Background: an optimization exercise with open tools, aiming at small area. Do not read the settings as production practice. Where RTL was checked, it was by simulation tests only, not by an equivalence proof against the original. Not every run is shown, and edits may drop behaviour that the tests do not exercise. Function not checked in runs 4 and 5: the RTL went through the layout flow alone.

==> flow/design.v <==
module ButtonShaper(B_in, B_out, Clk, Rst);
    input B_in, Clk, Rst;
    output reg B_out;
    reg down, was_down;
    always @(posedge Clk)
        if (Rst == 0) begin
            down <= 0; was_down <= 0; B_out <= 0;
        end else begin
            down <= ~B_in;
            was_down <= down;
            B_out <= down & ~was_down;
        end
endmodule
module Authentication(clk, reset, gs, user_cred, submit, s_update, ucls);
    input clk, reset, submit;
    input [2:0] gs;
    input [7:0] user_cred;
    output reg [1:0] s_update;
    output reg [2:0] ucls;
    localparam Init = 2'd0, Compare = 2'd1, Next_id = 2'd2;
    reg [1:0] st;
    reg flag;
    reg [2:0] rom_a;
    wire [2:0] cls;
    ROM_Sim Credentials(user_cred, cls);
    wire [2:0] hit = (rom_a == 3'd0) ? 3'd1 : rom_a;
    always @(posedge clk)
        if (reset == 0) begin
            st <= Init; flag <= 0; rom_a <= 0; ucls <= 0; s_update <= 0;
        end else if (gs == 3'd0) begin
            case (st)
                Init:
                    if (submit) begin ucls <= cls; st <= Compare; end
                    else if (flag) st <= Compare;
                    else s_update <= 2'b00;
                Compare: begin
                    st <= Next_id;
                    if (ucls == hit) begin s_update <= 2'b01; flag <= 0; end
                    else if (rom_a == 3'd5) begin s_update <= 2'b10; flag <= 0; end
                    else flag <= 1;
                end
                Next_id: begin
                    st <= Init;
                    rom_a <= flag ? rom_a + 3'd1 : 3'd0;
                end
                default: ;
            endcase
        end
endmodule
module ROM_Sim(cred, cls);
    input  [7:0] cred;
    output reg [2:0] cls;
    always @(*)
        case (cred)
            8'hCC:   cls = 3'd1;
            8'h33:   cls = 3'd2;
            8'hD1:   cls = 3'd3;
            8'h4E:   cls = 3'd4;
            8'hFF:   cls = 3'd5;
            default: cls = 3'd0;
        endcase
endmodule
module GameController(s_auth, cur_time, s_results, clk, rst, timeout, gs, gs_prev);
    input [1:0] s_auth, s_results;
    input clk, rst, timeout;
    input [11:0] cur_time;
    output reg [2:0] gs, gs_prev;
    reg [1:0] counter;
    always @(posedge clk)
        if (rst == 0) begin
            gs <= 3'd0; gs_prev <= 3'd0;
        end else begin
            gs_prev <= gs;
            case (gs)
                3'd0, 3'd2:
                    case (s_auth)
                        2'b00: gs <= 3'd0;
                        2'b01: gs <= 3'd1;
                        2'b10: gs <= 3'd2;
                        default: ;
                    endcase
                3'd1, 3'd3:
                    if (cur_time == 12'd0) gs <= 3'd5;
                    else if (s_results == 2'b01) begin gs <= 3'd4; counter <= 0; end
                    else if (s_results == 2'b10) begin gs <= 3'd5; counter <= 0; end
                    else gs <= 3'd3;
                3'd4:
                    if (counter == 2'd3) gs <= 3'd3;
                    else if (timeout) counter <= counter + 2'd1;
                default: ;
            endcase
        end
endmodule
module OneSec_Timer(clk, reset, timeout);
    input clk, reset;
    output reg timeout;
    reg [9:0] cnt;
    always @(posedge clk)
        if (reset == 0) begin cnt <= 10'd1000; timeout <= 1'b0; end
        else if (cnt == 0) begin timeout <= 1'b1; cnt <= 10'd1000; end
        else begin cnt <= cnt - 10'd1; timeout <= 1'b0; end
endmodule
module Countdown(init_time, gs, sec_timer, reset, clk, value_three, value_two, value_one);
    input [2:0] gs;
    input sec_timer, reset, clk;
    input [11:0] init_time;
    output reg [3:0] value_three, value_two, value_one;
    reg state;
    wire in_game = (gs == 3'd3);
    always @(posedge clk)
        if (reset == 0) begin
            state <= 0; value_one <= 9; value_two <= 9; value_three <= 9;
        end else if (state == 0) begin
            if (in_game) begin
                state <= 1;
                value_one <= init_time[3:0]; value_two <= init_time[7:4]; value_three <= init_time[11:8];
            end else begin
                value_one <= 9; value_two <= 9; value_three <= 9;
            end
        end else begin
            if (sec_timer && in_game) begin
                if (value_one != 0) value_one <= value_one - 4'd1;
                else if (value_two != 0 || value_three != 0) begin
                    value_one <= 4'd9;
                    if (value_two == 0) begin value_three <= value_three - 4'd1; value_two <= 4'd9; end
                    else value_two <= value_two - 4'd1;
                end else state <= 0;
            end else if (gs == 3'd4 || gs == 3'd5) state <= 0;
        end
endmodule
module SevSegTimer(digit_reg, segment_output);
	input [3:0] digit_reg;
	output [6:0] segment_output;
	reg [6:0] segment_output;
	always@(digit_reg)
	begin
		case(digit_reg)
			4'b0000 : begin segment_output = 7'b1000000; end
			4'b0001 : begin segment_output = 7'b1111001; end
			4'b0010 : begin segment_output = 7'b0100100; end
			4'b0011 : begin segment_output = 7'b0110000; end
			4'b0100 : begin segment_output = 7'b0011001; end
			4'b0101 : begin segment_output = 7'b0010010; end
			4'b0110 : begin segment_output = 7'b0000010; end
			4'b0111 : begin segment_output = 7'b1111000; end
			4'b1000 : begin segment_output = 7'b0000000; end
			4'b1001 : begin segment_output = 7'b0011000; end
			default : begin segment_output = 7'b0100001; end
		endcase
	end
endmodule
module LFSR8bit(reset, clk, output_sequence);
    input reset, clk;
    output [7:0] output_sequence;
    reg [7:0] LFSR;
    reg top;
    always @(posedge clk) begin
        top <= LFSR[7];
        if (reset == 0) LFSR <= 8'hFF;
        else LFSR <= {LFSR[6:0], LFSR[1] ^ LFSR[2] ^ LFSR[3] ^ LFSR[7]};
    end
    assign output_sequence = {top, LFSR[7:1]};
endmodule
module SequenceKeyBuilder(gs, level_state, data_in, clk, rst, key, transmit);
    input [2:0] gs;
    input [1:0] level_state;
    input [7:0] data_in;
    input clk, rst;
    output reg [7:0] key;
    output reg transmit;
    always @(posedge clk)
        if (rst == 0) begin key <= 0; transmit <= 0; end
        else if (transmit) transmit <= 0;
        else if (gs == 3'd3 && level_state == 2'b11) begin key <= data_in; transmit <= 1; end
endmodule
module SequenceKeyGenerator(gs, level_state, lfsr, clk, rst, key, transmit);
    input [2:0] gs;
    input [1:0] level_state;
    input [7:0] lfsr;
    input clk, rst;
    output [7:0] key;
    output transmit;
    SequenceKeyBuilder SequenceKeyBuilder1(gs, level_state, lfsr, clk, rst, key, transmit);
endmodule
module SequenceVerifier(gs, key, valid_key, seq_in, verify, clk, rst, result);
    input [2:0] gs;
    input [7:0] key;
    input [1:0] seq_in;
    input valid_key, verify, clk, rst;
    output reg [1:0] result;
    localparam stage0 = 3'd0, stage1 = 3'd1, stage2 = 3'd2, stage3 = 3'd3,
               stage_fail = 3'd5, level_success = 3'd6;
    reg [2:0] level_stage;
    reg sv, tv;             
    reg [1:0] sc, tc;       
    reg [1:0] cnt;
    wire [1:0] n0 = key[1:0], n1 = key[3:2], n2 = key[5:4], n3 = key[7:6];
    reg [1:0] load, tgt;
    always @(*) begin
        case (level_stage)
            stage1:  load = n2;
            stage2:  load = n0;
            default: load = n3;
        endcase
        case (level_stage)
            stage1: tgt = sc ^ 2'd2;
            stage2: tgt = (sc == 2'd1) ? n2 : (sc == 2'd2) ? n1 : n3;
            default:
                case ({sc, cnt})
                    4'b00_00: tgt = n0; 4'b00_01: tgt = n1; 4'b00_10: tgt = n2; 4'b00_11: tgt = n3;
                    4'b01_00: tgt = n3; 4'b01_01: tgt = n2; 4'b01_10: tgt = n1; 4'b01_11: tgt = n0;
                    4'b10_00: tgt = n0; 4'b10_01: tgt = n3; 4'b10_10: tgt = n2; 4'b10_11: tgt = n1;
                    4'b11_00: tgt = n2; 4'b11_01: tgt = n1; 4'b11_10: tgt = n0; default: tgt = n3;
                endcase
        endcase
    end
    always @(posedge clk)
        if (rst == 0) begin
            level_stage <= stage0; result <= 2'b11;
            sv <= 0; tv <= 0; sc <= 0; tc <= 0; cnt <= 0;
        end else
            case (level_stage)
                stage0: begin
                    sv <= 0; tv <= 0; cnt <= 0;
                    if (gs == 3'd3) begin level_stage <= stage1; result <= 2'b11; end
                    else result <= 2'b00;
                end
                stage1, stage2, stage3: begin
                    if (valid_key) begin sv <= 1; sc <= load; end
                    if (sv) begin
                        tv <= 1; tc <= tgt;
                        if (verify) begin
                            if (tv && seq_in == tc) begin
                                if (cnt != 2'd3) begin cnt <= cnt + 2'd1; result <= 2'b00; end
                                else begin
                                    cnt <= 0; sv <= 0; tv <= 0;
                                    if (level_stage == stage3) begin level_stage <= level_success; result <= 2'b01; end
                                    else begin level_stage <= level_stage + 3'd1; result <= 2'b11; end
                                end
                            end else begin result <= 2'b10; level_stage <= stage_fail; end
                        end else result <= 2'b00;
                    end
                end
                level_success, stage_fail:
                    if (gs == 3'd0 || gs == 3'd3) begin level_stage <= stage0; result <= 2'b00; end
                    else if (gs == 3'd4) result <= (level_stage == level_success) ? 2'b01 : 2'b10;
                default: ;
            endcase
endmodule
module SSD_Sequence(key, gs, one_sec, button_move, button_next, clk, reset, sequence_out,
                    sevseg_1, sevseg_2, sevseg_3, sevseg_4);
    input [7:0] key;
    input [2:0] gs;
    input one_sec, button_move, button_next, clk, reset;
    output reg [1:0] sequence_out;
    output [6:0] sevseg_1, sevseg_2, sevseg_3, sevseg_4;
    localparam init = 3'd0, show2Sec = 3'd1, initialStart = 3'd2, firstSeg = 3'd3,
               secondSeg = 3'd4, thirdSeg = 3'd5, fourthSeg = 3'd6;
    reg [2:0] state;
    reg [1:0] visabity, wait_start;
    reg [3:0] on;
    reg [1:0] c1, c2, c3, c4;
    function [6:0] seg;
        input o;
        input [1:0] c;
        seg = {1'b1, ~(o & c == 2'd3), ~(o & c == 2'd3), ~(o & c == 2'd2),
               ~(o & c == 2'd1), ~(o & c == 2'd1), ~(o & c == 2'd0)};
    endfunction
    assign sevseg_1 = seg(on[0], c1);
    assign sevseg_2 = seg(on[1], c2);
    assign sevseg_3 = seg(on[2], c3);
    assign sevseg_4 = seg(on[3], c4);
    always @(posedge clk)
        if (reset == 0) begin
            on <= 4'b0000; visabity <= 0; wait_start <= 0; sequence_out <= 2'd0; state <= init;
        end else
            case (state)
                init: begin
                    on <= 4'b0000;
                    visabity <= 0;
                    if (gs == 3'd3) begin
                        if (wait_start == 3) state <= show2Sec;
                        else wait_start <= wait_start + 2'd1;
                    end
                end
                show2Sec: begin
                    if (visabity == 3) state <= initialStart;
                    else if (one_sec) visabity <= visabity + 2'd1;
                    on <= 4'b1111;
                    c1 <= key[1:0]; c2 <= key[3:2]; c3 <= key[5:4]; c4 <= key[7:6];
                end
                initialStart: begin
                    on <= 4'b1111;
                    c1 <= 0; c2 <= 0; c3 <= 0; c4 <= 0;
                    sequence_out <= 2'd0;
                    visabity <= 0; wait_start <= 0;
                    state <= firstSeg;
                end
                firstSeg:
                    if (button_next) state <= secondSeg;
                    else if (button_move) begin c4 <= c4 + 2'd1; sequence_out <= c4 + 2'd1; end
                secondSeg:
                    if (button_next) state <= thirdSeg;
                    else if (button_move) begin c3 <= c3 + 2'd1; sequence_out <= c3 + 2'd1; end
                thirdSeg:
                    if (button_next) state <= fourthSeg;
                    else if (button_move) begin c2 <= c2 + 2'd1; sequence_out <= c2 + 2'd1; end
                fourthSeg:
                    if (button_next) state <= init;
                    else if (button_move) begin c1 <= c1 + 2'd1; sequence_out <= c1 + 2'd1; end
                default: ;
            endcase
endmodule
module LCDController(clk, reset, gs_prev, ucls, level, lcd_on, lcd_en, lcd_flag);
    input clk, reset;
    input [2:0] gs_prev, ucls;
    input [7:0] level;
    output lcd_on, lcd_en;
    output reg [9:0] lcd_flag;
    reg [1:0] ph;      
    reg [5:0] step;    
    reg [2:0] cap;     
    always @(posedge clk)
        if (reset == 0) begin
            ph <= 2'd3; step <= 6'd63;
        end else begin
            ph <= ph + 2'd1;
            if (ph == 2'd3) begin
                step <= (step == 6'd41) ? 6'd6 : step + 6'd1;
                cap <= gs_prev;
            end
        end
    assign lcd_on = 1'b1;
    assign lcd_en = (ph != 2'd2);
    reg [127:0] l1, l2;
    reg [47:0] uname;
    reg [15:0] score;
    reg [7:0] ch;
    integer i;
    always @(*) begin
        case (ucls)
            3'd1: uname = "KAT   ";
            3'd2: uname = "SERGIO";
            3'd3: uname = "DANIEL";
            3'd4: uname = "RAFAEL";
            default: uname = "ERROR!";
        endcase
        case (level)
            8'd0: score = "00"; 8'd1: score = "01"; 8'd2: score = "02"; 8'd3: score = "03";
            8'd4: score = "04"; 8'd5: score = "05"; 8'd6: score = "06"; 8'd7: score = "07";
            8'd8: score = "08"; 8'd9: score = "09"; 8'd10: score = "10";
            default: score = "XX";
        endcase
        case (cap)
            3'd0: begin l1 = "   BOMB SQUAD   "; l2 = "ENTER CREDENTIAL"; end
            3'd1: begin l1 = " ACCESS GRANTED "; l2 = "    WELCOME!    "; end
            3'd2: begin l1 = "     ACCESS     "; l2 = "     DENIED     "; end
            3'd3: begin l1 = "BOMB ACTIVATED  "; l2 = {"OPERATIVE:", uname}; end
            3'd4: begin l1 = "BOMB DEACTIVATED"; l2 = "  SUCCESSFULLY  "; end
            default: begin l1 = " BOMB DETONATED "; l2 = {" YOUR SCORE: ", score, " "}; end
        endcase
        ch = 8'h00;
        for (i = 0; i < 16; i = i + 1) begin
            if (step == 6 + i)  ch = l1[8*(15-i) +: 8];
            if (step == 24 + i) ch = l2[8*(15-i) +: 8];
        end
        case (step)
            6'd0, 6'd1: lcd_flag = 10'b00_0011_1000;
            6'd2:       lcd_flag = 10'b00_0000_1000;
            6'd3:       lcd_flag = 10'b00_0000_0001;
            6'd4:       lcd_flag = 10'b00_0000_1100;
            6'd5:       lcd_flag = 10'b00_0000_0110;
            6'd22, 6'd23: lcd_flag = 10'b00_1100_0000;
            6'd40, 6'd41: lcd_flag = 10'b00_1000_0000;
            default:    lcd_flag = {2'b10, ch};
        endcase
    end
endmodule
module LEDDriver(clk, reset, gs, gs_prev, rnd, led_g, led_r);
    input clk, reset;
    input [2:0] gs, gs_prev;
    input [7:0] rnd;
    output reg [7:0] led_g;
    output reg [17:0] led_r;
    reg [21:0] counter;
    localparam C_45MS = 45, C_1SAN = 56;
    always @(posedge clk)
        if (reset == 0) begin
            led_g <= 0; led_r <= 0; counter <= 0;
        end else
            case (gs)
                3'd3: begin
                    led_g <= 0;
                    if (gs_prev != 3'd3) led_r <= 18'd1;
                    else if (counter == C_1SAN) begin counter <= 0; led_r <= {led_r[16:0], led_r[17]}; end
                    else counter <= counter + 22'd1;
                end
                3'd4: begin
                    led_r <= 0;
                    if (counter == C_45MS) begin counter <= 0; led_g <= rnd; end
                    else counter <= counter + 22'd1;
                end
                3'd5: begin
                    led_g <= 0;
                    if (counter == C_45MS) begin counter <= 0; led_r <= {rnd[4:1], rnd[7:1], rnd[7:1]}; end
                    else counter <= counter + 22'd1;
                end
                default: begin led_g <= 0; led_r <= 0; counter <= 0; end
            endcase
endmodule
module RAMController(ucls, gs_prev, clk, reset, level);
    input [2:0] ucls, gs_prev;
    input clk, reset;
    output reg [7:0] level;
    wire known = (ucls != 3'd0) && (ucls != 3'd5) && (ucls[2:1] != 2'b11);
    always @(posedge clk)
        if (reset == 0) level <= 0;
        else if (gs_prev == 3'd4 && known) level <= level + 8'd1;
endmodule
module RAM_sim;
endmodule
module TimeAssignment(game_level, value_three, value_two, value_one);
    input [7:0] game_level;
    output reg [3:0] value_three, value_two, value_one;
    always @(*)
        case (game_level)
            8'd0:  {value_three, value_two, value_one} = 12'h200;
            8'd1:  {value_three, value_two, value_one} = 12'h100;
            8'd2:  {value_three, value_two, value_one} = 12'h060;
            8'd3:  {value_three, value_two, value_one} = 12'h055;
            8'd4:  {value_three, value_two, value_one} = 12'h050;
            8'd5:  {value_three, value_two, value_one} = 12'h045;
            8'd6:  {value_three, value_two, value_one} = 12'h035;
            8'd7:  {value_three, value_two, value_one} = 12'h030;
            8'd8:  {value_three, value_two, value_one} = 12'h025;
            8'd9:  {value_three, value_two, value_one} = 12'h020;
            8'd10: {value_three, value_two, value_one} = 12'h015;
            default: {value_three, value_two, value_one} = 12'h010;
        endcase
endmodule
module BombSquad(user_cred, submit_button, rotate_button, verify_button, clk, rst,
                 timer_sevseg1, timer_sevseg2, timer_sevseg3,
                 puzzle_sevseg1, puzzle_sevseg2, puzzle_sevseg3, puzzle_sevseg4,
                 lcd_on, lcd_en, lcd_flag, led_g, led_r);
    input [7:0] user_cred;
    input submit_button, rotate_button, verify_button, clk, rst;
    output lcd_on, lcd_en;
    output [9:0] lcd_flag;
    output [6:0] puzzle_sevseg1, puzzle_sevseg2, puzzle_sevseg3, puzzle_sevseg4;
    output [6:0] timer_sevseg1, timer_sevseg2, timer_sevseg3;
    output [7:0] led_g;
    output [17:0] led_r;
    wire submit, rotate, verify;
    wire [1:0] s_auth, verifier_result;
    wire [2:0] ucls;            
    wire [2:0] gs, gs_prev;     
    wire one_sec;
    wire [3:0] cur_time3, cur_time2, cur_time1;
    wire [3:0] value_three, value_two, value_one;
    wire [7:0] lfsr_out;
    wire [7:0] key;             
    wire valid_key;
    wire [1:0] seq_in;          
    wire [7:0] level;
    ButtonShaper RotateButton(rotate_button, rotate, clk, rst);
    ButtonShaper VerifyButton(verify_button, verify, clk, rst);
    ButtonShaper SubmitButton(submit_button, submit, clk, rst);
    Authentication UserAuthentication(clk, rst, gs, user_cred, submit, s_auth, ucls);
    GameController MainGameController(s_auth, {cur_time3, cur_time2, cur_time1}, verifier_result,
                                      clk, rst, one_sec, gs, gs_prev);
    OneSec_Timer OneSecondTimer(clk, rst, one_sec);
    Countdown CountdownTimer({value_three, value_two, value_one}, gs, one_sec, rst, clk,
                             cur_time3, cur_time2, cur_time1);
    SevSegTimer SevSegTimer1(cur_time3, timer_sevseg3);
    SevSegTimer SevSegTimer2(cur_time2, timer_sevseg2);
    SevSegTimer SevSegTimer3(cur_time1, timer_sevseg1);
    LFSR8bit LFSR(rst, clk, lfsr_out);
    SequenceKeyGenerator PuzzleSequenceKeyGenerator(gs, verifier_result, lfsr_out, clk, rst, key, valid_key);
    SequenceVerifier UserSequenceVerifier(gs, key, valid_key, seq_in, verify, clk, rst, verifier_result);
    SSD_Sequence SSD_Sequence1(key, gs, one_sec, rotate, verify, clk, rst, seq_in,
                               puzzle_sevseg1, puzzle_sevseg2, puzzle_sevseg3, puzzle_sevseg4);
    RAMController RAMController1(ucls, gs_prev, clk, rst, level);
    TimeAssignment TimeAssignment1(level, value_three, value_two, value_one);
    LCDController LCDController1(clk, rst, gs_prev, ucls, level, lcd_on, lcd_en, lcd_flag);
    LEDDriver LEDDriver1(clk, rst, gs, gs_prev, lfsr_out, led_g, led_r);
endmodule
==> flow/run.sh <==
#!/bin/bash
# synth_recipe.tcl (not shown) runs the flow's synth.tcl, then flattens the netlist and writes it again
# the make line also repeats each setting of config.mk as NAME=value (left out here)
make -C /OpenROAD-flow-scripts/flow DESIGN_CONFIG=/design/flow/config.mk WORK_HOME=/design/flow/orfs CLKGATE_MAP_FILE= SYNTH_SCRIPT=/design/flow/synth_recipe.tcl finish
==> flow/config.mk <==
export PLATFORM = sky130hd
export DESIGN_NAME = BombSquad
export DESIGN_NICKNAME = BombSquad
export VERILOG_FILES = /design/flow/design.v
export SDC_FILE = /design/flow/constraint.sdc
export NUM_CORES = 4
export LEC_CHECK = 0
export CAP_MARGIN = 20
export CORE_MARGIN = 2
export CORE_UTILIZATION = 40
export SLEW_MARGIN = 20
==> flow/constraint.sdc <==
create_clock -name core_clock -period 10.0 [get_ports {clk}]
set_input_delay 2.0000 -clock core_clock [delete_from_list [all_inputs] [get_ports {clk}]]
set_output_delay 2.0000 -clock core_clock [all_outputs]
set_load 0.01 [all_outputs]
Fig. 1: run 1, signal wires on met3
Scale bar: 50 um.
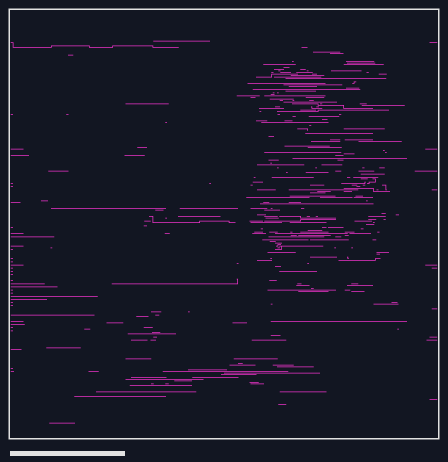
longest straight run: 58.9 um
wire length on this layer: 2870 um
nets with wire on the layer: 201
share of all routed wire: 6.7%
main direction: horizontal

Fig. 2: run 1, placement density heat map
The die is cut into 19 by 19 equal tiles; white is low, dark blue is high, 0 to 100% covered.
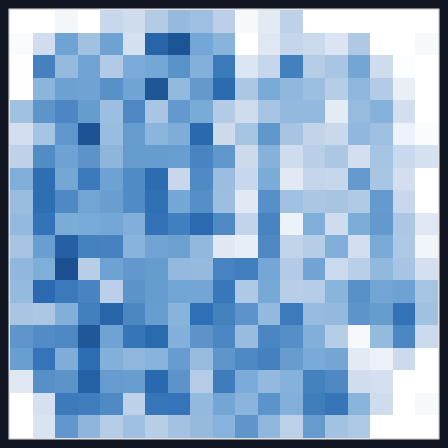
tiles over 75% full: 4.7%
fullest tile: 87%
mean over tiles: 42%
emptiest ninth of the die: upper right
Final Util: 0.462
core area: 0.0325 mm^2
Initial Utilization: 0.407

==> run_results.csv, run 1 <==
group,metric,value,unit
run_status,status,"complete, no violations",
worst_setup_path,rr_endpoint,"timer_sevseg2[5]",
final_layout,layout.nets,1831,
sta,maxSlewViolCount,0,
sta,finalCritPeriodShare,0.664,
logic_synthesis,netlist_top_cells_area,"dfxtp_1 (29%), ha_1 (7.3%), nor2_1 (5.8%), nand2_1 (5.5%), a21oi_1 (5.3%)",
logic_synthesis,synthSimpleGateAreaFrac,0.255,
logic_synthesis,ys_seq_elements,202,
global_route,grt_pass1_vias,12400,
clock_tree,cts_buffers,24,
logic_synthesis,synth-adder-area-share,0.0728,
logic_synthesis,seq_area_frac_synth,0.315,
logic_synthesis,synth_compound_area_frac,0.237,
worst_setup_path,critPathMaxFanout,24,
logic_synthesis,yosys_warnings,15,
final_layout,drive_gt1_frac,0.0530,
hold_path,min_path_cells,1,
clock_tree,cts_tree,"yes",
global_route,grt_pass1_wl,68100,um
clock_tree,clockBufferDepth,3,
hold_path,hp-start,"RotateButton.was_down",
drt,totalWireLength,42800,um
clock_tree,post_cts_buffers,0,
global_route,grt_usage,0.246,
final_layout,multi_input_area,0.00819,mm^2
worst_setup_path,cp.arrival,4640,ps
die,die_w,186,um
worst_setup_path,reg2reg_depth,11,
logic_synthesis,yosysMostFrequentCell,"nor2_1",
drt,vias,13000,
logic_synthesis,synth_top_area_frac,0.286,
run,max_cap_violations,0,
placed_design,portBuffers,93,
drt,routedWlPerCell,19.5,um
sta,max_slew_margin,0.316,
clock_tree,cts.hold.buffers_added,0,
sta,hold_viol,0,
clock_tree,clk_pin_slew_worst_paths,60,ps
global_route,antenna_found_initial,0,
clock_tree,clock-sinks,202,
drt,drc,0,
clock_tree,post_cts_resized,0,
global_route,overflow,0,
worst_setup_path,worstPathRequired,8000,ps
logic_synthesis,syn-cell-area,0.0132,mm^2
sta,fmax,151,MHz
worst_setup_path,r2r_start,"MainGameController.gs[0]",
drt,viasPerCell,5.91,
worst_setup_path,crit_path_start_kind,"register",
logic_synthesis,post-synth-top-area-cell,"dfxtp_1",
final_layout,diodes,0,
logic_synthesis,synth-edff-count,13,
sta,tns,0,ps
placed_design,dp_hpwl,30600,um
logic_synthesis,ys.flop_type,"dfxtp_1",
clock_tree,htreeDepth,1,
logic_synthesis,synth_top_family_by_area,"simple AND/OR/NAND/NOR gates",
clock_tree,worstSkewPairLatency,540,ps
final_layout,n_fill_cell,3264,
sta,hold_slack,385,ps
hold_path,whs_endpoint,"RotateButton.B_out",
clock_tree,root_buffer,"clkbuf_16",
sta,finalCriticalPeriod,6640,ps
logic_synthesis,synthCells,1728,
drt,dr.pass1.iters,5,
final_layout,area_growth,13.7,%
die,fp-row-count,66,
logic_synthesis,synth_xor_area_frac,0.0271,
drt,postRouteAntennaNets,0,
final_layout,final_cells,2197,
placed_design,placed_cells,2157,
hold_path,min_path_type,"register to register",
sta,finalSetupViolCount,0,
logic_synthesis,synthMuxAreaShare,0.0244,
logic_synthesis,avgSynthCellArea,7.66,um^2
drt,drt_iter0_markers,1145,
placed_design,gp_congestion,0.971,
global_route,grt_max_degree,73,
die,die_area,0.0346,mm^2
sta,worstMarginPinSlew,1020,ps
die,dieHeight,186,um
sta,rsz0062_at_grt,"false",
logic_synthesis,netlist_top_cells_count,"nor2_1 (204), nand2_1 (195), dfxtp_1 (189)",
logic_synthesis,async_flop_share,0,
worst_setup_path,critical_path_class,"register to primary output",
worst_setup_path,rrSetupSlack,6700,ps
final_layout,regArea,0.00418,mm^2
worst_setup_path,critPathCaptureType,"primary output",
logic_synthesis,synth_cell_type_count,97,
die,io_pins,100,
sta,clock_skew,26.3,ps
Fig. 3: run 1, clock distribution
Scale bar: 50 um.
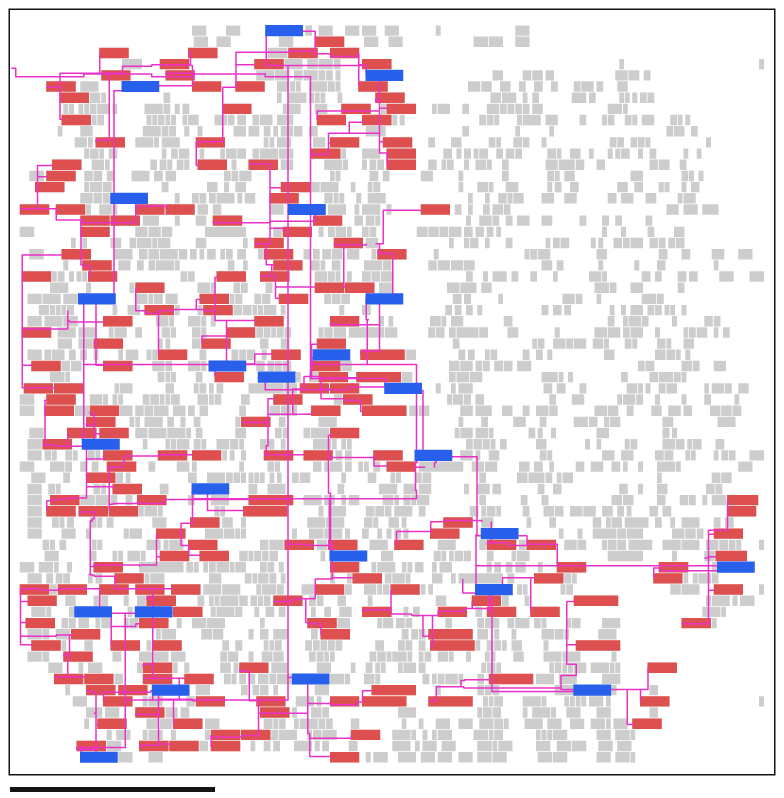
legend:
  magenta:
    item: clock wires
    length: 2840 um
  red:
    item: flip-flops
    count: 202
  blue:
    item: cells driving clock nets
    count: 24
routed clock nets: 25

-- run 1: metrics by stage --
stage	utilization	area, um^2	setup slack [ps]
2_1_floorplan	-	13300	5490
5_1_grt	0.462	15000	3180
3_3_place_gp	0.438	14200	3930
3_5_place_dp	0.438	14200	3970
6_report	0.462	15000	3360
4_1_cts	0.462	15000	3410
-- run 1: worst max-delay path by stage --
stage / cells after the start / to / start / slack, ps
floorplan: 12 / lcd_flag[2] / LCDController1.step[1] / 5490
global placement: 11 / lcd_flag[6] / LCDController1.cap[1] / 3930
detailed placement: 9 / lcd_flag[3] / LCDController1.step[2] / 3970
CTS: 9 / lcd_flag[3] / LCDController1.step[2] / 3410
global route: 9 / lcd_flag[3] / LCDController1.step[2] / 3180
finish: 9 / lcd_flag[3] / LCDController1.step[2] / 3360
-- run 1: metal layers --
| metal | track usage | routed length, um | vias to the layer above | part of all wire |
|---|---|---|---|---|
| met2 | 0.399 | 19300 | 498 | 0.45 |
| met1 | 0.325 | 18800 | 6167 | 0.44 |
| met3 | 0.0409 | 2870 | 116 | 0.067 |
| met5 | 0 | 0 | - | 0 |
| met4 | 0.102 | 1830 | 0 | 0.043 |
| li1 | - | - | 6195 | - |
-- run 1: cells by family (layout without fill, tap and decap cells) --
group	after synthesis	count (layout)
AOI/OAI and AO/OA	480	480
xor gates and xnor gates	41	41
adders and majority gates	77	77
buffers and inverters	203	226
DFF	202	202
muxes	32	32
other	2	6
and+or+nand+nor	691	691
-- run 1: registers in the layout (all words and copies together) (netlist names), 4 cells and up, named ones only --
register and count:
CountdownTimer.value_three 4, CountdownTimer.value_two 4, CountdownTimer.value_one 4, LCDController1.step 6
OneSecondTimer.cnt 10, LEDDriver1.led_g 8, LFSR.LFSR 8, timer_sevseg2 7
LEDDriver1.led_r 18, PuzzleSequenceKeyGenerator.SequenceKeyBuilder1.key 8, timer_sevseg3 7, LEDDriver1.counter 22
timer_sevseg1 7, RAMController1.level 8
-- run 1: placed cells by master, fill, tap and decap left out, types with 18 or more instances in the layout --
| cell type | instances |
|---|---|
| nor2_1 | 203 |
| nand2_1 | 195 |
| dfxtp_1 | 187 |
| a21oi_1 | 140 |
| o21ai_0 | 107 |
| clkdlybuf4s50_1 | 92 |
| inv_1 | 78 |
| ha_1 | 77 |
| nor3_1 | 48 |
| nand3_1 | 47 |
| mux2i_1 | 30 |
| nand2b_1 | 28 |
| o211ai_1 | 24 |
| nor4_1 | 24 |
| clkbuf_16 | 24 |
| xnor2_1 | 23 |
| nand4_1 | 23 |
| a31oi_1 | 21 |
| and2_1 | 20 |
| xor2_1 | 18 |
-- run 1: critical path, stage by stage, from the launching register on --
cell	delay [ps]
dfxtp_1	880
nor2b_1	780
nand2_1	410
a221o_1	440
o2111ai_1	80
o211ai_1	150
a311oi_1	310
o2111ai_1	210
a41oi_1	270
clkdlybuf4s50_1	570
-- run 1: layout make-up --
cell class | count | area share
timing repair buffer | 106 | 0.0680
multi-input combinational | 1327 | 0.545
tap | 442 | 0.0368
clock inverter | 11 | 0.00990
inverter | 80 | 0.0200
clock buffer | 29 | 0.0432
sequential | 202 | 0.278
==> run 1 -> run 2 <==
--- a/flow/design.v
+++ b/flow/design.v
@@ -49,16 +49,12 @@
 endmodule
 module ROM_Sim(cred, cls);
     input  [7:0] cred;
-    output reg [2:0] cls;
-    always @(*)
-        case (cred)
-            8'hCC:   cls = 3'd1;
-            8'h33:   cls = 3'd2;
-            8'hD1:   cls = 3'd3;
-            8'h4E:   cls = 3'd4;
-            8'hFF:   cls = 3'd5;
-            default: cls = 3'd0;
-        endcase
+    output [2:0] cls;
+    assign cls = (cred == 8'hCC) ? 3'd1 :
+                 (cred == 8'h33) ? 3'd2 :
+                 (cred == 8'hD1) ? 3'd3 :
+                 (cred == 8'h4E) ? 3'd4 :
+                 (cred == 8'hFF) ? 3'd5 : 3'd0;
 endmodule
 module GameController(s_auth, cur_time, s_results, clk, rst, timeout, gs, gs_prev);
     input [1:0] s_auth, s_results;
@@ -131,23 +127,17 @@
 module SevSegTimer(digit_reg, segment_output);
 	input [3:0] digit_reg;
 	output [6:0] segment_output;
-	reg [6:0] segment_output;
-	always@(digit_reg)
-	begin
-		case(digit_reg)
-			4'b0000 : begin segment_output = 7'b1000000; end
-			4'b0001 : begin segment_output = 7'b1111001; end
-			4'b0010 : begin segment_output = 7'b0100100; end
-			4'b0011 : begin segment_output = 7'b0110000; end
-			4'b0100 : begin segment_output = 7'b0011001; end
-			4'b0101 : begin segment_output = 7'b0010010; end
-			4'b0110 : begin segment_output = 7'b0000010; end
-			4'b0111 : begin segment_output = 7'b1111000; end
-			4'b1000 : begin segment_output = 7'b0000000; end
-			4'b1001 : begin segment_output = 7'b0011000; end
-			default : begin segment_output = 7'b0100001; end
-		endcase
-	end
+	assign segment_output =
+		(digit_reg == 4'd0) ? 7'b1000000 :
+		(digit_reg == 4'd1) ? 7'b1111001 :
+		(digit_reg == 4'd2) ? 7'b0100100 :
+		(digit_reg == 4'd3) ? 7'b0110000 :
+		(digit_reg == 4'd4) ? 7'b0011001 :
+		(digit_reg == 4'd5) ? 7'b0010010 :
+		(digit_reg == 4'd6) ? 7'b0000010 :
+		(digit_reg == 4'd7) ? 7'b1111000 :
+		(digit_reg == 4'd8) ? 7'b0000000 :
+		(digit_reg == 4'd9) ? 7'b0011000 : 7'b0100001;
 endmodule
 module LFSR8bit(reset, clk, output_sequence);
     input reset, clk;
@@ -318,16 +308,21 @@
     output lcd_on, lcd_en;
     output reg [9:0] lcd_flag;
     reg [1:0] ph;      
-    reg [5:0] step;    
+    reg init;          
+    reg [1:0] sec;     
+    reg [3:0] pos;     
     reg [2:0] cap;     
+    wire last = init ? (pos == 4'd5) : sec[0] ? (pos == 4'd1) : (pos == 4'd15);
     always @(posedge clk)
         if (reset == 0) begin
-            ph <= 2'd3; step <= 6'd63;
+            ph <= 2'd3; init <= 1; sec <= 2'd3; pos <= 4'd15;
         end else begin
             ph <= ph + 2'd1;
             if (ph == 2'd3) begin
-                step <= (step == 6'd41) ? 6'd6 : step + 6'd1;
                 cap <= gs_prev;
+                if (pos == 4'd15 && sec == 2'd3) pos <= 4'd0;    
+                else if (last) begin pos <= 4'd0; init <= 0; if (!init) sec <= sec + 2'd1; else sec <= 2'd0; end
+                else pos <= pos + 4'd1;
             end
         end
     assign lcd_on = 1'b1;
@@ -335,45 +330,34 @@
     reg [127:0] l1, l2;
     reg [47:0] uname;
     reg [15:0] score;
+    reg [127:0] ln;
     reg [7:0] ch;
-    integer i;
     always @(*) begin
-        case (ucls)
-            3'd1: uname = "KAT   ";
-            3'd2: uname = "SERGIO";
-            3'd3: uname = "DANIEL";
-            3'd4: uname = "RAFAEL";
-            default: uname = "ERROR!";
-        endcase
-        case (level)
-            8'd0: score = "00"; 8'd1: score = "01"; 8'd2: score = "02"; 8'd3: score = "03";
-            8'd4: score = "04"; 8'd5: score = "05"; 8'd6: score = "06"; 8'd7: score = "07";
-            8'd8: score = "08"; 8'd9: score = "09"; 8'd10: score = "10";
-            default: score = "XX";
-        endcase
-        case (cap)
-            3'd0: begin l1 = "   BOMB SQUAD   "; l2 = "ENTER CREDENTIAL"; end
-            3'd1: begin l1 = " ACCESS GRANTED "; l2 = "    WELCOME!    "; end
-            3'd2: begin l1 = "     ACCESS     "; l2 = "     DENIED     "; end
-            3'd3: begin l1 = "BOMB ACTIVATED  "; l2 = {"OPERATIVE:", uname}; end
-            3'd4: begin l1 = "BOMB DEACTIVATED"; l2 = "  SUCCESSFULLY  "; end
-            default: begin l1 = " BOMB DETONATED "; l2 = {" YOUR SCORE: ", score, " "}; end
-        endcase
-        ch = 8'h00;
-        for (i = 0; i < 16; i = i + 1) begin
-            if (step == 6 + i)  ch = l1[8*(15-i) +: 8];
-            if (step == 24 + i) ch = l2[8*(15-i) +: 8];
-        end
-        case (step)
-            6'd0, 6'd1: lcd_flag = 10'b00_0011_1000;
-            6'd2:       lcd_flag = 10'b00_0000_1000;
-            6'd3:       lcd_flag = 10'b00_0000_0001;
-            6'd4:       lcd_flag = 10'b00_0000_1100;
-            6'd5:       lcd_flag = 10'b00_0000_0110;
-            6'd22, 6'd23: lcd_flag = 10'b00_1100_0000;
-            6'd40, 6'd41: lcd_flag = 10'b00_1000_0000;
-            default:    lcd_flag = {2'b10, ch};
-        endcase
+        uname = (ucls == 3'd1) ? "KAT   " :
+                (ucls == 3'd2) ? "SERGIO" :
+                (ucls == 3'd3) ? "DANIEL" :
+                (ucls == 3'd4) ? "RAFAEL" : "ERROR!";
+        score = (level > 8'd10) ? "XX" :
+                (level == 8'd10) ? "10" : {"0", 4'h3, level[3:0]};
+        l1 = (cap == 3'd0) ? "   BOMB SQUAD   " :
+             (cap == 3'd1) ? " ACCESS GRANTED " :
+             (cap == 3'd2) ? "     ACCESS     " :
+             (cap == 3'd3) ? "BOMB ACTIVATED  " :
+             (cap == 3'd4) ? "BOMB DEACTIVATED" : " BOMB DETONATED ";
+        l2 = (cap == 3'd0) ? "ENTER CREDENTIAL" :
+             (cap == 3'd1) ? "    WELCOME!    " :
+             (cap == 3'd2) ? "     DENIED     " :
+             (cap == 3'd3) ? {"OPERATIVE:", uname} :
+             (cap == 3'd4) ? "  SUCCESSFULLY  " : {" YOUR SCORE: ", score, " "};
+        ln = sec[1] ? l2 : l1;
+        ch = ln[8*(15-pos) +: 8];
+        if (init)
+            lcd_flag = (pos[2:1] == 2'd0) ? 10'b00_0011_1000 :
+                       (pos == 4'd2) ? 10'b00_0000_1000 :
+                       (pos == 4'd3) ? 10'b00_0000_0001 :
+                       (pos == 4'd4) ? 10'b00_0000_1100 : 10'b00_0000_0110;
+        else if (sec[0]) lcd_flag = {3'b001, ~sec[1], 6'b000000};
+        else lcd_flag = {2'b10, ch};
     end
 endmodule
 module LEDDriver(clk, reset, gs, gs_prev, rnd, led_g, led_r);
@@ -420,23 +404,20 @@
 module RAM_sim;
 endmodule
 module TimeAssignment(game_level, value_three, value_two, value_one);
-    input [7:0] game_level;
-    output reg [3:0] value_three, value_two, value_one;
-    always @(*)
-        case (game_level)
-            8'd0:  {value_three, value_two, value_one} = 12'h200;
-            8'd1:  {value_three, value_two, value_one} = 12'h100;
-            8'd2:  {value_three, value_two, value_one} = 12'h060;
-            8'd3:  {value_three, value_two, value_one} = 12'h055;
-            8'd4:  {value_three, value_two, value_one} = 12'h050;
-            8'd5:  {value_three, value_two, value_one} = 12'h045;
-            8'd6:  {value_three, value_two, value_one} = 12'h035;
-            8'd7:  {value_three, value_two, value_one} = 12'h030;
-            8'd8:  {value_three, value_two, value_one} = 12'h025;
-            8'd9:  {value_three, value_two, value_one} = 12'h020;
-            8'd10: {value_three, value_two, value_one} = 12'h015;
-            default: {value_three, value_two, value_one} = 12'h010;
-        endcase
+	input [7:0] game_level;
+	output [3:0] value_three, value_two, value_one;
+	assign {value_three, value_two, value_one} =
+		(game_level == 8'd0)  ? 12'h200 :
+		(game_level == 8'd1)  ? 12'h100 :
+		(game_level == 8'd2)  ? 12'h060 :
+		(game_level == 8'd3)  ? 12'h055 :
+		(game_level == 8'd4)  ? 12'h050 :
+		(game_level == 8'd5)  ? 12'h045 :
+		(game_level == 8'd6)  ? 12'h035 :
+		(game_level == 8'd7)  ? 12'h030 :
+		(game_level == 8'd8)  ? 12'h025 :
+		(game_level == 8'd9)  ? 12'h020 :
+		(game_level == 8'd10) ? 12'h015 : 12'h010;
 endmodule
 module BombSquad(user_cred, submit_button, rotate_button, verify_button, clk, rst,
                  timer_sevseg1, timer_sevseg2, timer_sevseg3,
--- a/flow/config.mk
+++ b/flow/config.mk
@@ -5,7 +5,10 @@
 export SDC_FILE = /design/flow/constraint.sdc
 export NUM_CORES = 4
 export LEC_CHECK = 0
+export ABC_AREA = 1
 export CAP_MARGIN = 20
 export CORE_MARGIN = 2
-export CORE_UTILIZATION = 40
+export CORE_UTILIZATION = 60
+export CTS_CLUSTER_DIAMETER = 100
+export CTS_CLUSTER_SIZE = 50
 export SLEW_MARGIN = 20
Fig. 4: run 2, signal wires on met3
Scale bar: 50 um.
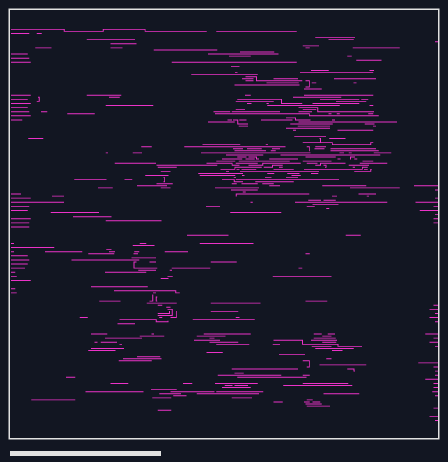
nets with wire on the layer: 252
wire length on this layer: 2850 um

Fig. 5: run 2, sequential cells grouped by signal name
Scale bar: 50 um. Other sequential cells in the stronger grey, the rest of the logic in the fainter grey.
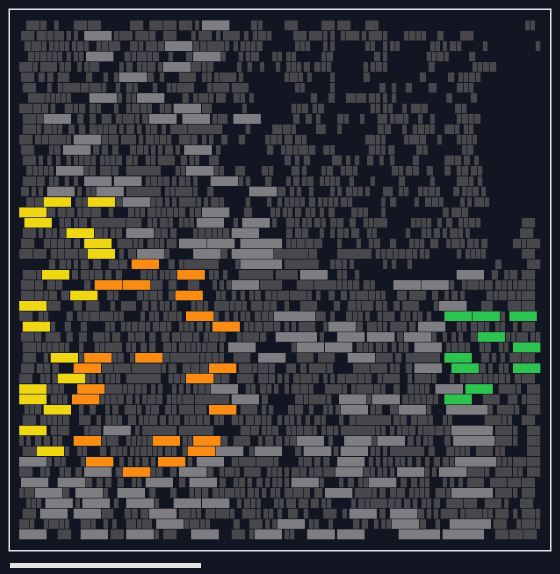
legend:
  green:
    signal: `OneSecondTimer.cnt`
    flops: 10
  yellow:
    signal: `LEDDriver1.led_r`
    flops: 18
    where: middle left
  orange:
    signal: `LEDDriver1.counter`
    flops: 22
not coloured: 119

==> run_results.csv, run 2 <==
group,metric,value,unit
run_status,status,"complete, no violations",
worst_setup_path,timing.critical_path.mode_cell,"nand2_1",
sta,setup_ws,4580,ps
hold_path,min_path_type,"register to register",
sta,tns,0,ps
logic_synthesis,netlist_top_cells_area,"dfxtp_1 (28%), nand2_1 (14%), inv_1 (8.0%), nor2_1 (7.4%), ha_1 (6.7%)",
worst_setup_path,cp_num_buf_inv,2,
global_route,overflow,0,
logic_synthesis,ys_seq_elements,169,
sta,finalCritPeriodShare,0.542,
global_route,grt_pass1_wl,53600,um
logic_synthesis,synthCells,1761,
global_route,antenna_found_initial,0,
sta,fmax,184,MHz
die,fp-row-count,50,
logic_synthesis,async_flop_share,0,
clock_tree,cts_tree,"yes",
placed_design,post-place-ws,5160,ps
sta,rsz0062_at_grt,"false",
clock_tree,root_buffer,"clkbuf_16",
clock_tree,clk_pin_slew_worst_paths,70,ps
clock_tree,clock-sinks,169,
die,die_w,141,um
final_layout,final_util,0.692,
final_layout,largest_reg_flops,22,
final_layout,regMostFlops,"LEDDriver1.counter",
placed_design,dp_hpwl,24000,um
sta,max_slew_margin,0.279,
sta,worstMarginPinSlew,1080,ps
logic_synthesis,synth-edff-count,13,
drt,totalWireLength,33500,um
clock_tree,post_cts_buffers,0,
worst_setup_path,worstPathRequired,8000,ps
final_layout,regArea,0.00351,mm^2
sta,maxSlewViolCount,0,
drt,vias,12100,
logic_synthesis,synth_top_area_frac,0.276,
worst_setup_path,critical_path_class,"register to primary output",
drt,routedWlPerCell,16.2,um
worst_setup_path,critPathMaxFanout,30,
die,start_util,0.609,
worst_setup_path,crit_path_start_kind,"register",
placed_design,portBuffers,93,
clock_tree,htreeDepth,4,
final_layout,n_fill_cell,1597,
worst_setup_path,path_delay_family,"buffers and inverters",
logic_synthesis,yosys_warnings,12,
logic_synthesis,avgSynthCellArea,6.43,um^2
clock_tree,post_cts_resized,0,
drt,postRouteAntennaNets,0,
drt,viasPerCell,5.82,
run,max_cap_violations,0,
final_layout,multi_input_area,0.00657,mm^2
sta,hold_viol,0,
logic_synthesis,synth_cell_type_count,60,
logic_synthesis,seq_area_frac_synth,0.310,
drt,drt_iter0_markers,1388,
final_layout,area_growth,13.6,%
sta,finalCriticalPeriod,5420,ps
logic_synthesis,netlist_top_cells_count,"nand2_1 (412), inv_1 (242), nor2_1 (222)",
final_layout,layout.nets,1899,
final_layout,final_cells,2072,
die,io_pins,100,
final_layout,layout_common_cells,"nand2_1 (412), inv_1 (242), nor2_1 (222)",
global_route,grt_max_degree,58,
drt,dr.pass1.iters,7,
worst_setup_path,crit_chain,"inv_1 > nor2_1 > nand2_1 > nand2_1 > o21ai_0 > o21ai_0 > nand2_1 > nand2_1 > nor2_1 > nand2_1 > nand2_1 > clkdlybuf4s50_1",
worst_setup_path,critPathCaptureType,"primary output",
logic_synthesis,ys.flop_type,"dfxtp_1",
final_layout,diodes,0,
drt,drc,0,
logic_synthesis,yosysMostFrequentCell,"nand2_1",
placed_design,placed_cells,2040,
clock_tree,cts.hold.buffers_added,0,
final_layout,final_common_cell,"nand2_1",
worst_setup_path,crit_path_max_incr_delay,770,ps
logic_synthesis,syn-cell-area,0.0113,mm^2
clock_tree,cts_buffers,17,
die,coreArea,0.0186,mm^2
worst_setup_path,cp_slowest_cell,"inv_1",
placed_design,gp_congestion,1.09,
global_route,grt_usage,0.330,
clock_tree,clockBufferDepth,2,
final_layout,drive_gt1_frac,0.0533,
global_route,grt_pass1_vias,11000,
logic_synthesis,post-synth-top-area-cell,"dfxtp_1",
die,die_area,0.0200,mm^2
sta,finalSetupViolCount,0,
Fig. 6: run 2, placement density heat map
The die is cut into 14 by 14 equal tiles; white is low, dark blue is high, 0 to 100% covered.
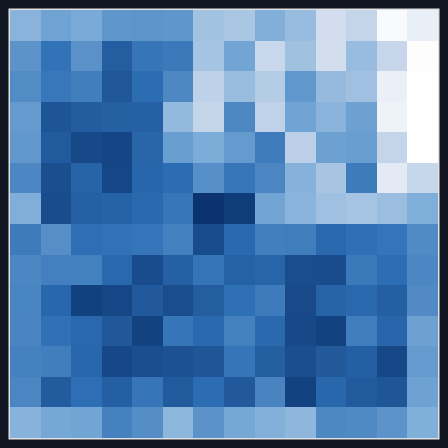
mean over tiles: 63%
tiles over 75% full: 36%
fullest tile: 99%
nearly empty tiles: 2.0%
emptiest ninth of the die: upper right

Fig. 7: run 2, clock distribution
Scale bar: 50 um.
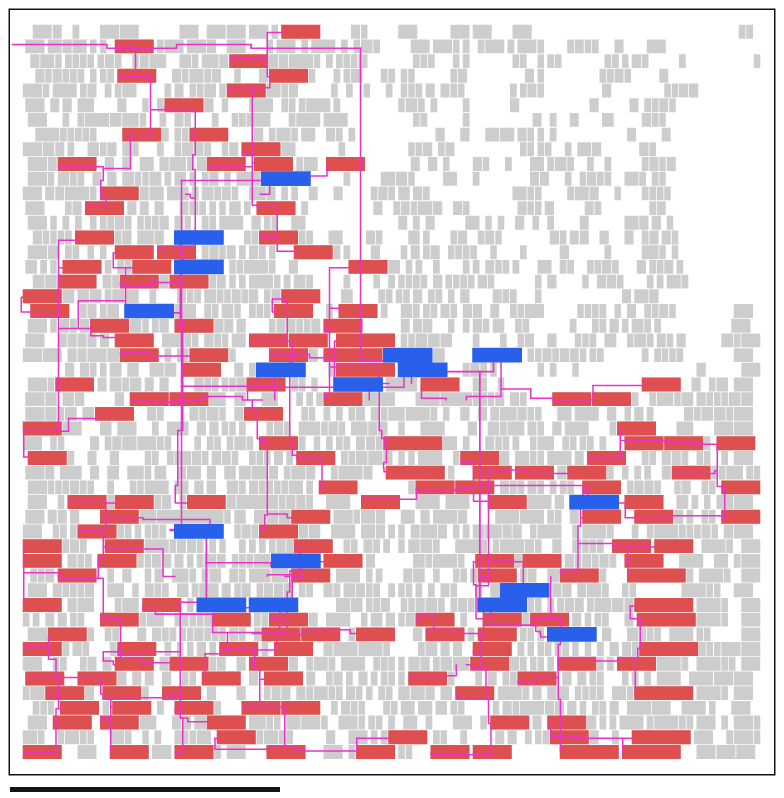
legend:
  magenta:
    item: clock wires
    length: 2060 um
  red:
    item: flip-flops
    count: 169
  blue:
    item: cells driving clock nets
    count: 17
flops lie: all over the die
Worst-Skew Late Latency: 440 ps
Clock Skew: 16.7 ps

-- run 2: cell families after synthesis --
kind of cell / count (synthesis) / synth area share
other: 2 / 0.000663
XOR/XNOR: 14 / 0.0108
AO/OA/AOI/OAI: 331 / 0.165
flip-flops: 169 / 0.310
AND/OR/NAND/NOR: 877 / 0.335
adder cells (fa/ha/maj): 61 / 0.0674
buffers and inverters: 307 / 0.111
-- run 2: final cells by class --
class / instances / area share
multi-input cells: 1289 / 0.511
well taps: 234 / 0.0228
repair buffers: 98 / 0.0749
inverters: 250 / 0.0733
clock inverters: 14 / 0.0116
clock buffers: 18 / 0.0334
flip-flops and latches: 169 / 0.273
-- run 2: final timing paths --
path | startpoint | slack, ps | cells past startpoint | endpoint
worst min register to register | VerifyButton.was_down | 390 | 1 | VerifyButton.B_out
worst max register to register | MainGameController.gs[1] | 7550 | 8 | LEDDriver1.counter[10]
worst max-delay path | LCDController1.sec[1] | 4580 | 12 | lcd_flag[3]
worst min-delay path | VerifyButton.was_down | 390 | 1 | VerifyButton.B_out
-- run 2: per-layer routing --
layer  vias to the layer above  share of wire  track usage  wire, um
met3                        97          0.085       0.0604      2850
li1                       5864              -            -         -
met4                         0          0.029        0.116       980
met2                       622           0.46        0.555     15400
met1                      5472           0.43        0.427     14300
met5                         -              0            0         0
-- run 2: per-stage QoR --
step	hold WS [ps]	cell area (um^2)
2_1_floorplan	368	11300
3_3_place_gp	372	12300
3_5_place_dp	378	12300
4_1_cts	389	12900
5_1_grt	406	12900
6_report	386	12900
==> run 2 -> run 3 <==
--- a/flow/config.mk
+++ b/flow/config.mk
@@ -8,7 +8,5 @@
 export ABC_AREA = 1
 export CAP_MARGIN = 20
 export CORE_MARGIN = 2
-export CORE_UTILIZATION = 60
-export CTS_CLUSTER_DIAMETER = 100
-export CTS_CLUSTER_SIZE = 50
+export CORE_UTILIZATION = 40
 export SLEW_MARGIN = 20
Fig. 8: run 3, signal wires on met3
Scale bar: 50 um.
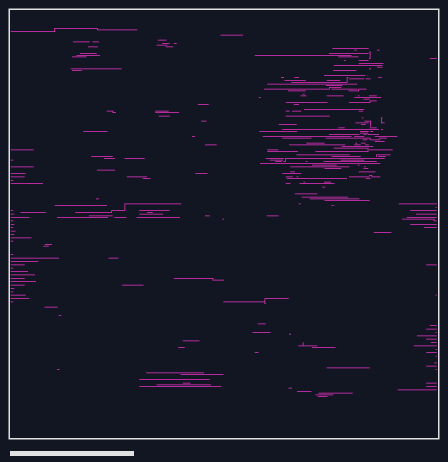
longest straight run: 48.1 um
nets with wire on the layer: 187

Fig. 9: run 3, placement density heat map
The die is cut into 17 by 17 equal tiles; white is low, dark blue is high, 0 to 100% covered.
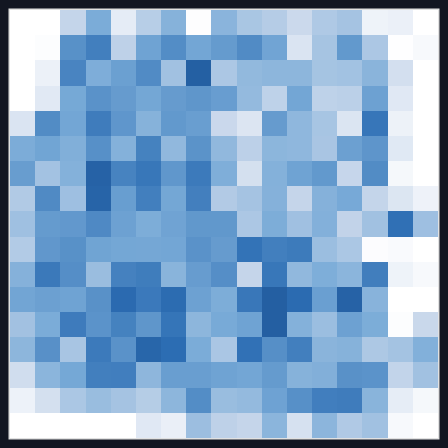
emptiest ninth of the die: upper right
tiles over 75% full: 3.8%
mean over tiles: 42%
nearly empty tiles: 8.7%
fullest tile: 81%
Initial Utilization: 0.406
Final Util: 0.468
core area: 0.0279 mm^2

==> run_results.csv, run 3 <==
group,metric,value,unit
run,max_cap_violations,0,
placed_design,dp_hpwl,24900,um
sta,finalCriticalPeriod,5310,ps
die,die_w,172,um
logic_synthesis,avgSynthCellArea,6.43,um^2
sta,rsz0062_at_grt,"false",
logic_synthesis,async_flop_share,0,
final_layout,area_growth,15.2,%
drt,postRouteAntennaNets,0,
drt,drt_iter0_markers,1036,
worst_setup_path,critPathCaptureType,"primary output",
die,fp-row-count,61,
hold_path,hp-start,"RotateButton.was_down",
clock_tree,worstSkewPairLatency,440,ps
logic_synthesis,synth_cell_type_count,60,
final_layout,largest_reg_flops,22,
logic_synthesis,synthCells,1761,
placed_design,portBuffers,93,
logic_synthesis,netlist_top_cells_count,"nand2_1 (412), inv_1 (242), nor2_1 (222)",
logic_synthesis,synth_top_area_frac,0.276,
clock_tree,cts_buffers,17,
global_route,overflow,0,
drt,routedWlPerCell,15.2,um
placed_design,placed_cells,2185,
logic_synthesis,ys.flop_type,"dfxtp_1",
final_layout,layout.nets,1900,
global_route,grt_usage,0.230,
final_layout,n_fill_cell,2817,
hold_path,min_path_type,"register to register",
clock_tree,clock-sinks,169,
run_status,status,"complete, no violations",
placed_design,gp_congestion,1.03,
logic_synthesis,yosys_warnings,12,
logic_synthesis,yosysMostFrequentCell,"nand2_1",
final_layout,drive_gt1_frac,0.0544,
logic_synthesis,seq_area_frac_synth,0.310,
sta,hold_viol,0,
worst_setup_path,critPathMaxFanout,11,
clock_tree,post_cts_resized,0,
drt,dr.pass1.iters,5,
global_route,grt_max_degree,85,
worst_setup_path,crit_path_start_kind,"register",
worst_setup_path,r2r_start,"MainGameController.gs[1]",
clock_tree,cts_tree,"yes",
clock_tree,htreeDepth,4,
global_route,grt_pass1_vias,10700,
clock_tree,clk_pin_slew_worst_paths,70,ps
worst_setup_path,critical_path_class,"register to primary output",
sta,maxSlewViolCount,0,
logic_synthesis,post-synth-top-area-cell,"dfxtp_1",
worst_setup_path,worstPathRequired,8000,ps
final_layout,final_common_cell,"nand2_1",
logic_synthesis,syn-cell-area,0.0113,mm^2
sta,max_slew_margin,0.329,
clock_tree,cts.hold.buffers_added,0,
clock_tree,clockBufferDepth,2,
die,die_area,0.0297,mm^2
final_layout,regMostFlops,"LEDDriver1.counter",
global_route,antenna_found_initial,0,
logic_synthesis,netlist_top_cells_area,"dfxtp_1 (28%), nand2_1 (14%), inv_1 (8.0%), nor2_1 (7.4%), ha_1 (6.7%)",
drt,drc,0,
clock_tree,root_buffer,"clkbuf_16",
worst_setup_path,crit_path_start,"LCDController1.cap[2]",
die,io_pins,100,
global_route,grt_pass1_wl,54700,um
sta,tns,0,ps
sta,finalCritPeriodShare,0.531,
drt,totalWireLength,33700,um
clock_tree,post_cts_buffers,0,
drt,viasPerCell,5.25,
sta,finalSetupViolCount,0,
final_layout,diodes,0,
logic_synthesis,synth-edff-count,13,
sta,worstMarginPinSlew,1010,ps
sta,fmax,188,MHz
drt,vias,11600,
sta,hold_slack,385,ps
final_layout,layout_common_cells,"nand2_1 (412), inv_1 (242), nor2_1 (222)",
logic_synthesis,ys_seq_elements,169,
die,dieHeight,172,um
final_layout,final_cells,2217,
worst_setup_path,cp.arrival,3310,ps
Fig. 10: run 3, sequential cells grouped by signal name
Scale bar: 50 um. Other sequential cells in the stronger grey, the rest of the logic in the fainter grey.
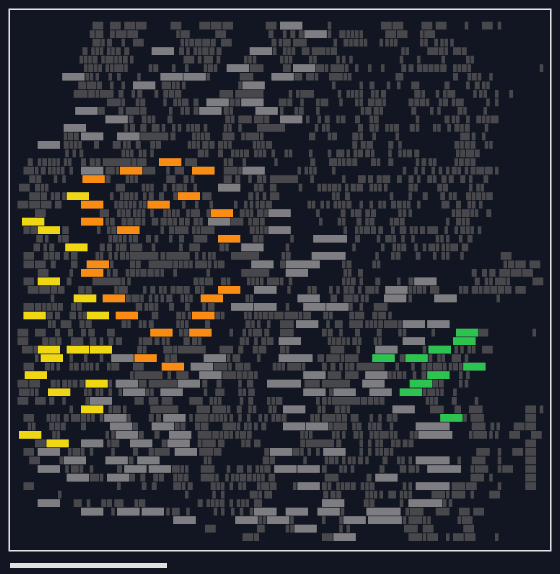
legend:
  green:
    signal: `OneSecondTimer.cnt`
    flops: 10
  orange:
    signal: `LEDDriver1.counter`
    flops: 22
    where: middle left
  yellow:
    signal: `LEDDriver1.led_r`
    flops: 18
not coloured: 119
FF/Latch Area: 0.00351 mm^2
fraction of area in registers: 0.269

Fig. 11: run 3, clock distribution
Scale bar: 50 um.
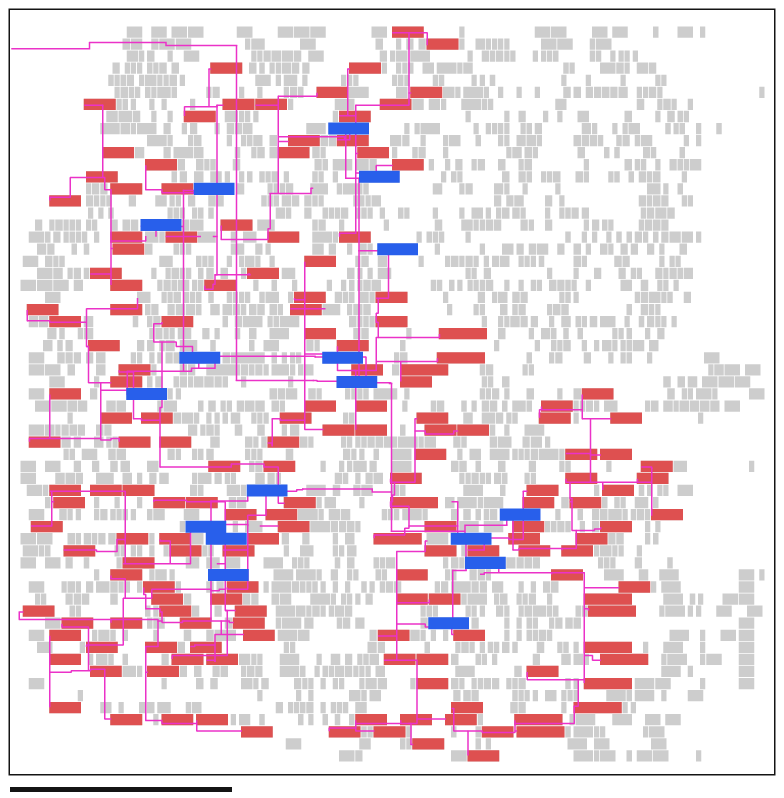
legend:
  red:
    item: flip-flops
    count: 169
  magenta:
    item: clock wires
    length: 2270 um
  blue:
    item: cells driving clock nets
    count: 17
flops lie: all over the die
routed clock nets: 18
Clock Skew: 12.1 ps

[run 3: cell counts after synthesis]
No cell type changed its count.
[run 3: final cells by class]
class / count / area, um^2 / area share
sequential: 169 / 3510 / 0.269
clock buffer: 19 / 453 / 0.0347
multi-input combinational: 1289 / 6570 / 0.504
timing repair buffer: 99 / 971 / 0.0744
inverter: 250 / 943 / 0.0723
clock inverter: 13 / 120 / 0.00921
tap: 378 / 473 / 0.0363
[run 3: stage by stage]
stage               setup WS, ps  cell area [um^2]
detailed placement          5240             12500
global placement            5150             12500
CTS                         4770             13000
finish                      4690             13000
floorplan                   6360             11300
global route                4420             13000
[run 3: cell families after synthesis]
logic type / Yosys count / share of synthesized area
other: 2 / 0.000663
AO/OA/AOI/OAI: 331 / 0.165
adder cells (fa/ha/maj): 61 / 0.0674
flip-flops: 169 / 0.310
AND/OR/NAND/NOR: 877 / 0.335
buffers and inverters: 307 / 0.111
XOR/XNOR: 14 / 0.0108
[run 3: worst max-delay path, stage by stage, from the launching register on]
cell             delay [ps]
edfxtp_1                570
inv_1                   240
nand3_2                 210
inv_1                   350
nand2_1                  80
nand3b_1                300
nand3_1                 140
nand2_1                  50
a21oi_1                 140
nand2_1                  70
nand2_1                  90
nand2_1                  50
nand2_1                  50
clkdlybuf4s50_1         520
[run 3: path summary, 6_finish.rpt]
path,depth (start not counted),to,slack (ps)
max,13,lcd_flag[2],4690
min,1,RotateButton.B_out,380
max reg2reg,8,LEDDriver1.counter[9],7500
min reg2reg,1,RotateButton.B_out,380
[run 3: per-layer routing]
layer	up-vias	part of all wire	track usage
met5	-	0	0
met2	409	0.43	0.359
met4	0	0.027	0.0822
met3	73	0.060	0.0385
met1	5306	0.48	0.320
li1	5856	-	-
## Run 4: large edit since run 3, in outline
flow/design.v: 467 -> 2948 lines; modules unchanged: 0
  BombSquad: edited, 46 -> 2948 lines
  removed: ButtonShaper, Authentication, ROM_Sim, GameController, OneSec_Timer, Countdown, SevSegTimer, LFSR8bit, SequenceKeyBuilder, SequenceKeyGenerator, SequenceVerifier, SSD_Sequence, LCDController, LEDDriver, RAMController, RAM_sim, TimeAssignment
--- a/flow/config.mk
+++ b/flow/config.mk
@@ -9,4 +9,5 @@
 export CAP_MARGIN = 20
 export CORE_MARGIN = 2
-export CORE_UTILIZATION = 40
+export CORE_UTILIZATION = 60
+export CTS_BUF_LIST = sky130_fd_sc_hd__clkbuf_8
 export SLEW_MARGIN = 20
Fig. 12: run 4, sequential cells grouped by signal name
Scale bar: 50 um. Other sequential cells in the stronger grey, the rest of the logic in the fainter grey.
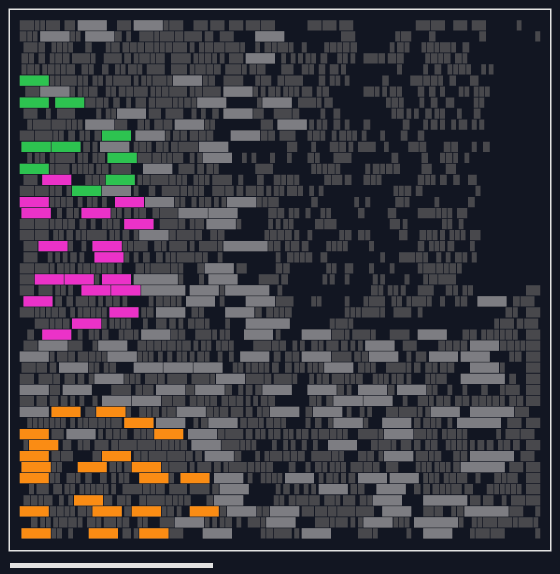
legend:
  magenta:
    signal: `led_r`
    flops: 18
    where: middle left
  orange:
    signal: `LEDDriver1.counter`
    flops: 22
    where: lower left
  green:
    signal: `OneSecondTimer.cnt`
    flops: 10
    where: upper left
not coloured: 119
fraction of area in registers: 0.311
Final Util: 0.689

Fig. 13: run 4, clock distribution
Scale bar: 50 um.
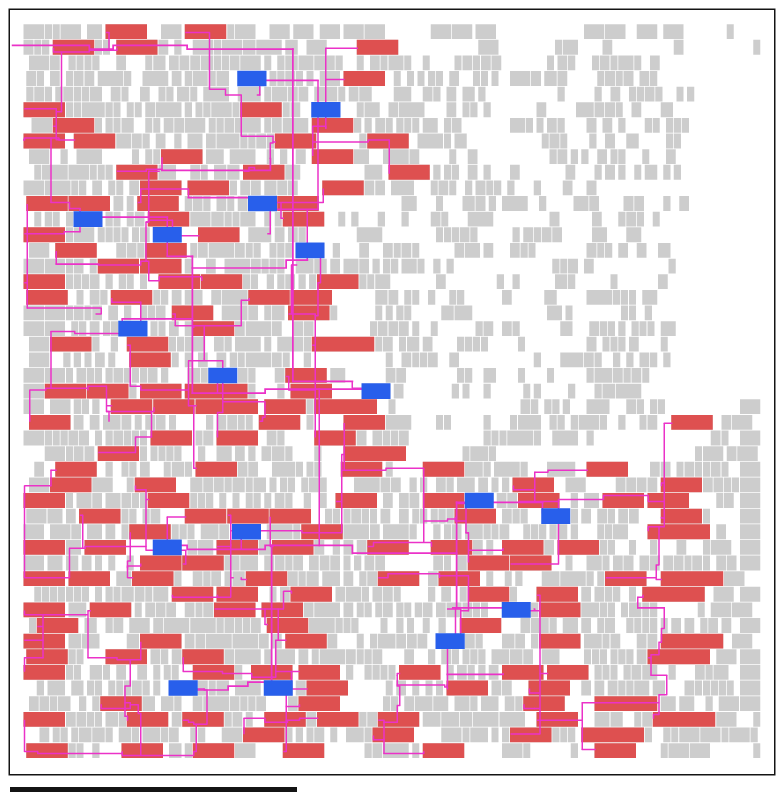
legend:
  magenta:
    item: clock wires
    length: 1880 um
  blue:
    item: cells driving clock nets
    count: 17
  red:
    item: flip-flops
    count: 169
flops lie: all over the die
Clock Skew: 18.6 ps
Worst-Skew Late Latency: 480 ps

Fig. 14: run 4, signal wires on met3
Scale bar: 50 um.
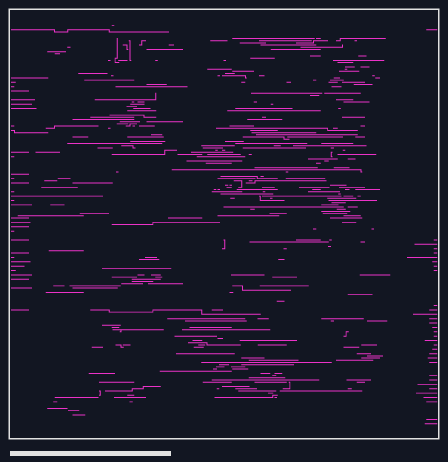
nets with wire on the layer: 257
longest straight run: 58.7 um
main direction: horizontal
Via Count: 10500
drt total wl: 29400 um

Fig. 15: run 4, placement density heat map
The die is cut into 13 by 13 equal tiles; white is low, dark blue is high, 0 to 100% covered.
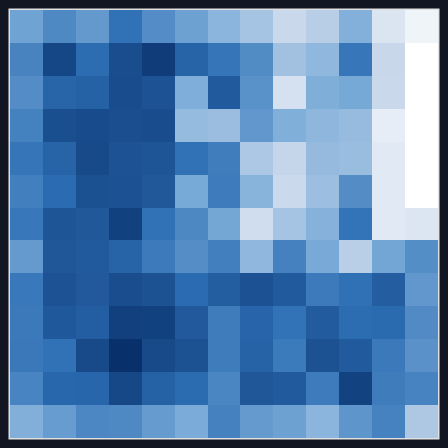
tiles over 75% full: 36%
fullest tile: 100%
nearly empty tiles: 3.0%
emptiest ninth of the die: upper right
mean over tiles: 62%

==> run_results.csv, run 4 <==
group,metric,value,unit
run_status,status,"complete, no violations",
worst_setup_path,crit_path_start_kind,"register",
drt,dr.pass1.iters,9,
global_route,overflow,0,
hold_path,min_path_cells,1,
sta,max_slew_margin,0.407,
global_route,grt_pass1_wl,46800,um
logic_synthesis,yosysMostFrequentCell,"nand2_1",
logic_synthesis,async_flop_share,0,
placed_design,gp_congestion,1.03,
clock_tree,clk_pin_slew_worst_paths,90,ps
placed_design,post-place-ws,4700,ps
sta,finalCriticalPeriod,5970,ps
sta,finalSetupViolCount,0,
final_layout,final_area,0.0113,mm^2
clock_tree,root_buffer,"clkbuf_8",
sta,fmax,168,MHz
hold_path,hp-start,"VerifyButton.was_down",
drt,drc,0,
final_layout,largest_reg_flops,22,
logic_synthesis,post-synth-top-area-cell,"dfxtp_1",
sta,tns,0,ps
die,die_w,133,um
drt,drt_iter0_markers,1041,
clock_tree,clock-sinks,169,
final_layout,n_fill_cell,1352,
sta,rsz0062_at_grt,"false",
logic_synthesis,synth_top_area_frac,0.313,
placed_design,portBuffers,93,
die,die_area,0.0177,mm^2
clock_tree,cts.hold.buffers_added,0,
worst_setup_path,reg2reg_depth,15,
die,dieHeight,133,um
clock_tree,post_cts_buffers,0,
final_layout,drive_gt1_frac,0.0434,
clock_tree,htreeDepth,4,
logic_synthesis,ys_seq_elements,169,
logic_synthesis,ys.flop_type,"dfxtp_1",
sta,hold_viol,0,
worst_setup_path,rr_endpoint,"LEDDriver1.counter[21]",
final_layout,diodes,0,
drt,viasPerCell,5.90,
final_layout,final_common_cell,"nand2_1",
run,max_cap_violations,0,
logic_synthesis,avgSynthCellArea,6.71,um^2
clock_tree,cts_buffers,17,
final_layout,layout.nets,1618,
drt,routedWlPerCell,16.4,um
placed_design,place_area,0.0110,mm^2
global_route,grt_max_degree,55,
logic_synthesis,synthCells,1487,
worst_setup_path,critical_path_class,"register to primary output",
logic_synthesis,netlist_top_cells_area,"dfxtp_1 (31%), nand2_1 (11%), nor2_1 (7.5%), inv_1 (7.2%), o21ai_0 (6.9%)",
global_route,grt_usage,0.327,
die,io_pins,100,
logic_synthesis,syn-cell-area,0.00998,mm^2
sta,setup_ws,4030,ps
worst_setup_path,worstPathRequired,8000,ps
worst_setup_path,critPathCaptureType,"primary output",
hold_path,whs_endpoint,"SSD_Sequence1.button_next",
final_layout,layout_common_cells,"nand2_1 (299), nor2_1 (199), inv_1 (192)",
worst_setup_path,rrSetupSlack,7210,ps
final_layout,area_growth,13.3,%
final_layout,regMostFlops,"LEDDriver1.counter",
placed_design,dp_hpwl,22000,um
logic_synthesis,synth-edff-count,13,
sta,worstMarginPinSlew,867,ps
global_route,grt_pass1_vias,9861,
sta,finalCritPeriodShare,0.597,
clock_tree,post_cts_resized,0,
global_route,antenna_found_initial,0,
logic_synthesis,synth_cell_type_count,53,
sta,maxSlewViolCount,0,
worst_setup_path,r2r_start,"LEDDriver1.counter[0]",
worst_setup_path,critPathMaxFanout,15,
logic_synthesis,yosys_warnings,1,
clock_tree,cts_tree,"yes",
logic_synthesis,seq_area_frac_synth,0.352,
clock_tree,clockBufferDepth,2,
worst_setup_path,cp.arrival,3970,ps
hold_path,min_path_type,"register to register",
die,start_util,0.608,
logic_synthesis,netlist_top_cells_count,"nand2_1 (299), nor2_1 (199), inv_1 (191)",
die,coreArea,0.0164,mm^2
drt,postRouteAntennaNets,0,
die,fp-row-count,47,
-- run 4: cells by family (layout without fill, tap and decap cells) --
group / count (synthesis) / in the layout / synth area share
xor+xnor: 15 / 15 / 0.0132
flops: 169 / 169 / 0.352
fa+ha+maj: 48 / 48 / 0.0602
compound gates: 325 / 325 / 0.182
simple gates: 678 / 678 / 0.291
other cells: 2 / 6 / 0.000753
buf+inv: 250 / 327 / 0.101
-- run 4: area by class of cell --
type | instances | area (um^2) | share of cell area
Clock buffer | 18 | 248 | 0.0219
Clock inverter | 12 | 96.3 | 0.00852
Inverter | 202 | 758 | 0.0671
Multi-Input combinational cell | 1072 | 5470 | 0.484
Sequential cell | 169 | 3510 | 0.311
Tap cell | 220 | 275 | 0.0243
Timing Repair Buffer | 95 | 941 | 0.0832
-- run 4: through the flow --
stage                      util  hold WS [ps]  std cells
after floorplan               -           368       1491
after global placement    0.668           373       1758
after detailed placement  0.668           384       1758
after CTS                 0.689           397       1788
after global routing      0.689           420       1788
final                     0.689           393       1788
-- run 4: how the worst max path moves through the flow --
stage	startpoint	depth (start not counted)	to
5_1_grt	LCDController1.pos[0]	14	lcd_flag[2]
3_3_place_gp	LCDController1.sec[1]	12	lcd_flag[2]
2_1_floorplan	LCDController1.pos[0]	14	lcd_flag[2]
4_1_cts	LCDController1.pos[0]	14	lcd_flag[2]
3_5_place_dp	LCDController1.pos[0]	14	lcd_flag[2]
6_report	LCDController1.sec[1]	12	lcd_flag[2]
-- run 4: critical path: stages, from the launching register on --
cell,delay [ps]
dfxtp_1,810
clkinv_1,580
ha_1,400
nand2_1,120
inv_1,80
nor2_1,190
nand4_1,210
nand4_1,190
nand3_1,90
nand2_1,60
nand2_1,50
a21oi_1,160
clkdlybuf4s50_1,560
-- run 4: layer usage --
layer  track usage  vias to the layer above  wire length [um]
met2         0.533                      603             13400
met1         0.409                     4792             12000
met5             0                        -                 0
met3        0.0739                      104              2750
li1              -                     5042                 -
met4         0.158                        0              1210
--- run 5: outline of the changes from run 4 ---
flow/design.v: 2948 -> 3047 lines; modules unchanged: 0
  BombSquad: edited, 2948 -> 3047 lines
==> flow/flow/run.sh (new file) <==
#!/bin/bash
# Layout flow: the standard flow (standard synthesis, floorplan, power
# grid, placement, CTS, routing), with one change: the port buffers that
# global placement inserts on every input and output are the smallest
# buffer, sky130_fd_sc_hd__buf_1, instead of the cell buffer_ports picks
# by default.
set -euo pipefail
export BUFFER_PORTS_ARGS="-buffer_cell sky130_fd_sc_hd__buf_1"
bash standard.sh finish > standard_flow.log 2>&1
==> flow/standard.sh (new file) <==
#!/bin/bash
# synth_recipe.tcl (not shown) runs the flow's synth.tcl, then flattens the netlist and writes it again
# the make line also repeats each setting of config.mk as NAME=value (left out here)
make -C /OpenROAD-flow-scripts/flow DESIGN_CONFIG=/design/flow/config.mk WORK_HOME=/design/flow/orfs CLKGATE_MAP_FILE= SYNTH_SCRIPT=/design/flow/synth_recipe.tcl "${@:-finish}"
removed: flow/run.sh
Fig. 16: run 5, signal wires on met3
Scale bar: 50 um.
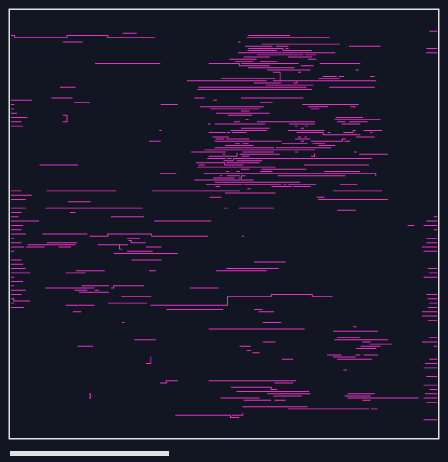
share of all routed wire: 9.1%
nets with wire on the layer: 237
longest straight run: 54.1 um
wire length on this layer: 2610 um
GR Util met3: 0.0721
Via Count: 10600
drt total wl: 28700 um

Fig. 17: run 5, flops by top-level scope
Other sequential cells in the stronger grey, the rest of the logic in the fainter grey.
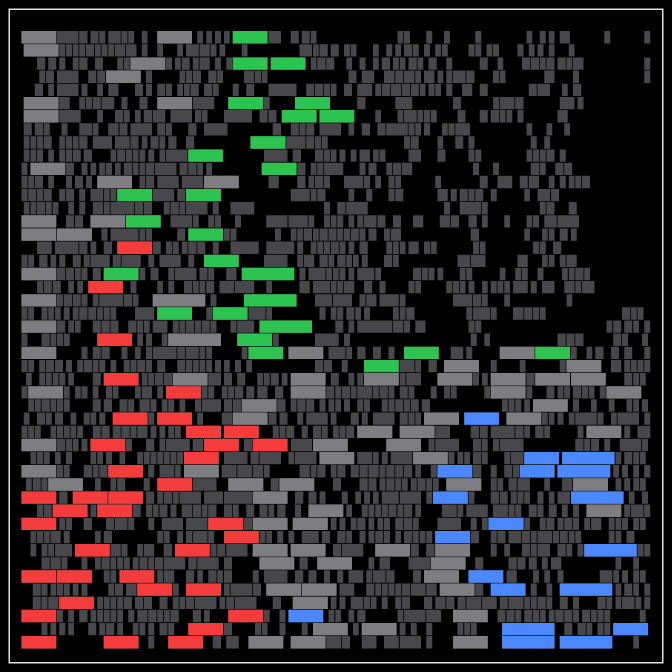
legend:
  green:
    scope: `LCDController1`
    flops: 26
  red:
    scope: `LEDDriver1`
    flops: 37
  blue:
    scope: `SSD_Sequence1`
    flops: 19
    where: lower right
Final Util: 0.661
Finished Layout Cells: 1867
overall die area: 0.0182 mm^2

==> run_results.csv, run 5 <==
group,metric,value,unit
sta,tns,0,ps
worst_setup_path,reg2reg_depth,18,
clock_tree,cts_tree,"yes",
drt,viasPerCell,5.70,
hold_path,min_path_type,"register to register",
drt,dr.pass1.iters,8,
global_route,grt_usage,0.317,
drt,drt_iter0_markers,961,
logic_synthesis,post-synth-top-area-cell,"dfxtp_1",
global_route,overflow,0,
logic_synthesis,seq_area_frac_synth,0.326,
placed_design,portBuffers,93,
placed_design,placed_cells,1835,
worst_setup_path,critPathMaxFanout,18,
logic_synthesis,yosysMostFrequentCell,"nand2_1",
worst_setup_path,cp.arrival,3260,ps
worst_setup_path,crit_path_max_incr_delay,800,ps
die,die_w,135,um
die,coreArea,0.0166,mm^2
logic_synthesis,async_flop_share,0,
worst_setup_path,cp.depth,13,
sta,hold_viol,0,
die,fp-row-count,47,
logic_synthesis,avgSynthCellArea,6.53,um^2
global_route,grt_pass1_vias,9657,
sta,fmax,190,MHz
global_route,grt_max_degree,88,
logic_synthesis,synthCells,1572,
clock_tree,post_cts_resized,0,
sta,rsz0062_at_grt,"false",
sta,max_slew_margin,0.298,
drt,routedWlPerCell,15.4,um
final_layout,layout.nets,1693,
sta,maxSlewViolCount,0,
hold_path,min_path_cells,1,
sta,finalSetupViolCount,0,
final_layout,diodes,0,
worst_setup_path,path_delay_family,"buffers and inverters",
final_layout,layout_common_cells,"nand2_1 (320), nor2_1 (220), inv_1 (218)",
worst_setup_path,timing.critical_path.mode_cell,"nand2_1",
drt,drc,0,
die,dieHeight,135,um
worst_setup_path,cp_num_buf_inv,3,
clock_tree,htreeDepth,4,
global_route,antenna_found_initial,0,
die,io_pins,100,
logic_synthesis,yosys_warnings,1,
logic_synthesis,synth_top_area_frac,0.288,
logic_synthesis,netlist_top_cells_count,"nand2_1 (320), nor2_1 (220), inv_1 (218)",
clock_tree,clk_pin_slew_worst_paths,100,ps
clock_tree,post_cts_buffers,0,
clock_tree,root_buffer,"clkbuf_8",
clock_tree,cts_buffers,17,
worst_setup_path,critical_path_class,"register to primary output",
final_layout,area_growth,7.02,%
sta,worstMarginPinSlew,1050,ps
sta,finalCritPeriodShare,0.526,
logic_synthesis,syn-cell-area,0.0103,mm^2
sta,setup_ws,4740,ps
logic_synthesis,synth_cell_type_count,55,
sta,hold_slack,383,ps
logic_synthesis,netlist_top_cells_area,"dfxtp_1 (29%), nand2_1 (12%), nor2_1 (8.0%), inv_1 (8.0%), o21ai_0 (6.6%)",
placed_design,dp_hpwl,21600,um
run_status,status,"complete, no violations",
sta,finalCriticalPeriod,5260,ps
drt,postRouteAntennaNets,0,
global_route,grt_pass1_wl,46400,um
worst_setup_path,cp_slowest_cell,"dfxtp_1",
logic_synthesis,ys_seq_elements,161,
run,max_cap_violations,0,
worst_setup_path,crit_path_start_kind,"register",
worst_setup_path,crit_chain,"inv_1 > ha_1 > inv_1 > o21ai_0 > o22ai_1 > nand2_1 > nand2_1 > nand2_1 > nand2_1 > nand2_1 > nand2_1 > nand2_1 > buf_1",
final_layout,drive_gt1_frac,0.0638,
worst_setup_path,critPathCaptureType,"primary output",
clock_tree,clock-sinks,161,
logic_synthesis,synth-edff-count,13,
die,start_util,0.617,
worst_setup_path,worstPathRequired,8000,ps
logic_synthesis,ys.flop_type,"dfxtp_1",
final_layout,largest_reg_flops,22,
clock_tree,cts.hold.buffers_added,0,
final_layout,final_common_cell,"nand2_1",
placed_design,gp_congestion,1.01,
sta,clock_skew,14.6,ps
clock_tree,clockBufferDepth,2,
placed_design,post-place-ws,5320,ps
worst_setup_path,rrSetupSlack,7130,ps
Fig. 18: run 5, placement density heat map
The die is cut into 13 by 13 equal tiles; white is low, dark blue is high, 0 to 100% covered.
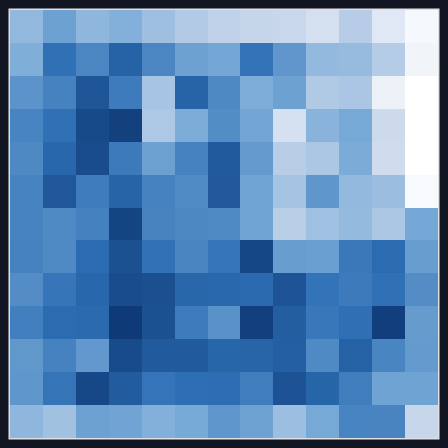
nearly empty tiles: 1.8%
fullest tile: 96%
mean over tiles: 59%
emptiest ninth of the die: upper right
tiles over 75% full: 25%

Fig. 19: run 5, clock distribution
Scale bar: 50 um.
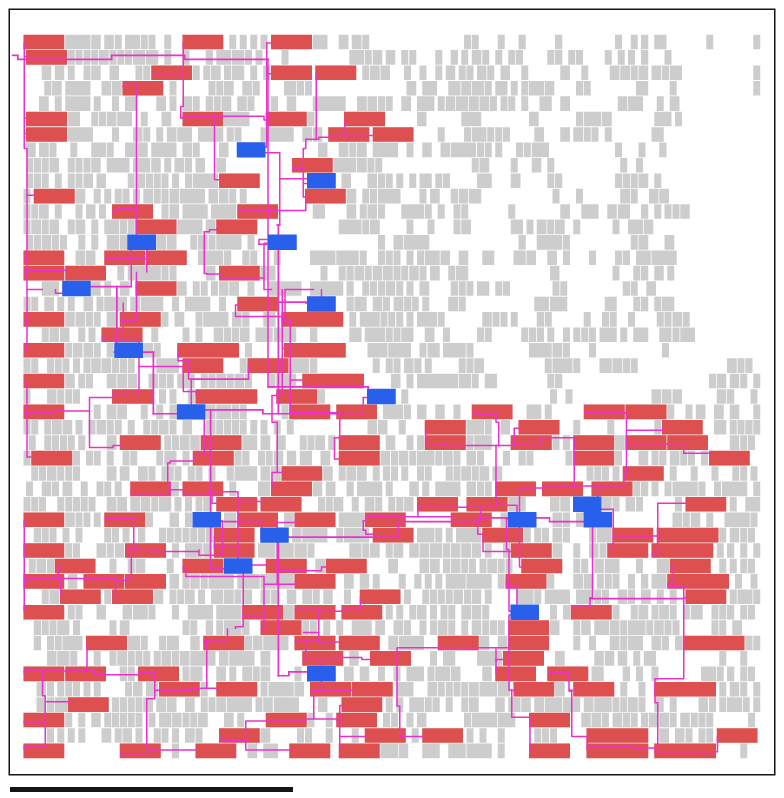
legend:
  red:
    item: flip-flops
    count: 161
  blue:
    item: cells driving clock nets
    count: 17
  magenta:
    item: clock wires
    length: 1900 um
routed clock nets: 18
Worst-Skew Late Latency: 470 ps

[run 5: cell count changes after synthesis, sizes merged, moves of 6 or more]
cell / delta
buf: +12
nand2: +30
dfxtp: -8
nor2: +25
inv: +38
nand3: +20
o211ai: -6
o21a: -7
[run 5: area by class of cell]
type | count | area [um^2]
clock inverter | 15 | 174
multi-input combinational | 1118 | 5680
clock buffer | 17 | 234
fill | 1520 | 5650
sequential | 161 | 3350
tap | 220 | 275
timing repair buffer | 96 | 373
inverter | 240 | 908
[run 5: layer usage]
layer	global-route usage	vias up	part of all wire
li1	-	5215	-
met1	0.436	4813	0.45
met2	0.501	536	0.44
met3	0.0721	72	0.091
met4	0.0889	0	0.021
met5	0	-	0
[run 5: final timing paths]
| kind | from | end |
|---|---|---|
| worst min-delay path | SubmitButton.was_down | SubmitButton.B_out |
| worst max-delay path | LCDController1.pos[1] | lcd_flag[0] |
| worst min register to register | SubmitButton.was_down | SubmitButton.B_out |
| worst max register to register | LEDDriver1.counter[0] | LEDDriver1.counter[21] |
[run 5: cell families after synthesis]
group                    count (synthesis)  share of synthesized area
AO/OA/AOI/OAI                          300                      0.161
XOR/XNOR                                10                    0.00853
AND/OR/NAND/NOR                        756                      0.325
buffers and inverters                  297                      0.123
adder cells (fa/ha/maj)                 46                     0.0560
other                                    2                   0.000731
flip-flops                             161                      0.326
[run 5: stage by stage]
stage | util | cell area, um^2
finish | 0.661 | 11000
global route | 0.661 | 11000
CTS | 0.661 | 11000
detailed placement | 0.636 | 10600
global placement | 0.636 | 10600
floorplan | - | 10300

-- static timing again, ports no longer ideal --
No port has a modelled driver above. Below, the same layouts with a new extraction and two added sets of constraints. Step 1 (the two cells are an assumption about what drives the block):
set clk [get_ports {clk}]
set_driving_cell -lib_cell sky130_fd_sc_hd__clkbuf_16 $clk
set_driving_cell -lib_cell sky130_fd_sc_hd__buf_2 [delete_from_list [all_inputs] $clk]
Step 2 times the ports against the registers' clock, not the clock port: input delays grow and output delays shrink by t, the midpoint of the rising clock arrivals with the driver on. Slacks: no drivers / after step 1 / after step 2; pairs: no drivers / after step 1.
| run | t, ns | setup slack, ns | worst setup path at the end |
|---|---|---|---|
| run 1 | 0.579 | 3.357 / 3.307 / 3.886 | register to output |
| run 2 | 0.475 | 4.576 / 4.530 / 5.005 | register to output |
| run 3 | 0.480 | 4.689 / 4.641 / 5.121 | register to output |
| run 4 | 0.510 | 4.035 / 3.993 / 4.503 | register to output |
| run 5 | 0.502 | 4.736 / 4.696 / 5.198 | register to output |
After both steps setup and hold are still met in every run listed.
